Background: an optimization exercise with open tools, aiming at small area and a short achievable clock period. Do not read the settings as production practice.
The series may have gaps, and a smaller design here may also do less where the tests do not look.
No functional check of the RTL was part of any run shown here.

File: flow/design.v
`timescale 1ns / 1ps
module butterfly_top_module_8_point(
    input clk,
    input rst,
    input new_input_flag,
    input [15:0] input_real0,
    input [15:0] input_real1,
    input [15:0] input_real2,
    input [15:0] input_real3,
    input [15:0] input_real4,
    input [15:0] input_real5,
    input [15:0] input_real6,
    input [15:0] input_real7,
    input [15:0] input_imag0,
    input [15:0] input_imag1,
    input [15:0] input_imag2,
    input [15:0] input_imag3,
    input [15:0] input_imag4,
    input [15:0] input_imag5,
    input [15:0] input_imag6,
    input [15:0] input_imag7,
    output [15:0] output_real0,
    output [15:0] output_real1,
    output [15:0] output_real2,
    output [15:0] output_real3,
    output [15:0] output_real4,
    output [15:0] output_real5,
    output [15:0] output_real6,
    output [15:0] output_real7,
    output [15:0] output_imag0,
    output [15:0] output_imag1,
    output [15:0] output_imag2,
    output [15:0] output_imag3,
    output [15:0] output_imag4,
    output [15:0] output_imag5,
    output [15:0] output_imag6,
    output [15:0] output_imag7,
    output fft_ready_flag
);
  wire [15:0] x0r = input_real0;
  wire [15:0] x0i = input_imag0;
  wire [15:0] x1r = input_real1;
  wire [15:0] x1i = input_imag1;
  wire [15:0] x2r = input_real2;
  wire [15:0] x2i = input_imag2;
  wire [15:0] x3r = input_real3;
  wire [15:0] x3i = input_imag3;
  wire [15:0] x4r = input_real4;
  wire [15:0] x4i = input_imag4;
  wire [15:0] x5r = input_real5;
  wire [15:0] x5i = input_imag5;
  wire [15:0] x6r = input_real6;
  wire [15:0] x6i = input_imag6;
  wire [15:0] x7r = input_real7;
  wire [15:0] x7i = input_imag7;
  wire l1_04r_nz = |x4r[14:0];
  wire l1_04r_pos = ~x4r[15] & l1_04r_nz;
  wire l1_04r_mn = x4r[15] & ~l1_04r_nz;
  wire [15:0] l1_04r_s0 = ~(x0r ^ x4r);
  wire [15:0] l1_04r_c0 = x0r | x4r;
  wire [15:0] l1_04r_s1 = x0r ^ x4r;
  wire [15:0] l1_04r_c1 = ~x0r | x4r;
  wire [15:0] l1_04r_0;
  add16_sk u_l1_04r_0(.a(l1_04r_s0), .b({l1_04r_c0[14:0], ~l1_04r_pos}), .ci(l1_04r_mn), .y(l1_04r_0));
  wire [15:0] l1_04r_t1;
  add16_sk u_l1_04r_t1(.a(l1_04r_s1), .b({l1_04r_c1[14:0], ~l1_04r_pos}), .ci(l1_04r_mn), .y(l1_04r_t1));
  wire [15:0] l1_04r_1 = ~l1_04r_t1;
  wire l1_04i_nz = |x4i[14:0];
  wire l1_04i_pos = ~x4i[15] & l1_04i_nz;
  wire l1_04i_mn = x4i[15] & ~l1_04i_nz;
  wire [15:0] l1_04i_s0 = ~(x0i ^ x4i);
  wire [15:0] l1_04i_c0 = x0i | x4i;
  wire [15:0] l1_04i_s1 = x0i ^ x4i;
  wire [15:0] l1_04i_c1 = ~x0i | x4i;
  wire [15:0] l1_04i_0;
  add16_sk u_l1_04i_0(.a(l1_04i_s0), .b({l1_04i_c0[14:0], ~l1_04i_pos}), .ci(l1_04i_mn), .y(l1_04i_0));
  wire [15:0] l1_04i_t1;
  add16_sk u_l1_04i_t1(.a(l1_04i_s1), .b({l1_04i_c1[14:0], ~l1_04i_pos}), .ci(l1_04i_mn), .y(l1_04i_t1));
  wire [15:0] l1_04i_1 = ~l1_04i_t1;
  wire l1_26r_nz = |x6r[14:0];
  wire l1_26r_pos = ~x6r[15] & l1_26r_nz;
  wire l1_26r_mn = x6r[15] & ~l1_26r_nz;
  wire [15:0] l1_26r_s0 = ~(x2r ^ x6r);
  wire [15:0] l1_26r_c0 = x2r | x6r;
  wire [15:0] l1_26r_s1 = x2r ^ x6r;
  wire [15:0] l1_26r_c1 = ~x2r | x6r;
  wire [15:0] l1_26r_0;
  add16_sk u_l1_26r_0(.a(l1_26r_s0), .b({l1_26r_c0[14:0], ~l1_26r_pos}), .ci(l1_26r_mn), .y(l1_26r_0));
  wire [15:0] l1_26r_t1;
  add16_sk u_l1_26r_t1(.a(l1_26r_s1), .b({l1_26r_c1[14:0], ~l1_26r_pos}), .ci(l1_26r_mn), .y(l1_26r_t1));
  wire [15:0] l1_26r_1 = ~l1_26r_t1;
  wire l1_26i_nz = |x6i[14:0];
  wire l1_26i_pos = ~x6i[15] & l1_26i_nz;
  wire l1_26i_mn = x6i[15] & ~l1_26i_nz;
  wire [15:0] l1_26i_s0 = ~(x2i ^ x6i);
  wire [15:0] l1_26i_c0 = x2i | x6i;
  wire [15:0] l1_26i_s1 = x2i ^ x6i;
  wire [15:0] l1_26i_c1 = ~x2i | x6i;
  wire [15:0] l1_26i_0;
  add16_sk u_l1_26i_0(.a(l1_26i_s0), .b({l1_26i_c0[14:0], ~l1_26i_pos}), .ci(l1_26i_mn), .y(l1_26i_0));
  wire [15:0] l1_26i_t1;
  add16_sk u_l1_26i_t1(.a(l1_26i_s1), .b({l1_26i_c1[14:0], ~l1_26i_pos}), .ci(l1_26i_mn), .y(l1_26i_t1));
  wire [15:0] l1_26i_1 = ~l1_26i_t1;
  wire l1_15r_nz = |x5r[14:0];
  wire l1_15r_pos = ~x5r[15] & l1_15r_nz;
  wire l1_15r_mn = x5r[15] & ~l1_15r_nz;
  wire [15:0] l1_15r_s0 = ~(x1r ^ x5r);
  wire [15:0] l1_15r_c0 = x1r | x5r;
  wire [15:0] l1_15r_s1 = x1r ^ x5r;
  wire [15:0] l1_15r_c1 = ~x1r | x5r;
  wire [15:0] l1_15r_0;
  add16_sk u_l1_15r_0(.a(l1_15r_s0), .b({l1_15r_c0[14:0], ~l1_15r_pos}), .ci(l1_15r_mn), .y(l1_15r_0));
  wire [15:0] l1_15r_t1;
  add16_sk u_l1_15r_t1(.a(l1_15r_s1), .b({l1_15r_c1[14:0], ~l1_15r_pos}), .ci(l1_15r_mn), .y(l1_15r_t1));
  wire [15:0] l1_15r_1 = ~l1_15r_t1;
  wire l1_15i_nz = |x5i[14:0];
  wire l1_15i_pos = ~x5i[15] & l1_15i_nz;
  wire l1_15i_mn = x5i[15] & ~l1_15i_nz;
  wire [15:0] l1_15i_s0 = ~(x1i ^ x5i);
  wire [15:0] l1_15i_c0 = x1i | x5i;
  wire [15:0] l1_15i_s1 = x1i ^ x5i;
  wire [15:0] l1_15i_c1 = ~x1i | x5i;
  wire [15:0] l1_15i_0;
  add16_sk u_l1_15i_0(.a(l1_15i_s0), .b({l1_15i_c0[14:0], ~l1_15i_pos}), .ci(l1_15i_mn), .y(l1_15i_0));
  wire [15:0] l1_15i_t1;
  add16_sk u_l1_15i_t1(.a(l1_15i_s1), .b({l1_15i_c1[14:0], ~l1_15i_pos}), .ci(l1_15i_mn), .y(l1_15i_t1));
  wire [15:0] l1_15i_1 = ~l1_15i_t1;
  wire l1_37r_nz = |x7r[14:0];
  wire l1_37r_pos = ~x7r[15] & l1_37r_nz;
  wire l1_37r_mn = x7r[15] & ~l1_37r_nz;
  wire [15:0] l1_37r_s0 = ~(x3r ^ x7r);
  wire [15:0] l1_37r_c0 = x3r | x7r;
  wire [15:0] l1_37r_s1 = x3r ^ x7r;
  wire [15:0] l1_37r_c1 = ~x3r | x7r;
  wire [15:0] l1_37r_0;
  add16_sk u_l1_37r_0(.a(l1_37r_s0), .b({l1_37r_c0[14:0], ~l1_37r_pos}), .ci(l1_37r_mn), .y(l1_37r_0));
  wire [15:0] l1_37r_t1;
  add16_sk u_l1_37r_t1(.a(l1_37r_s1), .b({l1_37r_c1[14:0], ~l1_37r_pos}), .ci(l1_37r_mn), .y(l1_37r_t1));
  wire [15:0] l1_37r_1 = ~l1_37r_t1;
  wire l1_37i_nz = |x7i[14:0];
  wire l1_37i_pos = ~x7i[15] & l1_37i_nz;
  wire l1_37i_mn = x7i[15] & ~l1_37i_nz;
  wire [15:0] l1_37i_s0 = ~(x3i ^ x7i);
  wire [15:0] l1_37i_c0 = x3i | x7i;
  wire [15:0] l1_37i_s1 = x3i ^ x7i;
  wire [15:0] l1_37i_c1 = ~x3i | x7i;
  wire [15:0] l1_37i_0;
  add16_sk u_l1_37i_0(.a(l1_37i_s0), .b({l1_37i_c0[14:0], ~l1_37i_pos}), .ci(l1_37i_mn), .y(l1_37i_0));
  wire [15:0] l1_37i_t1;
  add16_sk u_l1_37i_t1(.a(l1_37i_s1), .b({l1_37i_c1[14:0], ~l1_37i_pos}), .ci(l1_37i_mn), .y(l1_37i_t1));
  wire [15:0] l1_37i_1 = ~l1_37i_t1;
  wire l2_02r_nz = |l1_26r_0_p1[14:0];
  wire l2_02r_pos = ~l1_26r_0_p1[15] & l2_02r_nz;
  wire l2_02r_mn = l1_26r_0_p1[15] & ~l2_02r_nz;
  wire [15:0] l2_02r_s0 = ~(l1_04r_0_p1 ^ l1_26r_0_p1);
  wire [15:0] l2_02r_c0 = l1_04r_0_p1 | l1_26r_0_p1;
  wire [15:0] l2_02r_s1 = l1_04r_0_p1 ^ l1_26r_0_p1;
  wire [15:0] l2_02r_c1 = ~l1_04r_0_p1 | l1_26r_0_p1;
  wire [15:0] l2_02r_0;
  add16_sk u_l2_02r_0(.a(l2_02r_s0), .b({l2_02r_c0[14:0], ~l2_02r_pos}), .ci(l2_02r_mn), .y(l2_02r_0));
  wire [15:0] l2_02r_t1;
  add16_sk u_l2_02r_t1(.a(l2_02r_s1), .b({l2_02r_c1[14:0], ~l2_02r_pos}), .ci(l2_02r_mn), .y(l2_02r_t1));
  wire [15:0] l2_02r_1 = ~l2_02r_t1;
  wire l2_02i_nz = |l1_26i_0_p1[14:0];
  wire l2_02i_pos = ~l1_26i_0_p1[15] & l2_02i_nz;
  wire l2_02i_mn = l1_26i_0_p1[15] & ~l2_02i_nz;
  wire [15:0] l2_02i_s0 = ~(l1_04i_0_p1 ^ l1_26i_0_p1);
  wire [15:0] l2_02i_c0 = l1_04i_0_p1 | l1_26i_0_p1;
  wire [15:0] l2_02i_s1 = l1_04i_0_p1 ^ l1_26i_0_p1;
  wire [15:0] l2_02i_c1 = ~l1_04i_0_p1 | l1_26i_0_p1;
  wire [15:0] l2_02i_0;
  add16_sk u_l2_02i_0(.a(l2_02i_s0), .b({l2_02i_c0[14:0], ~l2_02i_pos}), .ci(l2_02i_mn), .y(l2_02i_0));
  wire [15:0] l2_02i_t1;
  add16_sk u_l2_02i_t1(.a(l2_02i_s1), .b({l2_02i_c1[14:0], ~l2_02i_pos}), .ci(l2_02i_mn), .y(l2_02i_t1));
  wire [15:0] l2_02i_1 = ~l2_02i_t1;
  wire l2_46r_nz = |l1_26i_1_p1[14:0];
  wire l2_46r_pos = ~l1_26i_1_p1[15] & l2_46r_nz;
  wire l2_46r_mn = l1_26i_1_p1[15] & ~l2_46r_nz;
  wire [15:0] l2_46r_s0 = ~(l1_04r_1_p1 ^ l1_26i_1_p1);
  wire [15:0] l2_46r_c0 = l1_04r_1_p1 | l1_26i_1_p1;
  wire [15:0] l2_46r_s1 = l1_04r_1_p1 ^ l1_26i_1_p1;
  wire [15:0] l2_46r_c1 = ~l1_04r_1_p1 | l1_26i_1_p1;
  wire [15:0] l2_46r_0;
  add16_sk u_l2_46r_0(.a(l2_46r_s0), .b({l2_46r_c0[14:0], ~l2_46r_pos}), .ci(l2_46r_mn), .y(l2_46r_0));
  wire [15:0] l2_46r_t1;
  add16_sk u_l2_46r_t1(.a(l2_46r_s1), .b({l2_46r_c1[14:0], ~l2_46r_pos}), .ci(l2_46r_mn), .y(l2_46r_t1));
  wire [15:0] l2_46r_1 = ~l2_46r_t1;
  wire [15:0] l2_46i_0;
  add16_sk u_l2_46i_0(.a(l1_04i_1_p1), .b(~l1_26r_1_p1), .ci(~l1_26r_1_p1[15]), .y(l2_46i_0));
  wire [15:0] l2_46i_1;
  add16_sk u_l2_46i_1(.a(l1_04i_1_p1), .b(l1_26r_1_p1), .ci(l1_26r_1_p1[15]), .y(l2_46i_1));
  wire l2_13r_nz = |l1_37r_0_p1[14:0];
  wire l2_13r_pos = ~l1_37r_0_p1[15] & l2_13r_nz;
  wire l2_13r_mn = l1_37r_0_p1[15] & ~l2_13r_nz;
  wire [15:0] l2_13r_s0 = ~(l1_15r_0_p1 ^ l1_37r_0_p1);
  wire [15:0] l2_13r_c0 = l1_15r_0_p1 | l1_37r_0_p1;
  wire [15:0] l2_13r_s1 = l1_15r_0_p1 ^ l1_37r_0_p1;
  wire [15:0] l2_13r_c1 = ~l1_15r_0_p1 | l1_37r_0_p1;
  wire [15:0] l2_13r_0;
  add16_sk u_l2_13r_0(.a(l2_13r_s0), .b({l2_13r_c0[14:0], ~l2_13r_pos}), .ci(l2_13r_mn), .y(l2_13r_0));
  wire [15:0] l2_13r_t1;
  add16_sk u_l2_13r_t1(.a(l2_13r_s1), .b({l2_13r_c1[14:0], ~l2_13r_pos}), .ci(l2_13r_mn), .y(l2_13r_t1));
  wire [15:0] l2_13r_1 = ~l2_13r_t1;
  wire l2_13i_nz = |l1_37i_0_p1[14:0];
  wire l2_13i_pos = ~l1_37i_0_p1[15] & l2_13i_nz;
  wire l2_13i_mn = l1_37i_0_p1[15] & ~l2_13i_nz;
  wire [15:0] l2_13i_s0 = ~(l1_15i_0_p1 ^ l1_37i_0_p1);
  wire [15:0] l2_13i_c0 = l1_15i_0_p1 | l1_37i_0_p1;
  wire [15:0] l2_13i_s1 = l1_15i_0_p1 ^ l1_37i_0_p1;
  wire [15:0] l2_13i_c1 = ~l1_15i_0_p1 | l1_37i_0_p1;
  wire [15:0] l2_13i_0;
  add16_sk u_l2_13i_0(.a(l2_13i_s0), .b({l2_13i_c0[14:0], ~l2_13i_pos}), .ci(l2_13i_mn), .y(l2_13i_0));
  wire [15:0] l2_13i_t1;
  add16_sk u_l2_13i_t1(.a(l2_13i_s1), .b({l2_13i_c1[14:0], ~l2_13i_pos}), .ci(l2_13i_mn), .y(l2_13i_t1));
  wire [15:0] l2_13i_1 = ~l2_13i_t1;
  wire l2_57r_nz = |l1_37i_1_p1[14:0];
  wire l2_57r_pos = ~l1_37i_1_p1[15] & l2_57r_nz;
  wire l2_57r_mn = l1_37i_1_p1[15] & ~l2_57r_nz;
  wire [15:0] l2_57r_s0 = ~(l1_15r_1_p1 ^ l1_37i_1_p1);
  wire [15:0] l2_57r_c0 = l1_15r_1_p1 | l1_37i_1_p1;
  wire [15:0] l2_57r_s1 = l1_15r_1_p1 ^ l1_37i_1_p1;
  wire [15:0] l2_57r_c1 = ~l1_15r_1_p1 | l1_37i_1_p1;
  wire [15:0] l2_57r_0;
  add16_sk u_l2_57r_0(.a(l2_57r_s0), .b({l2_57r_c0[14:0], ~l2_57r_pos}), .ci(l2_57r_mn), .y(l2_57r_0));
  wire [15:0] l2_57r_t1;
  add16_sk u_l2_57r_t1(.a(l2_57r_s1), .b({l2_57r_c1[14:0], ~l2_57r_pos}), .ci(l2_57r_mn), .y(l2_57r_t1));
  wire [15:0] l2_57r_1 = ~l2_57r_t1;
  wire [15:0] l2_57i_0;
  add16_sk u_l2_57i_0(.a(l1_15i_1_p1), .b(~l1_37r_1_p1), .ci(~l1_37r_1_p1[15]), .y(l2_57i_0));
  wire [15:0] l2_57i_1;
  add16_sk u_l2_57i_1(.a(l1_15i_1_p1), .b(l1_37r_1_p1), .ci(l1_37r_1_p1[15]), .y(l2_57i_1));
  wire l3_04r_nz = |l2_13r_0_p2[14:0];
  wire l3_04r_pos = ~l2_13r_0_p2[15] & l3_04r_nz;
  wire l3_04r_mn = l2_13r_0_p2[15] & ~l3_04r_nz;
  wire [15:0] l3_04r_s0 = ~(l2_02r_0_p2 ^ l2_13r_0_p2);
  wire [15:0] l3_04r_c0 = l2_02r_0_p2 | l2_13r_0_p2;
  wire [15:0] l3_04r_s1 = l2_02r_0_p2 ^ l2_13r_0_p2;
  wire [15:0] l3_04r_c1 = ~l2_02r_0_p2 | l2_13r_0_p2;
  wire [15:0] l3_04r_0;
  add16_sk u_l3_04r_0(.a(l3_04r_s0), .b({l3_04r_c0[14:0], ~l3_04r_pos}), .ci(l3_04r_mn), .y(l3_04r_0));
  wire [15:0] l3_04r_t1;
  add16_sk u_l3_04r_t1(.a(l3_04r_s1), .b({l3_04r_c1[14:0], ~l3_04r_pos}), .ci(l3_04r_mn), .y(l3_04r_t1));
  wire [15:0] l3_04r_1 = ~l3_04r_t1;
  wire l3_04i_nz = |l2_13i_0_p2[14:0];
  wire l3_04i_pos = ~l2_13i_0_p2[15] & l3_04i_nz;
  wire l3_04i_mn = l2_13i_0_p2[15] & ~l3_04i_nz;
  wire [15:0] l3_04i_s0 = ~(l2_02i_0_p2 ^ l2_13i_0_p2);
  wire [15:0] l3_04i_c0 = l2_02i_0_p2 | l2_13i_0_p2;
  wire [15:0] l3_04i_s1 = l2_02i_0_p2 ^ l2_13i_0_p2;
  wire [15:0] l3_04i_c1 = ~l2_02i_0_p2 | l2_13i_0_p2;
  wire [15:0] l3_04i_0;
  add16_sk u_l3_04i_0(.a(l3_04i_s0), .b({l3_04i_c0[14:0], ~l3_04i_pos}), .ci(l3_04i_mn), .y(l3_04i_0));
  wire [15:0] l3_04i_t1;
  add16_sk u_l3_04i_t1(.a(l3_04i_s1), .b({l3_04i_c1[14:0], ~l3_04i_pos}), .ci(l3_04i_mn), .y(l3_04i_t1));
  wire [15:0] l3_04i_1 = ~l3_04i_t1;
  wire l3_26r_nz = |l2_13i_1_p2[14:0];
  wire l3_26r_pos = ~l2_13i_1_p2[15] & l3_26r_nz;
  wire l3_26r_mn = l2_13i_1_p2[15] & ~l3_26r_nz;
  wire [15:0] l3_26r_s0 = ~(l2_02r_1_p2 ^ l2_13i_1_p2);
  wire [15:0] l3_26r_c0 = l2_02r_1_p2 | l2_13i_1_p2;
  wire [15:0] l3_26r_s1 = l2_02r_1_p2 ^ l2_13i_1_p2;
  wire [15:0] l3_26r_c1 = ~l2_02r_1_p2 | l2_13i_1_p2;
  wire [15:0] l3_26r_0;
  add16_sk u_l3_26r_0(.a(l3_26r_s0), .b({l3_26r_c0[14:0], ~l3_26r_pos}), .ci(l3_26r_mn), .y(l3_26r_0));
  wire [15:0] l3_26r_t1;
  add16_sk u_l3_26r_t1(.a(l3_26r_s1), .b({l3_26r_c1[14:0], ~l3_26r_pos}), .ci(l3_26r_mn), .y(l3_26r_t1));
  wire [15:0] l3_26r_1 = ~l3_26r_t1;
  wire [15:0] l3_26i_0;
  add16_sk u_l3_26i_0(.a(l2_02i_1_p2), .b(~l2_13r_1_p2), .ci(~l2_13r_1_p2[15]), .y(l3_26i_0));
  wire [15:0] l3_26i_1;
  add16_sk u_l3_26i_1(.a(l2_02i_1_p2), .b(l2_13r_1_p2), .ci(l2_13r_1_p2[15]), .y(l3_26i_1));
  wire [16:0] s5 = {l2_57r_0_p2[15],l2_57r_0_p2} + {l2_57i_0_p2[15],l2_57i_0_p2};
  wire [16:0] d5 = {l2_57i_0_p2[15],l2_57i_0_p2} - {l2_57r_0_p2[15],l2_57r_0_p2};
  wire ms5_s1 = s5[3] ^ s5[5];
  wire ms5_c1 = s5[3] & s5[5];
  wire ms5_s2 = s5[4] ^ s5[6];
  wire ms5_c2 = s5[4] & s5[6];
  wire ms5_s3 = s5[5] ^ s5[7];
  wire ms5_c3 = s5[5] & s5[7];
  wire ms5_s4 = s5[6] ^ s5[8];
  wire ms5_c4 = s5[6] & s5[8];
  wire ms5_s5 = s5[7] ^ s5[9];
  wire ms5_c5 = s5[7] & s5[9];
  wire ms5_s6 = s5[8] ^ s5[10];
  wire ms5_c6 = s5[8] & s5[10];
  wire ms5_s7 = s5[0] ^ s5[1];
  wire ms5_c7 = s5[0] & s5[1];
  wire ms5_s8 = s5[1] ^ s5[2] ^ s5[4];
  wire ms5_c8 = (s5[1] & s5[2]) | (s5[1] & s5[4]) | (s5[2] & s5[4]);
  wire ms5_s9 = s5[0] ^ s5[2] ^ s5[3];
  wire ms5_c9 = (s5[0] & s5[2]) | (s5[0] & s5[3]) | (s5[2] & s5[3]);
  wire ms5_s10 = s5[5] ^ s5[7];
  wire ms5_c10 = s5[5] & s5[7];
  wire ms5_s11 = s5[1] ^ s5[3] ^ s5[4];
  wire ms5_c11 = (s5[1] & s5[3]) | (s5[1] & s5[4]) | (s5[3] & s5[4]);
  wire ms5_s12 = s5[6] ^ s5[8] ^ s5[14];
  wire ms5_c12 = (s5[6] & s5[8]) | (s5[6] & s5[14]) | (s5[8] & s5[14]);
  wire ms5_s13 = s5[2] ^ s5[4] ^ s5[5];
  wire ms5_c13 = (s5[2] & s5[4]) | (s5[2] & s5[5]) | (s5[4] & s5[5]);
  wire ms5_s14 = s5[7] ^ s5[9] ^ s5[15];
  wire ms5_c14 = (s5[7] & s5[9]) | (s5[7] & s5[15]) | (s5[9] & s5[15]);
  wire ms5_s15 = ms5_s1 ^ s5[6] ^ s5[8];
  wire ms5_c15 = (ms5_s1 & s5[6]) | (ms5_s1 & s5[8]) | (s5[6] & s5[8]);
  wire ms5_s16 = s5[10] ^ ~s5[16] ^ 1'b1;
  wire ms5_c16 = (s5[10] & ~s5[16]) | (s5[10] & 1'b1) | (~s5[16] & 1'b1);
  wire ms5_s17 = ms5_c1 ^ ms5_s2 ^ s5[7];
  wire ms5_c17 = (ms5_c1 & ms5_s2) | (ms5_c1 & s5[7]) | (ms5_s2 & s5[7]);
  wire ms5_s18 = s5[9] ^ s5[11] ^ 1'b1;
  wire ms5_c18 = (s5[9] & s5[11]) | (s5[9] & 1'b1) | (s5[11] & 1'b1);
  wire ms5_s19 = ms5_c2 ^ ms5_s3 ^ s5[8];
  wire ms5_c19 = (ms5_c2 & ms5_s3) | (ms5_c2 & s5[8]) | (ms5_s3 & s5[8]);
  wire ms5_s20 = s5[10] ^ s5[12] ^ 1'b1;
  wire ms5_c20 = (s5[10] & s5[12]) | (s5[10] & 1'b1) | (s5[12] & 1'b1);
  wire ms5_s21 = ms5_c3 ^ ms5_s4 ^ s5[9];
  wire ms5_c21 = (ms5_c3 & ms5_s4) | (ms5_c3 & s5[9]) | (ms5_s4 & s5[9]);
  wire ms5_s22 = s5[11] ^ s5[13] ^ 1'b1;
  wire ms5_c22 = (s5[11] & s5[13]) | (s5[11] & 1'b1) | (s5[13] & 1'b1);
  wire ms5_s23 = ms5_c4 ^ ms5_s5 ^ s5[10];
  wire ms5_c23 = (ms5_c4 & ms5_s5) | (ms5_c4 & s5[10]) | (ms5_s5 & s5[10]);
  wire ms5_s24 = s5[12] ^ s5[14] ^ 1'b1;
  wire ms5_c24 = (s5[12] & s5[14]) | (s5[12] & 1'b1) | (s5[14] & 1'b1);
  wire ms5_s25 = ms5_c5 ^ ms5_s6 ^ s5[11];
  wire ms5_c25 = (ms5_c5 & ms5_s6) | (ms5_c5 & s5[11]) | (ms5_s6 & s5[11]);
  wire ms5_s26 = s5[13] ^ s5[15] ^ 1'b1;
  wire ms5_c26 = (s5[13] & s5[15]) | (s5[13] & 1'b1) | (s5[15] & 1'b1);
  wire ms5_s27 = ms5_c6 ^ s5[9] ^ s5[11];
  wire ms5_c27 = (ms5_c6 & s5[9]) | (ms5_c6 & s5[11]) | (s5[9] & s5[11]);
  wire ms5_s28 = s5[12] ^ s5[14] ^ ~s5[16];
  wire ms5_c28 = (s5[12] & s5[14]) | (s5[12] & ~s5[16]) | (s5[14] & ~s5[16]);
  wire ms5_s29 = s5[10] ^ s5[12] ^ s5[13];
  wire ms5_c29 = (s5[10] & s5[12]) | (s5[10] & s5[13]) | (s5[12] & s5[13]);
  wire ms5_s30 = s5[15] ^ 1'b1;
  wire ms5_c30 = s5[15] & 1'b1;
  wire ms5_s31 = s5[11] ^ s5[13] ^ s5[14];
  wire ms5_c31 = (s5[11] & s5[13]) | (s5[11] & s5[14]) | (s5[13] & s5[14]);
  wire ms5_s32 = s5[12] ^ s5[14];
  wire ms5_c32 = s5[12] & s5[14];
  wire ms5_s33 = s5[0] ^ s5[2];
  wire ms5_c33 = s5[0] & s5[2];
  wire ms5_s34 = ms5_s7 ^ s5[3] ^ s5[5];
  wire ms5_c34 = (ms5_s7 & s5[3]) | (ms5_s7 & s5[5]) | (s5[3] & s5[5]);
  wire ms5_s35 = ms5_c7 ^ ms5_s8 ^ s5[6];
  wire ms5_c35 = (ms5_c7 & ms5_s8) | (ms5_c7 & s5[6]) | (ms5_s8 & s5[6]);
  wire ms5_s36 = ms5_c8 ^ ms5_s9 ^ ms5_s10;
  wire ms5_c36 = (ms5_c8 & ms5_s9) | (ms5_c8 & ms5_s10) | (ms5_s9 & ms5_s10);
  wire ms5_s37 = ms5_c9 ^ ms5_c10 ^ ms5_s11;
  wire ms5_c37 = (ms5_c9 & ms5_c10) | (ms5_c9 & ms5_s11) | (ms5_c10 & ms5_s11);
  wire ms5_s38 = ms5_c11 ^ ms5_c12 ^ ms5_s13;
  wire ms5_c38 = (ms5_c11 & ms5_c12) | (ms5_c11 & ms5_s13) | (ms5_c12 & ms5_s13);
  wire ms5_s39 = ms5_c13 ^ ms5_c14 ^ ms5_s15;
  wire ms5_c39 = (ms5_c13 & ms5_c14) | (ms5_c13 & ms5_s15) | (ms5_c14 & ms5_s15);
  wire ms5_s40 = ms5_c15 ^ ms5_c16 ^ ms5_s17;
  wire ms5_c40 = (ms5_c15 & ms5_c16) | (ms5_c15 & ms5_s17) | (ms5_c16 & ms5_s17);
  wire ms5_s41 = ms5_c17 ^ ms5_c18 ^ ms5_s19;
  wire ms5_c41 = (ms5_c17 & ms5_c18) | (ms5_c17 & ms5_s19) | (ms5_c18 & ms5_s19);
  wire ms5_s42 = ms5_c19 ^ ms5_c20 ^ ms5_s21;
  wire ms5_c42 = (ms5_c19 & ms5_c20) | (ms5_c19 & ms5_s21) | (ms5_c20 & ms5_s21);
  wire ms5_s43 = ms5_c21 ^ ms5_c22 ^ ms5_s23;
  wire ms5_c43 = (ms5_c21 & ms5_c22) | (ms5_c21 & ms5_s23) | (ms5_c22 & ms5_s23);
  wire ms5_s44 = ms5_c23 ^ ms5_c24 ^ ms5_s25;
  wire ms5_c44 = (ms5_c23 & ms5_c24) | (ms5_c23 & ms5_s25) | (ms5_c24 & ms5_s25);
  wire ms5_s45 = ms5_c25 ^ ms5_c26 ^ ms5_s27;
  wire ms5_c45 = (ms5_c25 & ms5_c26) | (ms5_c25 & ms5_s27) | (ms5_c26 & ms5_s27);
  wire ms5_s46 = ms5_c27 ^ ms5_c28 ^ ms5_s29;
  wire ms5_c46 = (ms5_c27 & ms5_c28) | (ms5_c27 & ms5_s29) | (ms5_c28 & ms5_s29);
  wire ms5_s47 = ms5_c29 ^ ms5_c30 ^ ms5_s31;
  wire ms5_c47 = (ms5_c29 & ms5_c30) | (ms5_c29 & ms5_s31) | (ms5_c30 & ms5_s31);
  wire ms5_s48 = ms5_c31 ^ ms5_s32 ^ s5[15];
  wire ms5_c48 = (ms5_c31 & ms5_s32) | (ms5_c31 & s5[15]) | (ms5_s32 & s5[15]);
  wire ms5_s49 = ms5_c32 ^ s5[13] ^ s5[15];
  wire ms5_c49 = (ms5_c32 & s5[13]) | (ms5_c32 & s5[15]) | (s5[13] & s5[15]);
  wire ms5_s50 = s5[0] ^ s5[2];
  wire ms5_c50 = s5[0] & s5[2];
  wire ms5_s51 = s5[1] ^ s5[3] ^ s5[9];
  wire ms5_c51 = (s5[1] & s5[3]) | (s5[1] & s5[9]) | (s5[3] & s5[9]);
  wire ms5_s52 = ms5_s33 ^ s5[4] ^ s5[10];
  wire ms5_c52 = (ms5_s33 & s5[4]) | (ms5_s33 & s5[10]) | (s5[4] & s5[10]);
  wire ms5_s53 = ms5_c33 ^ ms5_s34 ^ s5[11];
  wire ms5_c53 = (ms5_c33 & ms5_s34) | (ms5_c33 & s5[11]) | (ms5_s34 & s5[11]);
  wire ms5_s54 = ms5_c34 ^ ms5_s35 ^ s5[12];
  wire ms5_c54 = (ms5_c34 & ms5_s35) | (ms5_c34 & s5[12]) | (ms5_s35 & s5[12]);
  wire ms5_s55 = ms5_c35 ^ ms5_s36 ^ s5[13];
  wire ms5_c55 = (ms5_c35 & ms5_s36) | (ms5_c35 & s5[13]) | (ms5_s36 & s5[13]);
  wire ms5_s56 = ms5_c36 ^ ms5_s37 ^ ms5_s12;
  wire ms5_c56 = (ms5_c36 & ms5_s37) | (ms5_c36 & ms5_s12) | (ms5_s37 & ms5_s12);
  wire ms5_s57 = ms5_c37 ^ ms5_s38 ^ ms5_s14;
  wire ms5_c57 = (ms5_c37 & ms5_s38) | (ms5_c37 & ms5_s14) | (ms5_s38 & ms5_s14);
  wire ms5_s58 = ms5_c38 ^ ms5_s39 ^ ms5_s16;
  wire ms5_c58 = (ms5_c38 & ms5_s39) | (ms5_c38 & ms5_s16) | (ms5_s39 & ms5_s16);
  wire ms5_s59 = ms5_c39 ^ ms5_s40 ^ ms5_s18;
  wire ms5_c59 = (ms5_c39 & ms5_s40) | (ms5_c39 & ms5_s18) | (ms5_s40 & ms5_s18);
  wire ms5_s60 = ms5_c40 ^ ms5_s41 ^ ms5_s20;
  wire ms5_c60 = (ms5_c40 & ms5_s41) | (ms5_c40 & ms5_s20) | (ms5_s41 & ms5_s20);
  wire ms5_s61 = ms5_c41 ^ ms5_s42 ^ ms5_s22;
  wire ms5_c61 = (ms5_c41 & ms5_s42) | (ms5_c41 & ms5_s22) | (ms5_s42 & ms5_s22);
  wire ms5_s62 = ms5_c42 ^ ms5_s43 ^ ms5_s24;
  wire ms5_c62 = (ms5_c42 & ms5_s43) | (ms5_c42 & ms5_s24) | (ms5_s43 & ms5_s24);
  wire ms5_s63 = ms5_c43 ^ ms5_s44 ^ ms5_s26;
  wire ms5_c63 = (ms5_c43 & ms5_s44) | (ms5_c43 & ms5_s26) | (ms5_s44 & ms5_s26);
  wire ms5_s64 = ms5_c44 ^ ms5_s45 ^ ms5_s28;
  wire ms5_c64 = (ms5_c44 & ms5_s45) | (ms5_c44 & ms5_s28) | (ms5_s45 & ms5_s28);
  wire ms5_s65 = ms5_c45 ^ ms5_s46 ^ ms5_s30;
  wire ms5_c65 = (ms5_c45 & ms5_s46) | (ms5_c45 & ms5_s30) | (ms5_s46 & ms5_s30);
  wire ms5_s66 = ms5_c46 ^ ms5_s47 ^ ~s5[16];
  wire ms5_c66 = (ms5_c46 & ms5_s47) | (ms5_c46 & ~s5[16]) | (ms5_s47 & ~s5[16]);
  wire ms5_s67 = ms5_c47 ^ ms5_s48 ^ 1'b1;
  wire ms5_c67 = (ms5_c47 & ms5_s48) | (ms5_c47 & 1'b1) | (ms5_s48 & 1'b1);
  wire ms5_s68 = ms5_c48 ^ ms5_s49 ^ ~s5[16];
  wire ms5_c68 = (ms5_c48 & ms5_s49) | (ms5_c48 & ~s5[16]) | (ms5_s49 & ~s5[16]);
  wire ms5_s69 = ms5_c49 ^ s5[14] ^ ~s5[16];
  wire ms5_c69 = (ms5_c49 & s5[14]) | (ms5_c49 & ~s5[16]) | (s5[14] & ~s5[16]);
  wire ms5_s70 = s5[15] ^ 1'b1;
  wire ms5_c70 = s5[15] & 1'b1;
  wire [29:0] ms5_X = {ms5_c70, ms5_c69, ms5_c68, ms5_c67, ms5_c66, ms5_c65, ms5_c64, ms5_c63, ms5_c62, ms5_c61, ms5_c60, ms5_c59, ms5_c58, ms5_c57, ms5_c56, ms5_c55, ms5_c54, ms5_c53, ms5_c52, ms5_c51, ms5_c50, ms5_s50, s5[1], s5[0], s5[5], s5[4], s5[3], s5[2], s5[1], s5[0]};
  wire [29:0] ms5_Y = {~s5[16], ms5_s70, ms5_s69, ms5_s68, ms5_s67, ms5_s66, ms5_s65, ms5_s64, ms5_s63, ms5_s62, ms5_s61, ms5_s60, ms5_s59, ms5_s58, ms5_s57, ms5_s56, ms5_s55, ms5_s54, ms5_s53, ms5_s52, ms5_s51, s5[8], s5[7], s5[6], 1'b0, 1'b0, 1'b0, 1'b0, 1'b0, 1'b0};
  wire [14:0] ms5_lo = {1'b0, ms5_X_p3[13:0]} + {1'b0, ms5_Y_p3[13:0]};
  wire [0:0] ms5_c = ms5_lo[14];
  wire [15:0] ms5_xh = ms5_X[29:14];
  wire [15:0] ms5_yh = ms5_Y[29:14];
  wire md5_s1 = d5[3] ^ d5[5];
  wire md5_c1 = d5[3] & d5[5];
  wire md5_s2 = d5[4] ^ d5[6];
  wire md5_c2 = d5[4] & d5[6];
  wire md5_s3 = d5[5] ^ d5[7];
  wire md5_c3 = d5[5] & d5[7];
  wire md5_s4 = d5[6] ^ d5[8];
  wire md5_c4 = d5[6] & d5[8];
  wire md5_s5 = d5[7] ^ d5[9];
  wire md5_c5 = d5[7] & d5[9];
  wire md5_s6 = d5[8] ^ d5[10];
  wire md5_c6 = d5[8] & d5[10];
  wire md5_s7 = d5[0] ^ d5[1];
  wire md5_c7 = d5[0] & d5[1];
  wire md5_s8 = d5[1] ^ d5[2] ^ d5[4];
  wire md5_c8 = (d5[1] & d5[2]) | (d5[1] & d5[4]) | (d5[2] & d5[4]);
  wire md5_s9 = d5[0] ^ d5[2] ^ d5[3];
  wire md5_c9 = (d5[0] & d5[2]) | (d5[0] & d5[3]) | (d5[2] & d5[3]);
  wire md5_s10 = d5[5] ^ d5[7];
  wire md5_c10 = d5[5] & d5[7];
  wire md5_s11 = d5[1] ^ d5[3] ^ d5[4];
  wire md5_c11 = (d5[1] & d5[3]) | (d5[1] & d5[4]) | (d5[3] & d5[4]);
  wire md5_s12 = d5[6] ^ d5[8] ^ d5[14];
  wire md5_c12 = (d5[6] & d5[8]) | (d5[6] & d5[14]) | (d5[8] & d5[14]);
  wire md5_s13 = d5[2] ^ d5[4] ^ d5[5];
  wire md5_c13 = (d5[2] & d5[4]) | (d5[2] & d5[5]) | (d5[4] & d5[5]);
  wire md5_s14 = d5[7] ^ d5[9] ^ d5[15];
  wire md5_c14 = (d5[7] & d5[9]) | (d5[7] & d5[15]) | (d5[9] & d5[15]);
  wire md5_s15 = md5_s1 ^ d5[6] ^ d5[8];
  wire md5_c15 = (md5_s1 & d5[6]) | (md5_s1 & d5[8]) | (d5[6] & d5[8]);
  wire md5_s16 = d5[10] ^ ~d5[16] ^ 1'b1;
  wire md5_c16 = (d5[10] & ~d5[16]) | (d5[10] & 1'b1) | (~d5[16] & 1'b1);
  wire md5_s17 = md5_c1 ^ md5_s2 ^ d5[7];
  wire md5_c17 = (md5_c1 & md5_s2) | (md5_c1 & d5[7]) | (md5_s2 & d5[7]);
  wire md5_s18 = d5[9] ^ d5[11] ^ 1'b1;
  wire md5_c18 = (d5[9] & d5[11]) | (d5[9] & 1'b1) | (d5[11] & 1'b1);
  wire md5_s19 = md5_c2 ^ md5_s3 ^ d5[8];
  wire md5_c19 = (md5_c2 & md5_s3) | (md5_c2 & d5[8]) | (md5_s3 & d5[8]);
  wire md5_s20 = d5[10] ^ d5[12] ^ 1'b1;
  wire md5_c20 = (d5[10] & d5[12]) | (d5[10] & 1'b1) | (d5[12] & 1'b1);
  wire md5_s21 = md5_c3 ^ md5_s4 ^ d5[9];
  wire md5_c21 = (md5_c3 & md5_s4) | (md5_c3 & d5[9]) | (md5_s4 & d5[9]);
  wire md5_s22 = d5[11] ^ d5[13] ^ 1'b1;
  wire md5_c22 = (d5[11] & d5[13]) | (d5[11] & 1'b1) | (d5[13] & 1'b1);
  wire md5_s23 = md5_c4 ^ md5_s5 ^ d5[10];
  wire md5_c23 = (md5_c4 & md5_s5) | (md5_c4 & d5[10]) | (md5_s5 & d5[10]);
  wire md5_s24 = d5[12] ^ d5[14] ^ 1'b1;
  wire md5_c24 = (d5[12] & d5[14]) | (d5[12] & 1'b1) | (d5[14] & 1'b1);
  wire md5_s25 = md5_c5 ^ md5_s6 ^ d5[11];
  wire md5_c25 = (md5_c5 & md5_s6) | (md5_c5 & d5[11]) | (md5_s6 & d5[11]);
  wire md5_s26 = d5[13] ^ d5[15] ^ 1'b1;
  wire md5_c26 = (d5[13] & d5[15]) | (d5[13] & 1'b1) | (d5[15] & 1'b1);
  wire md5_s27 = md5_c6 ^ d5[9] ^ d5[11];
  wire md5_c27 = (md5_c6 & d5[9]) | (md5_c6 & d5[11]) | (d5[9] & d5[11]);
  wire md5_s28 = d5[12] ^ d5[14] ^ ~d5[16];
  wire md5_c28 = (d5[12] & d5[14]) | (d5[12] & ~d5[16]) | (d5[14] & ~d5[16]);
  wire md5_s29 = d5[10] ^ d5[12] ^ d5[13];
  wire md5_c29 = (d5[10] & d5[12]) | (d5[10] & d5[13]) | (d5[12] & d5[13]);
  wire md5_s30 = d5[15] ^ 1'b1;
  wire md5_c30 = d5[15] & 1'b1;
  wire md5_s31 = d5[11] ^ d5[13] ^ d5[14];
  wire md5_c31 = (d5[11] & d5[13]) | (d5[11] & d5[14]) | (d5[13] & d5[14]);
  wire md5_s32 = d5[12] ^ d5[14];
  wire md5_c32 = d5[12] & d5[14];
  wire md5_s33 = d5[0] ^ d5[2];
  wire md5_c33 = d5[0] & d5[2];
  wire md5_s34 = md5_s7 ^ d5[3] ^ d5[5];
  wire md5_c34 = (md5_s7 & d5[3]) | (md5_s7 & d5[5]) | (d5[3] & d5[5]);
  wire md5_s35 = md5_c7 ^ md5_s8 ^ d5[6];
  wire md5_c35 = (md5_c7 & md5_s8) | (md5_c7 & d5[6]) | (md5_s8 & d5[6]);
  wire md5_s36 = md5_c8 ^ md5_s9 ^ md5_s10;
  wire md5_c36 = (md5_c8 & md5_s9) | (md5_c8 & md5_s10) | (md5_s9 & md5_s10);
  wire md5_s37 = md5_c9 ^ md5_c10 ^ md5_s11;
  wire md5_c37 = (md5_c9 & md5_c10) | (md5_c9 & md5_s11) | (md5_c10 & md5_s11);
  wire md5_s38 = md5_c11 ^ md5_c12 ^ md5_s13;
  wire md5_c38 = (md5_c11 & md5_c12) | (md5_c11 & md5_s13) | (md5_c12 & md5_s13);
  wire md5_s39 = md5_c13 ^ md5_c14 ^ md5_s15;
  wire md5_c39 = (md5_c13 & md5_c14) | (md5_c13 & md5_s15) | (md5_c14 & md5_s15);
  wire md5_s40 = md5_c15 ^ md5_c16 ^ md5_s17;
  wire md5_c40 = (md5_c15 & md5_c16) | (md5_c15 & md5_s17) | (md5_c16 & md5_s17);
  wire md5_s41 = md5_c17 ^ md5_c18 ^ md5_s19;
  wire md5_c41 = (md5_c17 & md5_c18) | (md5_c17 & md5_s19) | (md5_c18 & md5_s19);
  wire md5_s42 = md5_c19 ^ md5_c20 ^ md5_s21;
  wire md5_c42 = (md5_c19 & md5_c20) | (md5_c19 & md5_s21) | (md5_c20 & md5_s21);
  wire md5_s43 = md5_c21 ^ md5_c22 ^ md5_s23;
  wire md5_c43 = (md5_c21 & md5_c22) | (md5_c21 & md5_s23) | (md5_c22 & md5_s23);
  wire md5_s44 = md5_c23 ^ md5_c24 ^ md5_s25;
  wire md5_c44 = (md5_c23 & md5_c24) | (md5_c23 & md5_s25) | (md5_c24 & md5_s25);
  wire md5_s45 = md5_c25 ^ md5_c26 ^ md5_s27;
  wire md5_c45 = (md5_c25 & md5_c26) | (md5_c25 & md5_s27) | (md5_c26 & md5_s27);
  wire md5_s46 = md5_c27 ^ md5_c28 ^ md5_s29;
  wire md5_c46 = (md5_c27 & md5_c28) | (md5_c27 & md5_s29) | (md5_c28 & md5_s29);
  wire md5_s47 = md5_c29 ^ md5_c30 ^ md5_s31;
  wire md5_c47 = (md5_c29 & md5_c30) | (md5_c29 & md5_s31) | (md5_c30 & md5_s31);
  wire md5_s48 = md5_c31 ^ md5_s32 ^ d5[15];
  wire md5_c48 = (md5_c31 & md5_s32) | (md5_c31 & d5[15]) | (md5_s32 & d5[15]);
  wire md5_s49 = md5_c32 ^ d5[13] ^ d5[15];
  wire md5_c49 = (md5_c32 & d5[13]) | (md5_c32 & d5[15]) | (d5[13] & d5[15]);
  wire md5_s50 = d5[0] ^ d5[2];
  wire md5_c50 = d5[0] & d5[2];
  wire md5_s51 = d5[1] ^ d5[3] ^ d5[9];
  wire md5_c51 = (d5[1] & d5[3]) | (d5[1] & d5[9]) | (d5[3] & d5[9]);
  wire md5_s52 = md5_s33 ^ d5[4] ^ d5[10];
  wire md5_c52 = (md5_s33 & d5[4]) | (md5_s33 & d5[10]) | (d5[4] & d5[10]);
  wire md5_s53 = md5_c33 ^ md5_s34 ^ d5[11];
  wire md5_c53 = (md5_c33 & md5_s34) | (md5_c33 & d5[11]) | (md5_s34 & d5[11]);
  wire md5_s54 = md5_c34 ^ md5_s35 ^ d5[12];
  wire md5_c54 = (md5_c34 & md5_s35) | (md5_c34 & d5[12]) | (md5_s35 & d5[12]);
  wire md5_s55 = md5_c35 ^ md5_s36 ^ d5[13];
  wire md5_c55 = (md5_c35 & md5_s36) | (md5_c35 & d5[13]) | (md5_s36 & d5[13]);
  wire md5_s56 = md5_c36 ^ md5_s37 ^ md5_s12;
  wire md5_c56 = (md5_c36 & md5_s37) | (md5_c36 & md5_s12) | (md5_s37 & md5_s12);
  wire md5_s57 = md5_c37 ^ md5_s38 ^ md5_s14;
  wire md5_c57 = (md5_c37 & md5_s38) | (md5_c37 & md5_s14) | (md5_s38 & md5_s14);
  wire md5_s58 = md5_c38 ^ md5_s39 ^ md5_s16;
  wire md5_c58 = (md5_c38 & md5_s39) | (md5_c38 & md5_s16) | (md5_s39 & md5_s16);
  wire md5_s59 = md5_c39 ^ md5_s40 ^ md5_s18;
  wire md5_c59 = (md5_c39 & md5_s40) | (md5_c39 & md5_s18) | (md5_s40 & md5_s18);
  wire md5_s60 = md5_c40 ^ md5_s41 ^ md5_s20;
  wire md5_c60 = (md5_c40 & md5_s41) | (md5_c40 & md5_s20) | (md5_s41 & md5_s20);
  wire md5_s61 = md5_c41 ^ md5_s42 ^ md5_s22;
  wire md5_c61 = (md5_c41 & md5_s42) | (md5_c41 & md5_s22) | (md5_s42 & md5_s22);
  wire md5_s62 = md5_c42 ^ md5_s43 ^ md5_s24;
  wire md5_c62 = (md5_c42 & md5_s43) | (md5_c42 & md5_s24) | (md5_s43 & md5_s24);
  wire md5_s63 = md5_c43 ^ md5_s44 ^ md5_s26;
  wire md5_c63 = (md5_c43 & md5_s44) | (md5_c43 & md5_s26) | (md5_s44 & md5_s26);
  wire md5_s64 = md5_c44 ^ md5_s45 ^ md5_s28;
  wire md5_c64 = (md5_c44 & md5_s45) | (md5_c44 & md5_s28) | (md5_s45 & md5_s28);
  wire md5_s65 = md5_c45 ^ md5_s46 ^ md5_s30;
  wire md5_c65 = (md5_c45 & md5_s46) | (md5_c45 & md5_s30) | (md5_s46 & md5_s30);
  wire md5_s66 = md5_c46 ^ md5_s47 ^ ~d5[16];
  wire md5_c66 = (md5_c46 & md5_s47) | (md5_c46 & ~d5[16]) | (md5_s47 & ~d5[16]);
  wire md5_s67 = md5_c47 ^ md5_s48 ^ 1'b1;
  wire md5_c67 = (md5_c47 & md5_s48) | (md5_c47 & 1'b1) | (md5_s48 & 1'b1);
  wire md5_s68 = md5_c48 ^ md5_s49 ^ ~d5[16];
  wire md5_c68 = (md5_c48 & md5_s49) | (md5_c48 & ~d5[16]) | (md5_s49 & ~d5[16]);
  wire md5_s69 = md5_c49 ^ d5[14] ^ ~d5[16];
  wire md5_c69 = (md5_c49 & d5[14]) | (md5_c49 & ~d5[16]) | (d5[14] & ~d5[16]);
  wire md5_s70 = d5[15] ^ 1'b1;
  wire md5_c70 = d5[15] & 1'b1;
  wire [29:0] md5_X = {md5_c70, md5_c69, md5_c68, md5_c67, md5_c66, md5_c65, md5_c64, md5_c63, md5_c62, md5_c61, md5_c60, md5_c59, md5_c58, md5_c57, md5_c56, md5_c55, md5_c54, md5_c53, md5_c52, md5_c51, md5_c50, md5_s50, d5[1], d5[0], d5[5], d5[4], d5[3], d5[2], d5[1], d5[0]};
  wire [29:0] md5_Y = {~d5[16], md5_s70, md5_s69, md5_s68, md5_s67, md5_s66, md5_s65, md5_s64, md5_s63, md5_s62, md5_s61, md5_s60, md5_s59, md5_s58, md5_s57, md5_s56, md5_s55, md5_s54, md5_s53, md5_s52, md5_s51, d5[8], d5[7], d5[6], 1'b0, 1'b0, 1'b0, 1'b0, 1'b0, 1'b0};
  wire [14:0] md5_lo = {1'b0, md5_X_p3[13:0]} + {1'b0, md5_Y_p3[13:0]};
  wire [0:0] md5_c = md5_lo[14];
  wire [15:0] md5_xh = md5_X[29:14];
  wire [15:0] md5_yh = md5_Y[29:14];
  wire [0:0] nz5 = |s5[13:0];
  wire [16:0] s7 = {l2_57r_1_p2[15],l2_57r_1_p2} + {l2_57i_1_p2[15],l2_57i_1_p2};
  wire [16:0] d7 = {l2_57i_1_p2[15],l2_57i_1_p2} - {l2_57r_1_p2[15],l2_57r_1_p2};
  wire ms7_s1 = s7[3] ^ s7[5];
  wire ms7_c1 = s7[3] & s7[5];
  wire ms7_s2 = s7[4] ^ s7[6];
  wire ms7_c2 = s7[4] & s7[6];
  wire ms7_s3 = s7[5] ^ s7[7];
  wire ms7_c3 = s7[5] & s7[7];
  wire ms7_s4 = s7[6] ^ s7[8];
  wire ms7_c4 = s7[6] & s7[8];
  wire ms7_s5 = s7[7] ^ s7[9];
  wire ms7_c5 = s7[7] & s7[9];
  wire ms7_s6 = s7[8] ^ s7[10];
  wire ms7_c6 = s7[8] & s7[10];
  wire ms7_s7 = s7[0] ^ s7[1];
  wire ms7_c7 = s7[0] & s7[1];
  wire ms7_s8 = s7[1] ^ s7[2] ^ s7[4];
  wire ms7_c8 = (s7[1] & s7[2]) | (s7[1] & s7[4]) | (s7[2] & s7[4]);
  wire ms7_s9 = s7[0] ^ s7[2] ^ s7[3];
  wire ms7_c9 = (s7[0] & s7[2]) | (s7[0] & s7[3]) | (s7[2] & s7[3]);
  wire ms7_s10 = s7[5] ^ s7[7];
  wire ms7_c10 = s7[5] & s7[7];
  wire ms7_s11 = s7[1] ^ s7[3] ^ s7[4];
  wire ms7_c11 = (s7[1] & s7[3]) | (s7[1] & s7[4]) | (s7[3] & s7[4]);
  wire ms7_s12 = s7[6] ^ s7[8] ^ s7[14];
  wire ms7_c12 = (s7[6] & s7[8]) | (s7[6] & s7[14]) | (s7[8] & s7[14]);
  wire ms7_s13 = s7[2] ^ s7[4] ^ s7[5];
  wire ms7_c13 = (s7[2] & s7[4]) | (s7[2] & s7[5]) | (s7[4] & s7[5]);
  wire ms7_s14 = s7[7] ^ s7[9] ^ s7[15];
  wire ms7_c14 = (s7[7] & s7[9]) | (s7[7] & s7[15]) | (s7[9] & s7[15]);
  wire ms7_s15 = ms7_s1 ^ s7[6] ^ s7[8];
  wire ms7_c15 = (ms7_s1 & s7[6]) | (ms7_s1 & s7[8]) | (s7[6] & s7[8]);
  wire ms7_s16 = s7[10] ^ ~s7[16] ^ 1'b1;
  wire ms7_c16 = (s7[10] & ~s7[16]) | (s7[10] & 1'b1) | (~s7[16] & 1'b1);
  wire ms7_s17 = ms7_c1 ^ ms7_s2 ^ s7[7];
  wire ms7_c17 = (ms7_c1 & ms7_s2) | (ms7_c1 & s7[7]) | (ms7_s2 & s7[7]);
  wire ms7_s18 = s7[9] ^ s7[11] ^ 1'b1;
  wire ms7_c18 = (s7[9] & s7[11]) | (s7[9] & 1'b1) | (s7[11] & 1'b1);
  wire ms7_s19 = ms7_c2 ^ ms7_s3 ^ s7[8];
  wire ms7_c19 = (ms7_c2 & ms7_s3) | (ms7_c2 & s7[8]) | (ms7_s3 & s7[8]);
  wire ms7_s20 = s7[10] ^ s7[12] ^ 1'b1;
  wire ms7_c20 = (s7[10] & s7[12]) | (s7[10] & 1'b1) | (s7[12] & 1'b1);
  wire ms7_s21 = ms7_c3 ^ ms7_s4 ^ s7[9];
  wire ms7_c21 = (ms7_c3 & ms7_s4) | (ms7_c3 & s7[9]) | (ms7_s4 & s7[9]);
  wire ms7_s22 = s7[11] ^ s7[13] ^ 1'b1;
  wire ms7_c22 = (s7[11] & s7[13]) | (s7[11] & 1'b1) | (s7[13] & 1'b1);
  wire ms7_s23 = ms7_c4 ^ ms7_s5 ^ s7[10];
  wire ms7_c23 = (ms7_c4 & ms7_s5) | (ms7_c4 & s7[10]) | (ms7_s5 & s7[10]);
  wire ms7_s24 = s7[12] ^ s7[14] ^ 1'b1;
  wire ms7_c24 = (s7[12] & s7[14]) | (s7[12] & 1'b1) | (s7[14] & 1'b1);
  wire ms7_s25 = ms7_c5 ^ ms7_s6 ^ s7[11];
  wire ms7_c25 = (ms7_c5 & ms7_s6) | (ms7_c5 & s7[11]) | (ms7_s6 & s7[11]);
  wire ms7_s26 = s7[13] ^ s7[15] ^ 1'b1;
  wire ms7_c26 = (s7[13] & s7[15]) | (s7[13] & 1'b1) | (s7[15] & 1'b1);
  wire ms7_s27 = ms7_c6 ^ s7[9] ^ s7[11];
  wire ms7_c27 = (ms7_c6 & s7[9]) | (ms7_c6 & s7[11]) | (s7[9] & s7[11]);
  wire ms7_s28 = s7[12] ^ s7[14] ^ ~s7[16];
  wire ms7_c28 = (s7[12] & s7[14]) | (s7[12] & ~s7[16]) | (s7[14] & ~s7[16]);
  wire ms7_s29 = s7[10] ^ s7[12] ^ s7[13];
  wire ms7_c29 = (s7[10] & s7[12]) | (s7[10] & s7[13]) | (s7[12] & s7[13]);
  wire ms7_s30 = s7[15] ^ 1'b1;
  wire ms7_c30 = s7[15] & 1'b1;
  wire ms7_s31 = s7[11] ^ s7[13] ^ s7[14];
  wire ms7_c31 = (s7[11] & s7[13]) | (s7[11] & s7[14]) | (s7[13] & s7[14]);
  wire ms7_s32 = s7[12] ^ s7[14];
  wire ms7_c32 = s7[12] & s7[14];
  wire ms7_s33 = s7[0] ^ s7[2];
  wire ms7_c33 = s7[0] & s7[2];
  wire ms7_s34 = ms7_s7 ^ s7[3] ^ s7[5];
  wire ms7_c34 = (ms7_s7 & s7[3]) | (ms7_s7 & s7[5]) | (s7[3] & s7[5]);
  wire ms7_s35 = ms7_c7 ^ ms7_s8 ^ s7[6];
  wire ms7_c35 = (ms7_c7 & ms7_s8) | (ms7_c7 & s7[6]) | (ms7_s8 & s7[6]);
  wire ms7_s36 = ms7_c8 ^ ms7_s9 ^ ms7_s10;
  wire ms7_c36 = (ms7_c8 & ms7_s9) | (ms7_c8 & ms7_s10) | (ms7_s9 & ms7_s10);
  wire ms7_s37 = ms7_c9 ^ ms7_c10 ^ ms7_s11;
  wire ms7_c37 = (ms7_c9 & ms7_c10) | (ms7_c9 & ms7_s11) | (ms7_c10 & ms7_s11);
  wire ms7_s38 = ms7_c11 ^ ms7_c12 ^ ms7_s13;
  wire ms7_c38 = (ms7_c11 & ms7_c12) | (ms7_c11 & ms7_s13) | (ms7_c12 & ms7_s13);
  wire ms7_s39 = ms7_c13 ^ ms7_c14 ^ ms7_s15;
  wire ms7_c39 = (ms7_c13 & ms7_c14) | (ms7_c13 & ms7_s15) | (ms7_c14 & ms7_s15);
  wire ms7_s40 = ms7_c15 ^ ms7_c16 ^ ms7_s17;
  wire ms7_c40 = (ms7_c15 & ms7_c16) | (ms7_c15 & ms7_s17) | (ms7_c16 & ms7_s17);
  wire ms7_s41 = ms7_c17 ^ ms7_c18 ^ ms7_s19;
  wire ms7_c41 = (ms7_c17 & ms7_c18) | (ms7_c17 & ms7_s19) | (ms7_c18 & ms7_s19);
  wire ms7_s42 = ms7_c19 ^ ms7_c20 ^ ms7_s21;
  wire ms7_c42 = (ms7_c19 & ms7_c20) | (ms7_c19 & ms7_s21) | (ms7_c20 & ms7_s21);
  wire ms7_s43 = ms7_c21 ^ ms7_c22 ^ ms7_s23;
  wire ms7_c43 = (ms7_c21 & ms7_c22) | (ms7_c21 & ms7_s23) | (ms7_c22 & ms7_s23);
  wire ms7_s44 = ms7_c23 ^ ms7_c24 ^ ms7_s25;
  wire ms7_c44 = (ms7_c23 & ms7_c24) | (ms7_c23 & ms7_s25) | (ms7_c24 & ms7_s25);
  wire ms7_s45 = ms7_c25 ^ ms7_c26 ^ ms7_s27;
  wire ms7_c45 = (ms7_c25 & ms7_c26) | (ms7_c25 & ms7_s27) | (ms7_c26 & ms7_s27);
  wire ms7_s46 = ms7_c27 ^ ms7_c28 ^ ms7_s29;
  wire ms7_c46 = (ms7_c27 & ms7_c28) | (ms7_c27 & ms7_s29) | (ms7_c28 & ms7_s29);
  wire ms7_s47 = ms7_c29 ^ ms7_c30 ^ ms7_s31;
  wire ms7_c47 = (ms7_c29 & ms7_c30) | (ms7_c29 & ms7_s31) | (ms7_c30 & ms7_s31);
  wire ms7_s48 = ms7_c31 ^ ms7_s32 ^ s7[15];
  wire ms7_c48 = (ms7_c31 & ms7_s32) | (ms7_c31 & s7[15]) | (ms7_s32 & s7[15]);
  wire ms7_s49 = ms7_c32 ^ s7[13] ^ s7[15];
  wire ms7_c49 = (ms7_c32 & s7[13]) | (ms7_c32 & s7[15]) | (s7[13] & s7[15]);
  wire ms7_s50 = s7[0] ^ s7[2];
  wire ms7_c50 = s7[0] & s7[2];
  wire ms7_s51 = s7[1] ^ s7[3] ^ s7[9];
  wire ms7_c51 = (s7[1] & s7[3]) | (s7[1] & s7[9]) | (s7[3] & s7[9]);
  wire ms7_s52 = ms7_s33 ^ s7[4] ^ s7[10];
  wire ms7_c52 = (ms7_s33 & s7[4]) | (ms7_s33 & s7[10]) | (s7[4] & s7[10]);
  wire ms7_s53 = ms7_c33 ^ ms7_s34 ^ s7[11];
  wire ms7_c53 = (ms7_c33 & ms7_s34) | (ms7_c33 & s7[11]) | (ms7_s34 & s7[11]);
  wire ms7_s54 = ms7_c34 ^ ms7_s35 ^ s7[12];
  wire ms7_c54 = (ms7_c34 & ms7_s35) | (ms7_c34 & s7[12]) | (ms7_s35 & s7[12]);
  wire ms7_s55 = ms7_c35 ^ ms7_s36 ^ s7[13];
  wire ms7_c55 = (ms7_c35 & ms7_s36) | (ms7_c35 & s7[13]) | (ms7_s36 & s7[13]);
  wire ms7_s56 = ms7_c36 ^ ms7_s37 ^ ms7_s12;
  wire ms7_c56 = (ms7_c36 & ms7_s37) | (ms7_c36 & ms7_s12) | (ms7_s37 & ms7_s12);
  wire ms7_s57 = ms7_c37 ^ ms7_s38 ^ ms7_s14;
  wire ms7_c57 = (ms7_c37 & ms7_s38) | (ms7_c37 & ms7_s14) | (ms7_s38 & ms7_s14);
  wire ms7_s58 = ms7_c38 ^ ms7_s39 ^ ms7_s16;
  wire ms7_c58 = (ms7_c38 & ms7_s39) | (ms7_c38 & ms7_s16) | (ms7_s39 & ms7_s16);
  wire ms7_s59 = ms7_c39 ^ ms7_s40 ^ ms7_s18;
  wire ms7_c59 = (ms7_c39 & ms7_s40) | (ms7_c39 & ms7_s18) | (ms7_s40 & ms7_s18);
  wire ms7_s60 = ms7_c40 ^ ms7_s41 ^ ms7_s20;
  wire ms7_c60 = (ms7_c40 & ms7_s41) | (ms7_c40 & ms7_s20) | (ms7_s41 & ms7_s20);
  wire ms7_s61 = ms7_c41 ^ ms7_s42 ^ ms7_s22;
  wire ms7_c61 = (ms7_c41 & ms7_s42) | (ms7_c41 & ms7_s22) | (ms7_s42 & ms7_s22);
  wire ms7_s62 = ms7_c42 ^ ms7_s43 ^ ms7_s24;
  wire ms7_c62 = (ms7_c42 & ms7_s43) | (ms7_c42 & ms7_s24) | (ms7_s43 & ms7_s24);
  wire ms7_s63 = ms7_c43 ^ ms7_s44 ^ ms7_s26;
  wire ms7_c63 = (ms7_c43 & ms7_s44) | (ms7_c43 & ms7_s26) | (ms7_s44 & ms7_s26);
  wire ms7_s64 = ms7_c44 ^ ms7_s45 ^ ms7_s28;
  wire ms7_c64 = (ms7_c44 & ms7_s45) | (ms7_c44 & ms7_s28) | (ms7_s45 & ms7_s28);
  wire ms7_s65 = ms7_c45 ^ ms7_s46 ^ ms7_s30;
  wire ms7_c65 = (ms7_c45 & ms7_s46) | (ms7_c45 & ms7_s30) | (ms7_s46 & ms7_s30);
  wire ms7_s66 = ms7_c46 ^ ms7_s47 ^ ~s7[16];
  wire ms7_c66 = (ms7_c46 & ms7_s47) | (ms7_c46 & ~s7[16]) | (ms7_s47 & ~s7[16]);
  wire ms7_s67 = ms7_c47 ^ ms7_s48 ^ 1'b1;
  wire ms7_c67 = (ms7_c47 & ms7_s48) | (ms7_c47 & 1'b1) | (ms7_s48 & 1'b1);
  wire ms7_s68 = ms7_c48 ^ ms7_s49 ^ ~s7[16];
  wire ms7_c68 = (ms7_c48 & ms7_s49) | (ms7_c48 & ~s7[16]) | (ms7_s49 & ~s7[16]);
  wire ms7_s69 = ms7_c49 ^ s7[14] ^ ~s7[16];
  wire ms7_c69 = (ms7_c49 & s7[14]) | (ms7_c49 & ~s7[16]) | (s7[14] & ~s7[16]);
  wire ms7_s70 = s7[15] ^ 1'b1;
  wire ms7_c70 = s7[15] & 1'b1;
  wire [29:0] ms7_X = {ms7_c70, ms7_c69, ms7_c68, ms7_c67, ms7_c66, ms7_c65, ms7_c64, ms7_c63, ms7_c62, ms7_c61, ms7_c60, ms7_c59, ms7_c58, ms7_c57, ms7_c56, ms7_c55, ms7_c54, ms7_c53, ms7_c52, ms7_c51, ms7_c50, ms7_s50, s7[1], s7[0], s7[5], s7[4], s7[3], s7[2], s7[1], s7[0]};
  wire [29:0] ms7_Y = {~s7[16], ms7_s70, ms7_s69, ms7_s68, ms7_s67, ms7_s66, ms7_s65, ms7_s64, ms7_s63, ms7_s62, ms7_s61, ms7_s60, ms7_s59, ms7_s58, ms7_s57, ms7_s56, ms7_s55, ms7_s54, ms7_s53, ms7_s52, ms7_s51, s7[8], s7[7], s7[6], 1'b0, 1'b0, 1'b0, 1'b0, 1'b0, 1'b0};
  wire [14:0] ms7_lo = {1'b0, ms7_X_p3[13:0]} + {1'b0, ms7_Y_p3[13:0]};
  wire [0:0] ms7_c = ms7_lo[14];
  wire [15:0] ms7_xh = ms7_X[29:14];
  wire [15:0] ms7_yh = ms7_Y[29:14];
  wire md7_s1 = d7[3] ^ d7[5];
  wire md7_c1 = d7[3] & d7[5];
  wire md7_s2 = d7[4] ^ d7[6];
  wire md7_c2 = d7[4] & d7[6];
  wire md7_s3 = d7[5] ^ d7[7];
  wire md7_c3 = d7[5] & d7[7];
  wire md7_s4 = d7[6] ^ d7[8];
  wire md7_c4 = d7[6] & d7[8];
  wire md7_s5 = d7[7] ^ d7[9];
  wire md7_c5 = d7[7] & d7[9];
  wire md7_s6 = d7[8] ^ d7[10];
  wire md7_c6 = d7[8] & d7[10];
  wire md7_s7 = d7[0] ^ d7[1];
  wire md7_c7 = d7[0] & d7[1];
  wire md7_s8 = d7[1] ^ d7[2] ^ d7[4];
  wire md7_c8 = (d7[1] & d7[2]) | (d7[1] & d7[4]) | (d7[2] & d7[4]);
  wire md7_s9 = d7[0] ^ d7[2] ^ d7[3];
  wire md7_c9 = (d7[0] & d7[2]) | (d7[0] & d7[3]) | (d7[2] & d7[3]);
  wire md7_s10 = d7[5] ^ d7[7];
  wire md7_c10 = d7[5] & d7[7];
  wire md7_s11 = d7[1] ^ d7[3] ^ d7[4];
  wire md7_c11 = (d7[1] & d7[3]) | (d7[1] & d7[4]) | (d7[3] & d7[4]);
  wire md7_s12 = d7[6] ^ d7[8] ^ d7[14];
  wire md7_c12 = (d7[6] & d7[8]) | (d7[6] & d7[14]) | (d7[8] & d7[14]);
  wire md7_s13 = d7[2] ^ d7[4] ^ d7[5];
  wire md7_c13 = (d7[2] & d7[4]) | (d7[2] & d7[5]) | (d7[4] & d7[5]);
  wire md7_s14 = d7[7] ^ d7[9] ^ d7[15];
  wire md7_c14 = (d7[7] & d7[9]) | (d7[7] & d7[15]) | (d7[9] & d7[15]);
  wire md7_s15 = md7_s1 ^ d7[6] ^ d7[8];
  wire md7_c15 = (md7_s1 & d7[6]) | (md7_s1 & d7[8]) | (d7[6] & d7[8]);
  wire md7_s16 = d7[10] ^ ~d7[16] ^ 1'b1;
  wire md7_c16 = (d7[10] & ~d7[16]) | (d7[10] & 1'b1) | (~d7[16] & 1'b1);
  wire md7_s17 = md7_c1 ^ md7_s2 ^ d7[7];
  wire md7_c17 = (md7_c1 & md7_s2) | (md7_c1 & d7[7]) | (md7_s2 & d7[7]);
  wire md7_s18 = d7[9] ^ d7[11] ^ 1'b1;
  wire md7_c18 = (d7[9] & d7[11]) | (d7[9] & 1'b1) | (d7[11] & 1'b1);
  wire md7_s19 = md7_c2 ^ md7_s3 ^ d7[8];
  wire md7_c19 = (md7_c2 & md7_s3) | (md7_c2 & d7[8]) | (md7_s3 & d7[8]);
  wire md7_s20 = d7[10] ^ d7[12] ^ 1'b1;
  wire md7_c20 = (d7[10] & d7[12]) | (d7[10] & 1'b1) | (d7[12] & 1'b1);
  wire md7_s21 = md7_c3 ^ md7_s4 ^ d7[9];
  wire md7_c21 = (md7_c3 & md7_s4) | (md7_c3 & d7[9]) | (md7_s4 & d7[9]);
  wire md7_s22 = d7[11] ^ d7[13] ^ 1'b1;
  wire md7_c22 = (d7[11] & d7[13]) | (d7[11] & 1'b1) | (d7[13] & 1'b1);
  wire md7_s23 = md7_c4 ^ md7_s5 ^ d7[10];
  wire md7_c23 = (md7_c4 & md7_s5) | (md7_c4 & d7[10]) | (md7_s5 & d7[10]);
  wire md7_s24 = d7[12] ^ d7[14] ^ 1'b1;
  wire md7_c24 = (d7[12] & d7[14]) | (d7[12] & 1'b1) | (d7[14] & 1'b1);
  wire md7_s25 = md7_c5 ^ md7_s6 ^ d7[11];
  wire md7_c25 = (md7_c5 & md7_s6) | (md7_c5 & d7[11]) | (md7_s6 & d7[11]);
  wire md7_s26 = d7[13] ^ d7[15] ^ 1'b1;
  wire md7_c26 = (d7[13] & d7[15]) | (d7[13] & 1'b1) | (d7[15] & 1'b1);
  wire md7_s27 = md7_c6 ^ d7[9] ^ d7[11];
  wire md7_c27 = (md7_c6 & d7[9]) | (md7_c6 & d7[11]) | (d7[9] & d7[11]);
  wire md7_s28 = d7[12] ^ d7[14] ^ ~d7[16];
  wire md7_c28 = (d7[12] & d7[14]) | (d7[12] & ~d7[16]) | (d7[14] & ~d7[16]);
  wire md7_s29 = d7[10] ^ d7[12] ^ d7[13];
  wire md7_c29 = (d7[10] & d7[12]) | (d7[10] & d7[13]) | (d7[12] & d7[13]);
  wire md7_s30 = d7[15] ^ 1'b1;
  wire md7_c30 = d7[15] & 1'b1;
  wire md7_s31 = d7[11] ^ d7[13] ^ d7[14];
  wire md7_c31 = (d7[11] & d7[13]) | (d7[11] & d7[14]) | (d7[13] & d7[14]);
  wire md7_s32 = d7[12] ^ d7[14];
  wire md7_c32 = d7[12] & d7[14];
  wire md7_s33 = d7[0] ^ d7[2];
  wire md7_c33 = d7[0] & d7[2];
  wire md7_s34 = md7_s7 ^ d7[3] ^ d7[5];
  wire md7_c34 = (md7_s7 & d7[3]) | (md7_s7 & d7[5]) | (d7[3] & d7[5]);
  wire md7_s35 = md7_c7 ^ md7_s8 ^ d7[6];
  wire md7_c35 = (md7_c7 & md7_s8) | (md7_c7 & d7[6]) | (md7_s8 & d7[6]);
  wire md7_s36 = md7_c8 ^ md7_s9 ^ md7_s10;
  wire md7_c36 = (md7_c8 & md7_s9) | (md7_c8 & md7_s10) | (md7_s9 & md7_s10);
  wire md7_s37 = md7_c9 ^ md7_c10 ^ md7_s11;
  wire md7_c37 = (md7_c9 & md7_c10) | (md7_c9 & md7_s11) | (md7_c10 & md7_s11);
  wire md7_s38 = md7_c11 ^ md7_c12 ^ md7_s13;
  wire md7_c38 = (md7_c11 & md7_c12) | (md7_c11 & md7_s13) | (md7_c12 & md7_s13);
  wire md7_s39 = md7_c13 ^ md7_c14 ^ md7_s15;
  wire md7_c39 = (md7_c13 & md7_c14) | (md7_c13 & md7_s15) | (md7_c14 & md7_s15);
  wire md7_s40 = md7_c15 ^ md7_c16 ^ md7_s17;
  wire md7_c40 = (md7_c15 & md7_c16) | (md7_c15 & md7_s17) | (md7_c16 & md7_s17);
  wire md7_s41 = md7_c17 ^ md7_c18 ^ md7_s19;
  wire md7_c41 = (md7_c17 & md7_c18) | (md7_c17 & md7_s19) | (md7_c18 & md7_s19);
  wire md7_s42 = md7_c19 ^ md7_c20 ^ md7_s21;
  wire md7_c42 = (md7_c19 & md7_c20) | (md7_c19 & md7_s21) | (md7_c20 & md7_s21);
  wire md7_s43 = md7_c21 ^ md7_c22 ^ md7_s23;
  wire md7_c43 = (md7_c21 & md7_c22) | (md7_c21 & md7_s23) | (md7_c22 & md7_s23);
  wire md7_s44 = md7_c23 ^ md7_c24 ^ md7_s25;
  wire md7_c44 = (md7_c23 & md7_c24) | (md7_c23 & md7_s25) | (md7_c24 & md7_s25);
  wire md7_s45 = md7_c25 ^ md7_c26 ^ md7_s27;
  wire md7_c45 = (md7_c25 & md7_c26) | (md7_c25 & md7_s27) | (md7_c26 & md7_s27);
  wire md7_s46 = md7_c27 ^ md7_c28 ^ md7_s29;
  wire md7_c46 = (md7_c27 & md7_c28) | (md7_c27 & md7_s29) | (md7_c28 & md7_s29);
  wire md7_s47 = md7_c29 ^ md7_c30 ^ md7_s31;
  wire md7_c47 = (md7_c29 & md7_c30) | (md7_c29 & md7_s31) | (md7_c30 & md7_s31);
  wire md7_s48 = md7_c31 ^ md7_s32 ^ d7[15];
  wire md7_c48 = (md7_c31 & md7_s32) | (md7_c31 & d7[15]) | (md7_s32 & d7[15]);
  wire md7_s49 = md7_c32 ^ d7[13] ^ d7[15];
  wire md7_c49 = (md7_c32 & d7[13]) | (md7_c32 & d7[15]) | (d7[13] & d7[15]);
  wire md7_s50 = d7[0] ^ d7[2];
  wire md7_c50 = d7[0] & d7[2];
  wire md7_s51 = d7[1] ^ d7[3] ^ d7[9];
  wire md7_c51 = (d7[1] & d7[3]) | (d7[1] & d7[9]) | (d7[3] & d7[9]);
  wire md7_s52 = md7_s33 ^ d7[4] ^ d7[10];
  wire md7_c52 = (md7_s33 & d7[4]) | (md7_s33 & d7[10]) | (d7[4] & d7[10]);
  wire md7_s53 = md7_c33 ^ md7_s34 ^ d7[11];
  wire md7_c53 = (md7_c33 & md7_s34) | (md7_c33 & d7[11]) | (md7_s34 & d7[11]);
  wire md7_s54 = md7_c34 ^ md7_s35 ^ d7[12];
  wire md7_c54 = (md7_c34 & md7_s35) | (md7_c34 & d7[12]) | (md7_s35 & d7[12]);
  wire md7_s55 = md7_c35 ^ md7_s36 ^ d7[13];
  wire md7_c55 = (md7_c35 & md7_s36) | (md7_c35 & d7[13]) | (md7_s36 & d7[13]);
  wire md7_s56 = md7_c36 ^ md7_s37 ^ md7_s12;
  wire md7_c56 = (md7_c36 & md7_s37) | (md7_c36 & md7_s12) | (md7_s37 & md7_s12);
  wire md7_s57 = md7_c37 ^ md7_s38 ^ md7_s14;
  wire md7_c57 = (md7_c37 & md7_s38) | (md7_c37 & md7_s14) | (md7_s38 & md7_s14);
  wire md7_s58 = md7_c38 ^ md7_s39 ^ md7_s16;
  wire md7_c58 = (md7_c38 & md7_s39) | (md7_c38 & md7_s16) | (md7_s39 & md7_s16);
  wire md7_s59 = md7_c39 ^ md7_s40 ^ md7_s18;
  wire md7_c59 = (md7_c39 & md7_s40) | (md7_c39 & md7_s18) | (md7_s40 & md7_s18);
  wire md7_s60 = md7_c40 ^ md7_s41 ^ md7_s20;
  wire md7_c60 = (md7_c40 & md7_s41) | (md7_c40 & md7_s20) | (md7_s41 & md7_s20);
  wire md7_s61 = md7_c41 ^ md7_s42 ^ md7_s22;
  wire md7_c61 = (md7_c41 & md7_s42) | (md7_c41 & md7_s22) | (md7_s42 & md7_s22);
  wire md7_s62 = md7_c42 ^ md7_s43 ^ md7_s24;
  wire md7_c62 = (md7_c42 & md7_s43) | (md7_c42 & md7_s24) | (md7_s43 & md7_s24);
  wire md7_s63 = md7_c43 ^ md7_s44 ^ md7_s26;
  wire md7_c63 = (md7_c43 & md7_s44) | (md7_c43 & md7_s26) | (md7_s44 & md7_s26);
  wire md7_s64 = md7_c44 ^ md7_s45 ^ md7_s28;
  wire md7_c64 = (md7_c44 & md7_s45) | (md7_c44 & md7_s28) | (md7_s45 & md7_s28);
  wire md7_s65 = md7_c45 ^ md7_s46 ^ md7_s30;
  wire md7_c65 = (md7_c45 & md7_s46) | (md7_c45 & md7_s30) | (md7_s46 & md7_s30);
  wire md7_s66 = md7_c46 ^ md7_s47 ^ ~d7[16];
  wire md7_c66 = (md7_c46 & md7_s47) | (md7_c46 & ~d7[16]) | (md7_s47 & ~d7[16]);
  wire md7_s67 = md7_c47 ^ md7_s48 ^ 1'b1;
  wire md7_c67 = (md7_c47 & md7_s48) | (md7_c47 & 1'b1) | (md7_s48 & 1'b1);
  wire md7_s68 = md7_c48 ^ md7_s49 ^ ~d7[16];
  wire md7_c68 = (md7_c48 & md7_s49) | (md7_c48 & ~d7[16]) | (md7_s49 & ~d7[16]);
  wire md7_s69 = md7_c49 ^ d7[14] ^ ~d7[16];
  wire md7_c69 = (md7_c49 & d7[14]) | (md7_c49 & ~d7[16]) | (d7[14] & ~d7[16]);
  wire md7_s70 = d7[15] ^ 1'b1;
  wire md7_c70 = d7[15] & 1'b1;
  wire [29:0] md7_X = {md7_c70, md7_c69, md7_c68, md7_c67, md7_c66, md7_c65, md7_c64, md7_c63, md7_c62, md7_c61, md7_c60, md7_c59, md7_c58, md7_c57, md7_c56, md7_c55, md7_c54, md7_c53, md7_c52, md7_c51, md7_c50, md7_s50, d7[1], d7[0], d7[5], d7[4], d7[3], d7[2], d7[1], d7[0]};
  wire [29:0] md7_Y = {~d7[16], md7_s70, md7_s69, md7_s68, md7_s67, md7_s66, md7_s65, md7_s64, md7_s63, md7_s62, md7_s61, md7_s60, md7_s59, md7_s58, md7_s57, md7_s56, md7_s55, md7_s54, md7_s53, md7_s52, md7_s51, d7[8], d7[7], d7[6], 1'b0, 1'b0, 1'b0, 1'b0, 1'b0, 1'b0};
  wire [14:0] md7_lo = {1'b0, md7_X_p3[13:0]} + {1'b0, md7_Y_p3[13:0]};
  wire [0:0] md7_c = md7_lo[14];
  wire [15:0] md7_xh = md7_X[29:14];
  wire [15:0] md7_yh = md7_Y[29:14];
  wire [0:0] nz7 = |s7[13:0];
  wire [15:0] y1r_rs = l2_46r_0_p3 ^ ms5_xh_p3 ^ ms5_yh_p3;
  wire [15:0] y1r_rc = (l2_46r_0_p3 & ms5_xh_p3) | (l2_46r_0_p3 & ms5_yh_p3) | (ms5_xh_p3 & ms5_yh_p3);
  wire [15:0] y1r;
  add16_sk u_y1r(.a(y1r_rs), .b({y1r_rc[14:0], ms5_c}), .ci(1'b0), .y(y1r));
  wire [15:0] y5r_rs = l2_46r_0_p3 ^ ~ms5_xh_p3 ^ ~ms5_yh_p3;
  wire [15:0] y5r_rc = (l2_46r_0_p3 & ~ms5_xh_p3) | (l2_46r_0_p3 & ~ms5_yh_p3) | (~ms5_xh_p3 & ~ms5_yh_p3);
  wire [15:0] y5r;
  add16_sk u_y5r(.a(y5r_rs), .b({y5r_rc[14:0], ~ms5_c}), .ci(1'b1), .y(y5r));
  wire [15:0] y1i_rs = l2_46i_0_p3 ^ md5_xh_p3 ^ md5_yh_p3;
  wire [15:0] y1i_rc = (l2_46i_0_p3 & md5_xh_p3) | (l2_46i_0_p3 & md5_yh_p3) | (md5_xh_p3 & md5_yh_p3);
  wire [15:0] y1i;
  add16_sk u_y1i(.a(y1i_rs), .b({y1i_rc[14:0], md5_c}), .ci(1'b0), .y(y1i));
  wire [15:0] y5i_rs = l2_46i_0_p3 ^ ~md5_xh_p3 ^ ~md5_yh_p3;
  wire [15:0] y5i_rc = (l2_46i_0_p3 & ~md5_xh_p3) | (l2_46i_0_p3 & ~md5_yh_p3) | (~md5_xh_p3 & ~md5_yh_p3);
  wire [15:0] y5i;
  add16_sk u_y5i(.a(y5i_rs), .b({y5i_rc[14:0], ~md5_c}), .ci(1'b1), .y(y5i));
  wire [15:0] y3r_rs = l2_46r_1_p3 ^ md7_xh_p3 ^ md7_yh_p3;
  wire [15:0] y3r_rc = (l2_46r_1_p3 & md7_xh_p3) | (l2_46r_1_p3 & md7_yh_p3) | (md7_xh_p3 & md7_yh_p3);
  wire [15:0] y3r;
  add16_sk u_y3r(.a(y3r_rs), .b({y3r_rc[14:0], md7_c}), .ci(1'b0), .y(y3r));
  wire [15:0] y7r_rs = l2_46r_1_p3 ^ ~md7_xh_p3 ^ ~md7_yh_p3;
  wire [15:0] y7r_rc = (l2_46r_1_p3 & ~md7_xh_p3) | (l2_46r_1_p3 & ~md7_yh_p3) | (~md7_xh_p3 & ~md7_yh_p3);
  wire [15:0] y7r;
  add16_sk u_y7r(.a(y7r_rs), .b({y7r_rc[14:0], ~md7_c}), .ci(1'b1), .y(y7r));
  wire [15:0] y3i_rs = l2_46i_1_p3 ^ ~ms7_xh_p3 ^ ~ms7_yh_p3;
  wire [15:0] y3i_rc = (l2_46i_1_p3 & ~ms7_xh_p3) | (l2_46i_1_p3 & ~ms7_yh_p3) | (~ms7_xh_p3 & ~ms7_yh_p3);
  wire [15:0] y3i;
  add16_sk u_y3i(.a(y3i_rs), .b({y3i_rc[14:0], ~ms7_c}), .ci(~nz7_p3), .y(y3i));
  wire [15:0] y7i_rs = l2_46i_1_p3 ^ ms7_xh_p3 ^ ms7_yh_p3;
  wire [15:0] y7i_rc = (l2_46i_1_p3 & ms7_xh_p3) | (l2_46i_1_p3 & ms7_yh_p3) | (ms7_xh_p3 & ms7_yh_p3);
  wire [15:0] y7i;
  add16_sk u_y7i(.a(y7i_rs), .b({y7i_rc[14:0], ms7_c}), .ci(nz7_p3), .y(y7i));
  reg [15:0] l1_04r_0_p1;
  reg [15:0] l1_26r_0_p1;
  reg [15:0] l1_04i_0_p1;
  reg [15:0] l1_26i_0_p1;
  reg [15:0] l1_04r_1_p1;
  reg [15:0] l1_26i_1_p1;
  reg [15:0] l1_26r_1_p1;
  reg [15:0] l1_04i_1_p1;
  reg [15:0] l1_15r_0_p1;
  reg [15:0] l1_37r_0_p1;
  reg [15:0] l1_15i_0_p1;
  reg [15:0] l1_37i_0_p1;
  reg [15:0] l1_15r_1_p1;
  reg [15:0] l1_37i_1_p1;
  reg [15:0] l1_37r_1_p1;
  reg [15:0] l1_15i_1_p1;
  reg [15:0] l2_02r_0_p2;
  reg [15:0] l2_13r_0_p2;
  reg [15:0] l2_02i_0_p2;
  reg [15:0] l2_13i_0_p2;
  reg [15:0] l2_02r_1_p2;
  reg [15:0] l2_13i_1_p2;
  reg [15:0] l2_13r_1_p2;
  reg [15:0] l2_02i_1_p2;
  reg [15:0] l2_57r_0_p2;
  reg [15:0] l2_57i_0_p2;
  reg [29:0] ms5_X_p3;
  reg [29:0] ms5_Y_p3;
  reg [29:0] md5_X_p3;
  reg [29:0] md5_Y_p3;
  reg [15:0] l2_57r_1_p2;
  reg [15:0] l2_57i_1_p2;
  reg [29:0] ms7_X_p3;
  reg [29:0] ms7_Y_p3;
  reg [29:0] md7_X_p3;
  reg [29:0] md7_Y_p3;
  reg [15:0] ms5_xh_p3;
  reg [15:0] ms5_yh_p3;
  reg [15:0] l2_46r_0_p2;
  reg [15:0] l2_46r_0_p3;
  reg [15:0] md5_xh_p3;
  reg [15:0] md5_yh_p3;
  reg [15:0] l2_46i_0_p2;
  reg [15:0] l2_46i_0_p3;
  reg [15:0] md7_xh_p3;
  reg [15:0] md7_yh_p3;
  reg [15:0] l2_46r_1_p2;
  reg [15:0] l2_46r_1_p3;
  reg [15:0] ms7_xh_p3;
  reg [15:0] ms7_yh_p3;
  reg [15:0] l2_46i_1_p2;
  reg [15:0] l2_46i_1_p3;
  reg [0:0] nz7_p3;
  reg [15:0] l3_04r_0_p3;
  reg [15:0] l3_04r_0_p4;
  reg [15:0] l3_04i_0_p3;
  reg [15:0] l3_04i_0_p4;
  reg [15:0] y1r_p4;
  reg [15:0] y1i_p4;
  reg [15:0] l3_26r_0_p3;
  reg [15:0] l3_26r_0_p4;
  reg [15:0] l3_26i_0_p3;
  reg [15:0] l3_26i_0_p4;
  reg [15:0] y3r_p4;
  reg [15:0] y3i_p4;
  reg [15:0] l3_04r_1_p3;
  reg [15:0] l3_04r_1_p4;
  reg [15:0] l3_04i_1_p3;
  reg [15:0] l3_04i_1_p4;
  reg [15:0] y5r_p4;
  reg [15:0] y5i_p4;
  reg [15:0] l3_26r_1_p3;
  reg [15:0] l3_26r_1_p4;
  reg [15:0] l3_26i_1_p3;
  reg [15:0] l3_26i_1_p4;
  reg [15:0] y7r_p4;
  reg [15:0] y7i_p4;
  always @(posedge clk) begin
    l1_04r_0_p1 <= l1_04r_0;
    l1_26r_0_p1 <= l1_26r_0;
    l1_04i_0_p1 <= l1_04i_0;
    l1_26i_0_p1 <= l1_26i_0;
    l1_04r_1_p1 <= l1_04r_1;
    l1_26i_1_p1 <= l1_26i_1;
    l1_26r_1_p1 <= l1_26r_1;
    l1_04i_1_p1 <= l1_04i_1;
    l1_15r_0_p1 <= l1_15r_0;
    l1_37r_0_p1 <= l1_37r_0;
    l1_15i_0_p1 <= l1_15i_0;
    l1_37i_0_p1 <= l1_37i_0;
    l1_15r_1_p1 <= l1_15r_1;
    l1_37i_1_p1 <= l1_37i_1;
    l1_37r_1_p1 <= l1_37r_1;
    l1_15i_1_p1 <= l1_15i_1;
    l2_02r_0_p2 <= l2_02r_0;
    l2_13r_0_p2 <= l2_13r_0;
    l2_02i_0_p2 <= l2_02i_0;
    l2_13i_0_p2 <= l2_13i_0;
    l2_02r_1_p2 <= l2_02r_1;
    l2_13i_1_p2 <= l2_13i_1;
    l2_13r_1_p2 <= l2_13r_1;
    l2_02i_1_p2 <= l2_02i_1;
    l2_57r_0_p2 <= l2_57r_0;
    l2_57i_0_p2 <= l2_57i_0;
    ms5_X_p3 <= ms5_X;
    ms5_Y_p3 <= ms5_Y;
    md5_X_p3 <= md5_X;
    md5_Y_p3 <= md5_Y;
    l2_57r_1_p2 <= l2_57r_1;
    l2_57i_1_p2 <= l2_57i_1;
    ms7_X_p3 <= ms7_X;
    ms7_Y_p3 <= ms7_Y;
    md7_X_p3 <= md7_X;
    md7_Y_p3 <= md7_Y;
    ms5_xh_p3 <= ms5_xh;
    ms5_yh_p3 <= ms5_yh;
    l2_46r_0_p2 <= l2_46r_0;
    l2_46r_0_p3 <= l2_46r_0_p2;
    md5_xh_p3 <= md5_xh;
    md5_yh_p3 <= md5_yh;
    l2_46i_0_p2 <= l2_46i_0;
    l2_46i_0_p3 <= l2_46i_0_p2;
    md7_xh_p3 <= md7_xh;
    md7_yh_p3 <= md7_yh;
    l2_46r_1_p2 <= l2_46r_1;
    l2_46r_1_p3 <= l2_46r_1_p2;
    ms7_xh_p3 <= ms7_xh;
    ms7_yh_p3 <= ms7_yh;
    l2_46i_1_p2 <= l2_46i_1;
    l2_46i_1_p3 <= l2_46i_1_p2;
    nz7_p3 <= nz7;
    l3_04r_0_p3 <= l3_04r_0;
    l3_04r_0_p4 <= l3_04r_0_p3;
    l3_04i_0_p3 <= l3_04i_0;
    l3_04i_0_p4 <= l3_04i_0_p3;
    y1r_p4 <= y1r;
    y1i_p4 <= y1i;
    l3_26r_0_p3 <= l3_26r_0;
    l3_26r_0_p4 <= l3_26r_0_p3;
    l3_26i_0_p3 <= l3_26i_0;
    l3_26i_0_p4 <= l3_26i_0_p3;
    y3r_p4 <= y3r;
    y3i_p4 <= y3i;
    l3_04r_1_p3 <= l3_04r_1;
    l3_04r_1_p4 <= l3_04r_1_p3;
    l3_04i_1_p3 <= l3_04i_1;
    l3_04i_1_p4 <= l3_04i_1_p3;
    y5r_p4 <= y5r;
    y5i_p4 <= y5i;
    l3_26r_1_p3 <= l3_26r_1;
    l3_26r_1_p4 <= l3_26r_1_p3;
    l3_26i_1_p3 <= l3_26i_1;
    l3_26i_1_p4 <= l3_26i_1_p3;
    y7r_p4 <= y7r;
    y7i_p4 <= y7i;
  end
  assign output_real0 = l3_04r_0_p4;
  assign output_imag0 = l3_04i_0_p4;
  assign output_real1 = y1r_p4;
  assign output_imag1 = y1i_p4;
  assign output_real2 = l3_26r_0_p4;
  assign output_imag2 = l3_26i_0_p4;
  assign output_real3 = y3r_p4;
  assign output_imag3 = y3i_p4;
  assign output_real4 = l3_04r_1_p4;
  assign output_imag4 = l3_04i_1_p4;
  assign output_real5 = y5r_p4;
  assign output_imag5 = y5i_p4;
  assign output_real6 = l3_26r_1_p4;
  assign output_imag6 = l3_26i_1_p4;
  assign output_real7 = y7r_p4;
  assign output_imag7 = y7i_p4;
  reg [3:0] valid;
  always @(posedge clk) begin
    if (rst) valid <= 0;
    else valid <= {valid[2:0], new_input_flag};
  end
  assign fft_ready_flag = valid[3];
endmodule
module add16_sk(input [15:0] a, input [15:0] b, input ci, output [15:0] y);
  wire [15:0] p0 = a ^ b;
  wire [15:0] g0 = a & b;
  wire [15:0] gg0 = {g0[15:1], g0[0] | (p0[0] & ci)};
  wire G1_1 = gg0[1] | (p0[1] & gg0[0]);
  wire P1_1 = p0[1] & p0[0];
  wire G1_3 = gg0[3] | (p0[3] & gg0[2]);
  wire P1_3 = p0[3] & p0[2];
  wire G1_5 = gg0[5] | (p0[5] & gg0[4]);
  wire P1_5 = p0[5] & p0[4];
  wire G1_7 = gg0[7] | (p0[7] & gg0[6]);
  wire P1_7 = p0[7] & p0[6];
  wire G1_9 = gg0[9] | (p0[9] & gg0[8]);
  wire P1_9 = p0[9] & p0[8];
  wire G1_11 = gg0[11] | (p0[11] & gg0[10]);
  wire P1_11 = p0[11] & p0[10];
  wire G1_13 = gg0[13] | (p0[13] & gg0[12]);
  wire P1_13 = p0[13] & p0[12];
  wire G1_15 = gg0[15] | (p0[15] & gg0[14]);
  wire P1_15 = p0[15] & p0[14];
  wire G2_2 = gg0[2] | (p0[2] & G1_1);
  wire P2_2 = p0[2] & P1_1;
  wire G2_3 = G1_3 | (P1_3 & G1_1);
  wire P2_3 = P1_3 & P1_1;
  wire G2_6 = gg0[6] | (p0[6] & G1_5);
  wire P2_6 = p0[6] & P1_5;
  wire G2_7 = G1_7 | (P1_7 & G1_5);
  wire P2_7 = P1_7 & P1_5;
  wire G2_10 = gg0[10] | (p0[10] & G1_9);
  wire P2_10 = p0[10] & P1_9;
  wire G2_11 = G1_11 | (P1_11 & G1_9);
  wire P2_11 = P1_11 & P1_9;
  wire G2_14 = gg0[14] | (p0[14] & G1_13);
  wire P2_14 = p0[14] & P1_13;
  wire G2_15 = G1_15 | (P1_15 & G1_13);
  wire P2_15 = P1_15 & P1_13;
  wire G3_4 = gg0[4] | (p0[4] & G2_3);
  wire P3_4 = p0[4] & P2_3;
  wire G3_5 = G1_5 | (P1_5 & G2_3);
  wire P3_5 = P1_5 & P2_3;
  wire G3_6 = G2_6 | (P2_6 & G2_3);
  wire P3_6 = P2_6 & P2_3;
  wire G3_7 = G2_7 | (P2_7 & G2_3);
  wire P3_7 = P2_7 & P2_3;
  wire G3_12 = gg0[12] | (p0[12] & G2_11);
  wire P3_12 = p0[12] & P2_11;
  wire G3_13 = G1_13 | (P1_13 & G2_11);
  wire P3_13 = P1_13 & P2_11;
  wire G3_14 = G2_14 | (P2_14 & G2_11);
  wire P3_14 = P2_14 & P2_11;
  wire G3_15 = G2_15 | (P2_15 & G2_11);
  wire P3_15 = P2_15 & P2_11;
  wire G4_8 = gg0[8] | (p0[8] & G3_7);
  wire P4_8 = p0[8] & P3_7;
  wire G4_9 = G1_9 | (P1_9 & G3_7);
  wire P4_9 = P1_9 & P3_7;
  wire G4_10 = G2_10 | (P2_10 & G3_7);
  wire P4_10 = P2_10 & P3_7;
  wire G4_11 = G2_11 | (P2_11 & G3_7);
  wire P4_11 = P2_11 & P3_7;
  wire G4_12 = G3_12 | (P3_12 & G3_7);
  wire P4_12 = P3_12 & P3_7;
  wire G4_13 = G3_13 | (P3_13 & G3_7);
  wire P4_13 = P3_13 & P3_7;
  wire G4_14 = G3_14 | (P3_14 & G3_7);
  wire P4_14 = P3_14 & P3_7;
  wire G4_15 = G3_15 | (P3_15 & G3_7);
  wire P4_15 = P3_15 & P3_7;
  assign y = p0 ^ {G4_14, G4_13, G4_12, G4_11, G4_10, G4_9, G4_8, G3_7, G3_6, G3_5, G3_4, G2_3, G2_2, G1_1, gg0[0], ci};
endmodule
File: flow/run.sh
#!/bin/bash
# synth_recipe.tcl (not shown) runs the flow's synth.tcl, then flattens the netlist and writes it again
# the make line also repeats each setting of config.mk as NAME=value (left out here)
make -C /OpenROAD-flow-scripts/flow DESIGN_CONFIG=/design/flow/config.mk WORK_HOME=/design/flow/orfs CLKGATE_MAP_FILE= SYNTH_SCRIPT=/design/flow/synth_recipe.tcl finish
File: flow/config.mk
export PLATFORM = sky130hd
export DESIGN_NAME = butterfly_top_module_8_point
export DESIGN_NICKNAME = butterfly_top_module_8_point
export VERILOG_FILES = /design/flow/design.v
export SDC_FILE = /design/flow/constraint.sdc
export NUM_CORES = 4
export LEC_CHECK = 0
export CAP_MARGIN = 20
export CORE_MARGIN = 2
export CORE_UTILIZATION = 60
export SETUP_SLACK_MARGIN = 5
export SLEW_MARGIN = 20
File: flow/constraint.sdc
create_clock -name core_clock -period 10.0 [get_ports {clk}]
set_input_delay 2.0000 -clock core_clock [delete_from_list [all_inputs] [get_ports {clk}]]
set_output_delay 2.0000 -clock core_clock [all_outputs]
set_load 0.01 [all_outputs]
==> reports/qor.csv, run 1 <==
metric,value,unit
synth_nets,9954,
final_layout_size_suffix_gt1_share,4.723,%
hold_viol_final,0,
antenna_found_initial,9,
gp_congestion,0.9833,
portBuffers,515,
final_max_slew_viol_count,0,
grtUsageTotal,29.99,%
drt_drc_violations_left,0,
htree_levels,3,
post-cts-setup-buffers,0,
multi_input_area,0.04590,sq mm
dr.max_layer_used,met5,
synth_cells,7860,
fin_nets,10570,
cts_hold_buf,0,
maxCapViolations,0,
ys_seq_area_share,29.81,%
cp-start-kind,input pin,
area_growth_syn_to_layout,15.22,%
cts_buffers,119,
avgViaCountPerCell,5.144,
layout_common_cells,"inv_1 (1961), ha_1 (1310), dfxtp_1 (1131)",
avgSynthCellArea,9.665,sq um
final-setup-viol-count,0,
met3_length,8.598,mm
cts_resized,3,
cts_tree,built,
wl_met2,91.18,mm
synth_area_leaders,"dfxtp_1 (30%), ha_1 (22%), fa_1 (14%)",
fp-row-count,130,
synthesis.area,0.07596,sq mm
fillers,9812,
max_freq,204.2,MHz
drtAntennaViolNets,0,
critPathKind,in2reg,
overflow,0,
final_util,69.70,%
dp_hpwl,164.9,mm
period_needed,4896,ps
final_common_cell,inv_1,
grt_max_degree,17,
cts_buffer_depth,3,
grt_pass1_vias,54110,
root_buffer,clkbuf_16,
core_area,0.1256,sq mm
final-seq-area,0.02264,sq mm
fp.dieW,359.8,um
end_kind,flop,
synth-seq-cells,1131,
drt_iter0_drc,2803,
dieHeight,359.8,um
synth_warnings,1,
fin_tns_setup,0,ps
worst_pin_slew,1076,ps
synth.top_cell.area_share,29.81,%
preCtsSetupSlack,4147,ps
start_util,60.50,%
slew_headroom,27.76,%
clkSinkCount,1131,
fin_ws,5104,ps
min_period_over_period,48.96,%
synth_edf_count,0,
pin_count,516,
arrival,5510,ps
whs,321.9,ps
async_flop_share,0,%
grt_pass1_wl,300.4,mm
worstPathMaxFanout,3,
yosysUniqueCellTypes,90,
yosysTopAreaCell,dfxtp_1,
status,timing/DRC/antenna clean,
synth_flop_cell,dfxtp_1,
wl_per_cell,18.99,um
clk_pin_slew,60,ps
critPathRequiredTime,10620,ps
hold_class,reg2reg,
drtPass1Iterations,7,
[run 1: layout make-up]
class                   count  share of cell area (%)
multi-input cells        4709                   52.44
flip-flops and latches   1131                   25.87
inverters                1979                   8.487
repair buffers            531                   6.027
clock buffers             167                   3.884
well taps                1650                   2.359
clock inverters            58                  0.8991
diodes                     12                 0.03431
[run 1: critical path, cell delays in order]
cell             delay [ps]
clkdlybuf4s50_1         440
nor4_2                  290
and4_4                  320
nand2_1                 150
fa_2                    440
fa_1                    470
nor2b_1                 120
o21ai_0                 100
a21o_1                  220
nand2_1                 110
a21o_1                  150
a21oi_1                  90
fa_1                    550
inv_1                    40
[run 1: synth_stat cells (119+ instances only)]
cell	count
nor2b_1	168
a21o_1	143
ha_1	1310
dfxtp_1	1131
nor2_1	290
a21oi_1	300
nand2_1	198
xnor2_1	383
o21ai_0	184
fa_1	525
inv_1	1961
nor3_1	119
xor2_1	221
[run 1: metrics by stage]
step,std cells,area [sq um]
after detailed placement,9998,83120
after CTS,10220,87320
after global placement,9998,83110
after global routing,10230,87510
after floorplan,7860,75960
final,10240,87530
[run 1: path summary, 6_finish.rpt]
path,start,endpoint,slack (ps),depth (start not counted)
worst max-delay path,input_real4[3],l1_04r_0_p1[8],5100,14
worst min-delay path,l2_46i_1_p2[0],l2_46i_1_p3[0],320,0
worst max register to register,l2_57r_1_p2[0],md5_yh_p3[5],5260,13
worst min register to register,l2_46i_1_p2[0],l2_46i_1_p3[0],320,0
[run 1: cells by family (layout without fill, tap and decap cells)]
family / count (synthesis) / in the layout / synth area share, %
DFF: 1131 / 1131 / 29.81
AOI/OAI and AO/OA: 1092 / 1092 / 9.553
adders and majority gates: 1844 / 1844 / 35.53
other: 0 / 12 / 0
muxes: 21 / 21 / 0.2784
xor gates and xnor gates: 614 / 614 / 7.186
buffers and inverters: 2020 / 2735 / 10.04
and+or+nand+nor: 1138 / 1138 / 7.606
[run 1: metal layers]
metal  vias to the layer above  GRT usage (%)
li1                      25980              -
met1                     25180          38.93
met2                      1190          50.97
met3                       312          3.470
met4                         2          12.04
met5                         -              0
Fig. 1: run 1, wires after detailed routing
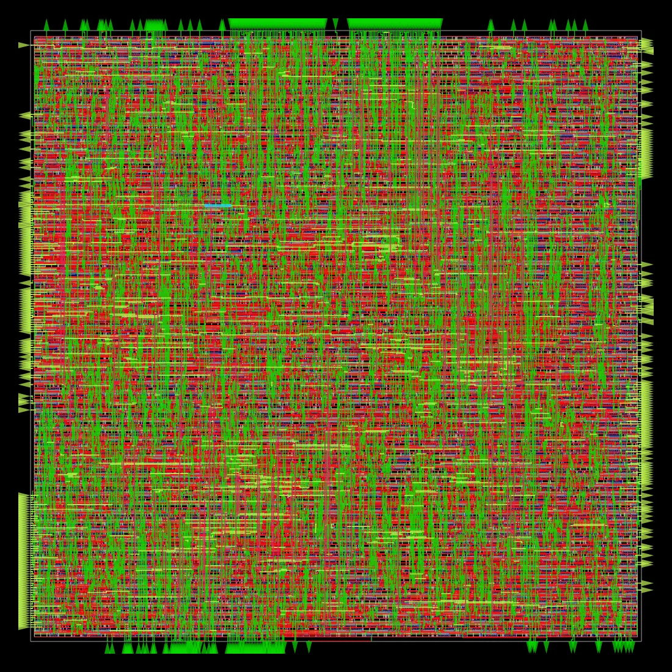
WL met1: 86.02 mm
via count: 52660

Fig. 2: run 1, clock wires, drivers and flops
Scale: 1.5 px per um.
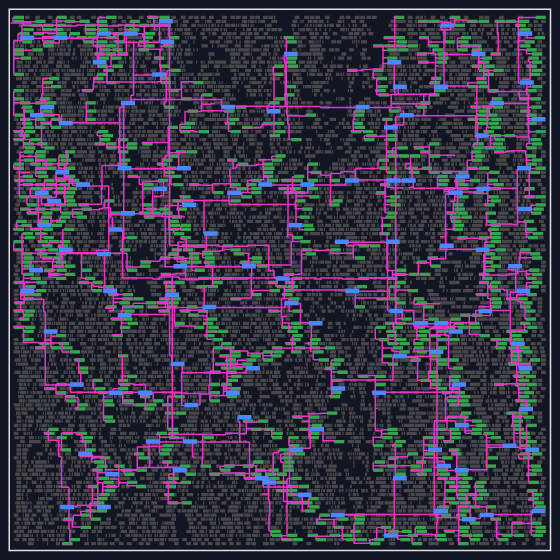
[magenta] clock wires | length: 13900 um
[blue] clock drivers | count: 119
[green] flip-flops | count: 1131
flops lie: widely spread
Worst Clk Skew: 30.35 ps
Clk Latency, worst-skew pair: 740 ps

Fig. 3: run 1, full-chip view from the flow's report step
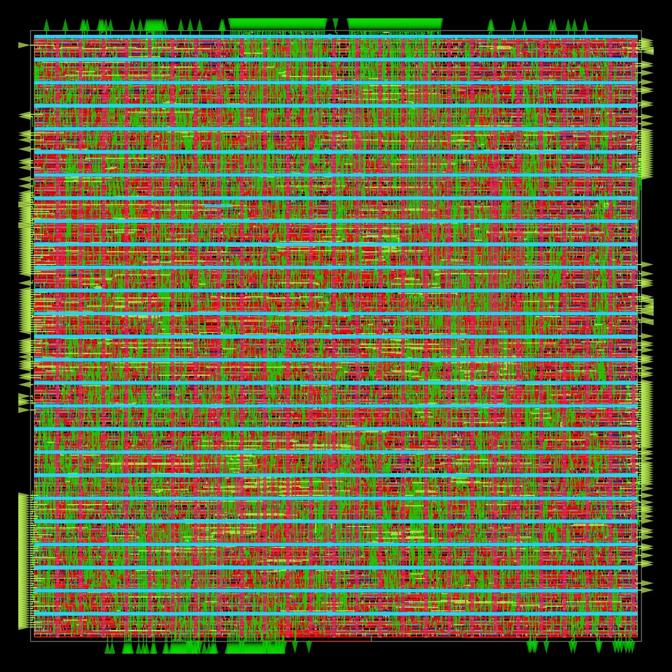
Final Non-Filler Cells: 10240
Die ar.: 0.1295 sq mm

Fig. 4: run 1, metal 3
Scale: 1.5 px per um.
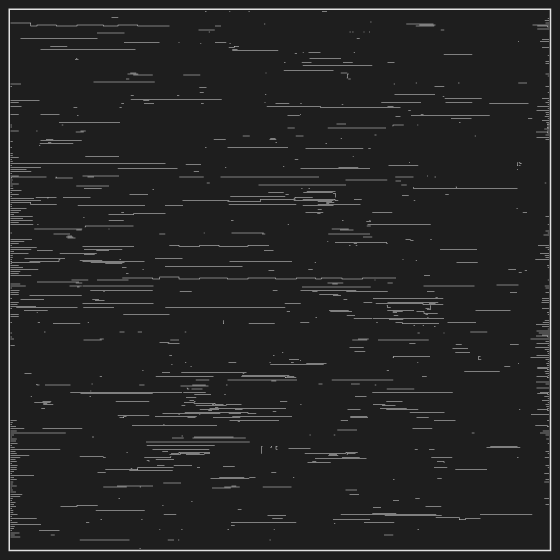
wire length on this layer: 8600 um
nets with wire on the layer: 626
share of all routed wire: 4.4%
routed wire length: 194.4 mm
GR Util met3: 3.470%

## Run 2: large edit since run 1, in outline
flow/design.v: 1142 -> 1208 lines; modules unchanged: 1
  butterfly_top_module_8_point: edited, 1071 -> 1137 lines
==> flow/flow/run.sh (new file) <==
#!/bin/bash
set -euo pipefail
bash standard.sh "BUFFER_PORTS_ARGS=-buffer_cell sky130_fd_sc_hd__buf_1" SETUP_SLACK_MARGIN=5.8 finish > standard_sh.log 2>&1
==> flow/standard.sh (new file) <==
#!/bin/bash
# synth_recipe.tcl (not shown) runs the flow's synth.tcl, then flattens the netlist and writes it again
# the make line also repeats each setting of config.mk as NAME=value (left out here)
make -C /OpenROAD-flow-scripts/flow DESIGN_CONFIG=/design/flow/config.mk WORK_HOME=/design/flow/orfs CLKGATE_MAP_FILE= SYNTH_SCRIPT=/design/flow/synth_recipe.tcl "${@:-finish}"
--- a/flow/config.mk
+++ b/flow/config.mk
@@ -9,4 +9,4 @@
 export CORE_MARGIN = 2
 export CORE_UTILIZATION = 60
-export SETUP_SLACK_MARGIN = 5
 export SLEW_MARGIN = 20
+export TNS_END_PERCENT = 0
removed: flow/run.sh
==> run 2 against run 1 <==
Against the previous run:
- via count down 2.8%
- synthesized area up 4.3%
- synthesized cell count down 1.1%
- global-route usage down 1.7 points
- clock skew down 9.2 ps
- register-to-register slack better by 530 ps
- critical path type is now reg2reg
- critical endpoint is now ms5_yh_p4[8]
==> reports/qor.csv, run 2 <==
metric,value,unit,change
status,timing/DRC/antenna clean,,
htree_levels,4,,+1
critPathRequiredTime,10660,ps,+40 ps
yosysUniqueCellTypes,87,,-3.3%
grt_max_degree,18,,+1
core_area,0.1313,sq mm,+4.6%
slew_headroom,39.69,%,+12 points
fillers,10480,,+6.8%
arrival,4870,ps,-640 ps
hold_viol_final,0,,unchanged
area_growth_syn_to_layout,12.80,%,
dp_hpwl,160.9,mm,-2.4%
final_common_cell,inv_1,,
clk_pin_slew,60,ps,about the same
synth_warnings,1,,unchanged
synth_xor_area_share,7.192,%,about the same
fp-row-count,133,,+2.3%
synthAdderAreaFrac,34.05,%,-1.5 points
grtUsageTotal,28.25,%,-1.7 points
synth-compound-area-share,8.159,%,-1.4 points
synth_top_family_by_area,adder cells,,
cp-start-kind,flop,,
final_max_slew_viol_count,0,,unchanged
portBuffers,515,,unchanged
cts_tree,built,,
worstPathMaxFanout,10,,+7
critPathKind,reg2reg,,
clkSinkCount,1388,,+23%
grt_pass1_vias,52770,,-2.5%
wl,189.6,mm,-2.5%
yosys.area_share.simple,6.080,%,-1.5 points
min_period_over_period,42.14,%,-6.8 points
grt_pass1_wl,290.6,mm,-3.3%
synthMuxAreaShare,0.03791,%,-0.24 points
max_freq,237.3,MHz,+16%
end_kind,flop,,
start_util,60.33,%,-0.17 points
synth_area_leaders,"dfxtp_1 (35%), ha_1 (21%), fa_1 (13%)",,
die-area,0.1349,sq mm,+4.2%
wl_per_cell,18.38,um,-3.2%
yosysMostFrequentCell,inv_1,,
drt_drc_violations_left,0,,unchanged
drtPass1Iterations,7,,unchanged
r2r_slack,5790,ps,+530 ps
fin_tns_setup,0,ps,unchanged
cts_buffers,148,,+24%
synth.top_cell.area_share,35.08,%,+5.3 points
synthesis.area,0.07921,sq mm,+4.3%
place_inst,9998,,unchanged
fin_cells,10320,,+0.78%
worst_pin_slew,898.2,ps,-177.6 ps
yosysTopAreaCell,dfxtp_1,,
overflow,0,,unchanged
drt_iter0_drc,2390,,-15%
synth_nets,9868,,-0.86%
synth-seq-cells,1388,,+23%
final_layout_size_suffix_gt1_share,5.284,%,+0.56 points
layout_common_cells,"inv_1 (1905), dfxtp_1 (1386), ha_1 (1293)",,
synth_cells,7774,,-1.1%
period_needed,4214,ps,-681.8 ps
cts_buffer_depth,3,,unchanged
ys_seq_area_share,35.08,%,+5.3 points
root_buffer,clkbuf_16,,
hold_class,reg2reg,,
final-setup-viol-count,0,,unchanged
drtAntennaViolNets,0,,unchanged
maxCapViolations,0,,unchanged
gp_congestion,0.9445,,-3.9%
fin_nets,10530,,-0.36%
synth_edf_count,0,,unchanged
avgViaCountPerCell,4.962,,-3.5%
rsz0062_at_grt,true,,
synth_flop_cell,dfxtp_1,,
async_flop_share,0,%,unchanged
netlist_top_cells_count,"inv_1 (1906), dfxtp_1 (1388), ha_1 (1310)",,
pin_count,516,,unchanged
antenna_found_initial,18,,+9
vias,51190,,-2.8%
avgSynthCellArea,10.19,sq um,+5.4%
-- run 2: cell count changes in the layout (fill, tap and decap cells not counted), moves of 53 or more --
cell             delta
clkdlybuf4s50_1   -515
o21a_1             +65
inv_1              -56
dfxtp_1           +255
o21ai_0            -53
nor2b_1            -61
buf_1             +515
-- run 2: metrics by stage --
stage               util (%)  setup slack, ps  hold slack [ps]  cell area [sq um]
CTS                    67.43             5602            322.9              88530
floorplan                  -             5809            309.6              79210
global route           68.04             5656            319.0              89340
detailed placement     63.30             5368            312.1              83100
global placement       63.30             5401            309.9              83100
finish                 68.05             5786            320.4              89350
-- run 2: cell families after synthesis --
kind of cell / after synthesis
AND/OR/NAND/NOR: 985
multiplexers: 3
adder cells (fa/ha/maj): 1842
AO/OA/AOI/OAI: 957
buffers and inverters: 1964
flip-flops: 1388
XOR/XNOR: 635
-- run 2: path summary, 6_finish.rpt --
kind,from,to,cells after the start
max reg2reg,l2_57r_1_p3[0],ms5_yh_p4[8],14
min,l3_04i_1_p4[1],l3_04i_1_p5[1],0
min reg2reg,l3_04i_1_p4[1],l3_04i_1_p5[1],0
max,l2_57r_1_p3[0],ms5_yh_p4[8],14
-- run 2: what timing repair did --
action                                  in CTS  in global routing
pin swaps                                    0                 30
resized for setup                           15                 92
endpoints found under the setup margin      68                123
setup buffers                                1                 39
hold buffers                                 0                  0
endpoints found under the hold margin        0                  0
-- run 2: worst max-delay path, stage by stage, from the launching register on --
cell and delay (ps):
dfxtp_4 360, ha_2 190, inv_1 50, fa_2 360, o21ba_4 250, o21ai_4 180
a21oi_4 90, o311a_4 410, xnor2_4 420, nor2_1 120, ha_1 340, xnor2_1 350
fa_1 460, inv_1 90, fa_1 400
-- run 2: metal layers --
metal / vias to the layer above / routed length (um) / track usage [%]
li1: 25500 / - / -
met1: 24410 / 83880 / 36.53
met2: 1016 / 91190 / 48.38
met3: 261 / 7591 / 3.617
met4: 2 / 6958 / 10.41
met5: - / 8 / 0
-- run 2: final cells by class --
cell class | count | area, sq um | area share (%)
Sequential cell | 1388 | 27790 | 31.10
Multi-Input combinational cell | 4422 | 44560 | 49.87
Inverter | 1916 | 7197 | 8.055
Antenna cell | 8 | 20.02 | 0.02241
Clock buffer | 193 | 4209 | 4.711
Clock inverter | 78 | 1114 | 1.246
Timing Repair Buffer | 557 | 2265 | 2.535
Tap cell | 1755 | 2196 | 2.458
Fig. 5: run 2, clock wires, drivers and flops
Scale: 1.5 px per um.
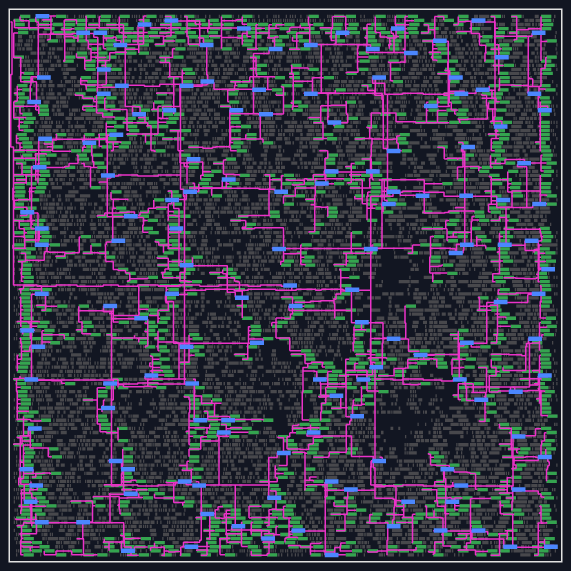
[magenta] clock wires | length: 16000 um
[green] flip-flops | count: 1388
[blue] clock drivers | count: 148
flops lie: widely spread
Clk Latency, worst-skew pair: 790 ps
Worst Clk Skew: 21.16 ps

Fig. 6: run 2, full-chip view from the flow's report step
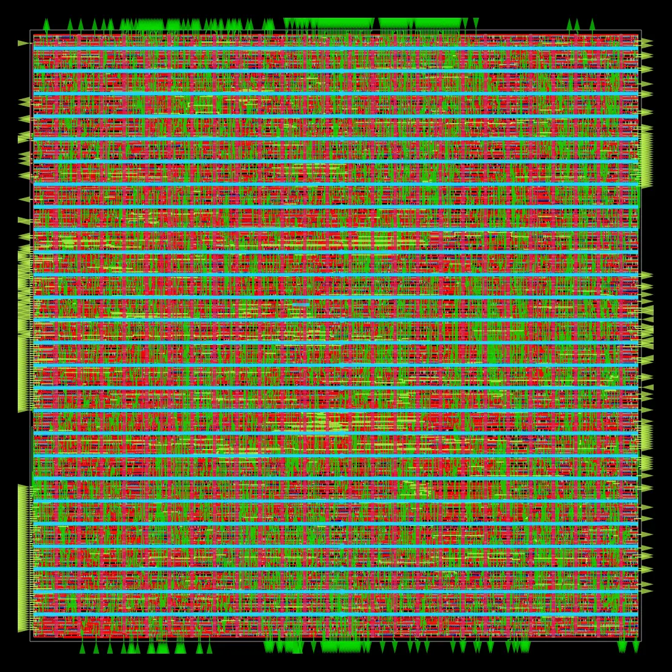
die width: 367.3 um
Post-Route Utilization: 68.05%
Die Height: 367.3 um

[re-timing with driven ports]
The flow's constraints put no driver on any port. The routed layouts listed below were extracted and timed again, unchanged, in two steps. Step 1: set_driving_cell puts a clkbuf_16 on clk and a buf_2 on each other input, an assumption about the parent block. Step 2 adds t to the input delays and takes it off the output delays; t is the mean of the earliest and latest rising clock arrival at the registers after step 1. Input paths then give back, and output paths get back, about the clock's delay inside the block. Three values: ideal ports, drivers, drivers and shift; two values: the first two.
run	t, ns	slack for setup (ns)	cell pins on the clock port's net
run 1	0.802	5.104 / 5.154 / 4.352	1
run 2	0.857	5.786 / 5.786 / 5.786	1
After both steps setup and hold are still met in every run listed. For run 1, which loses most, drivers alone change the setup slack by +0.050 ns; drivers and shift together by -0.752 ns.
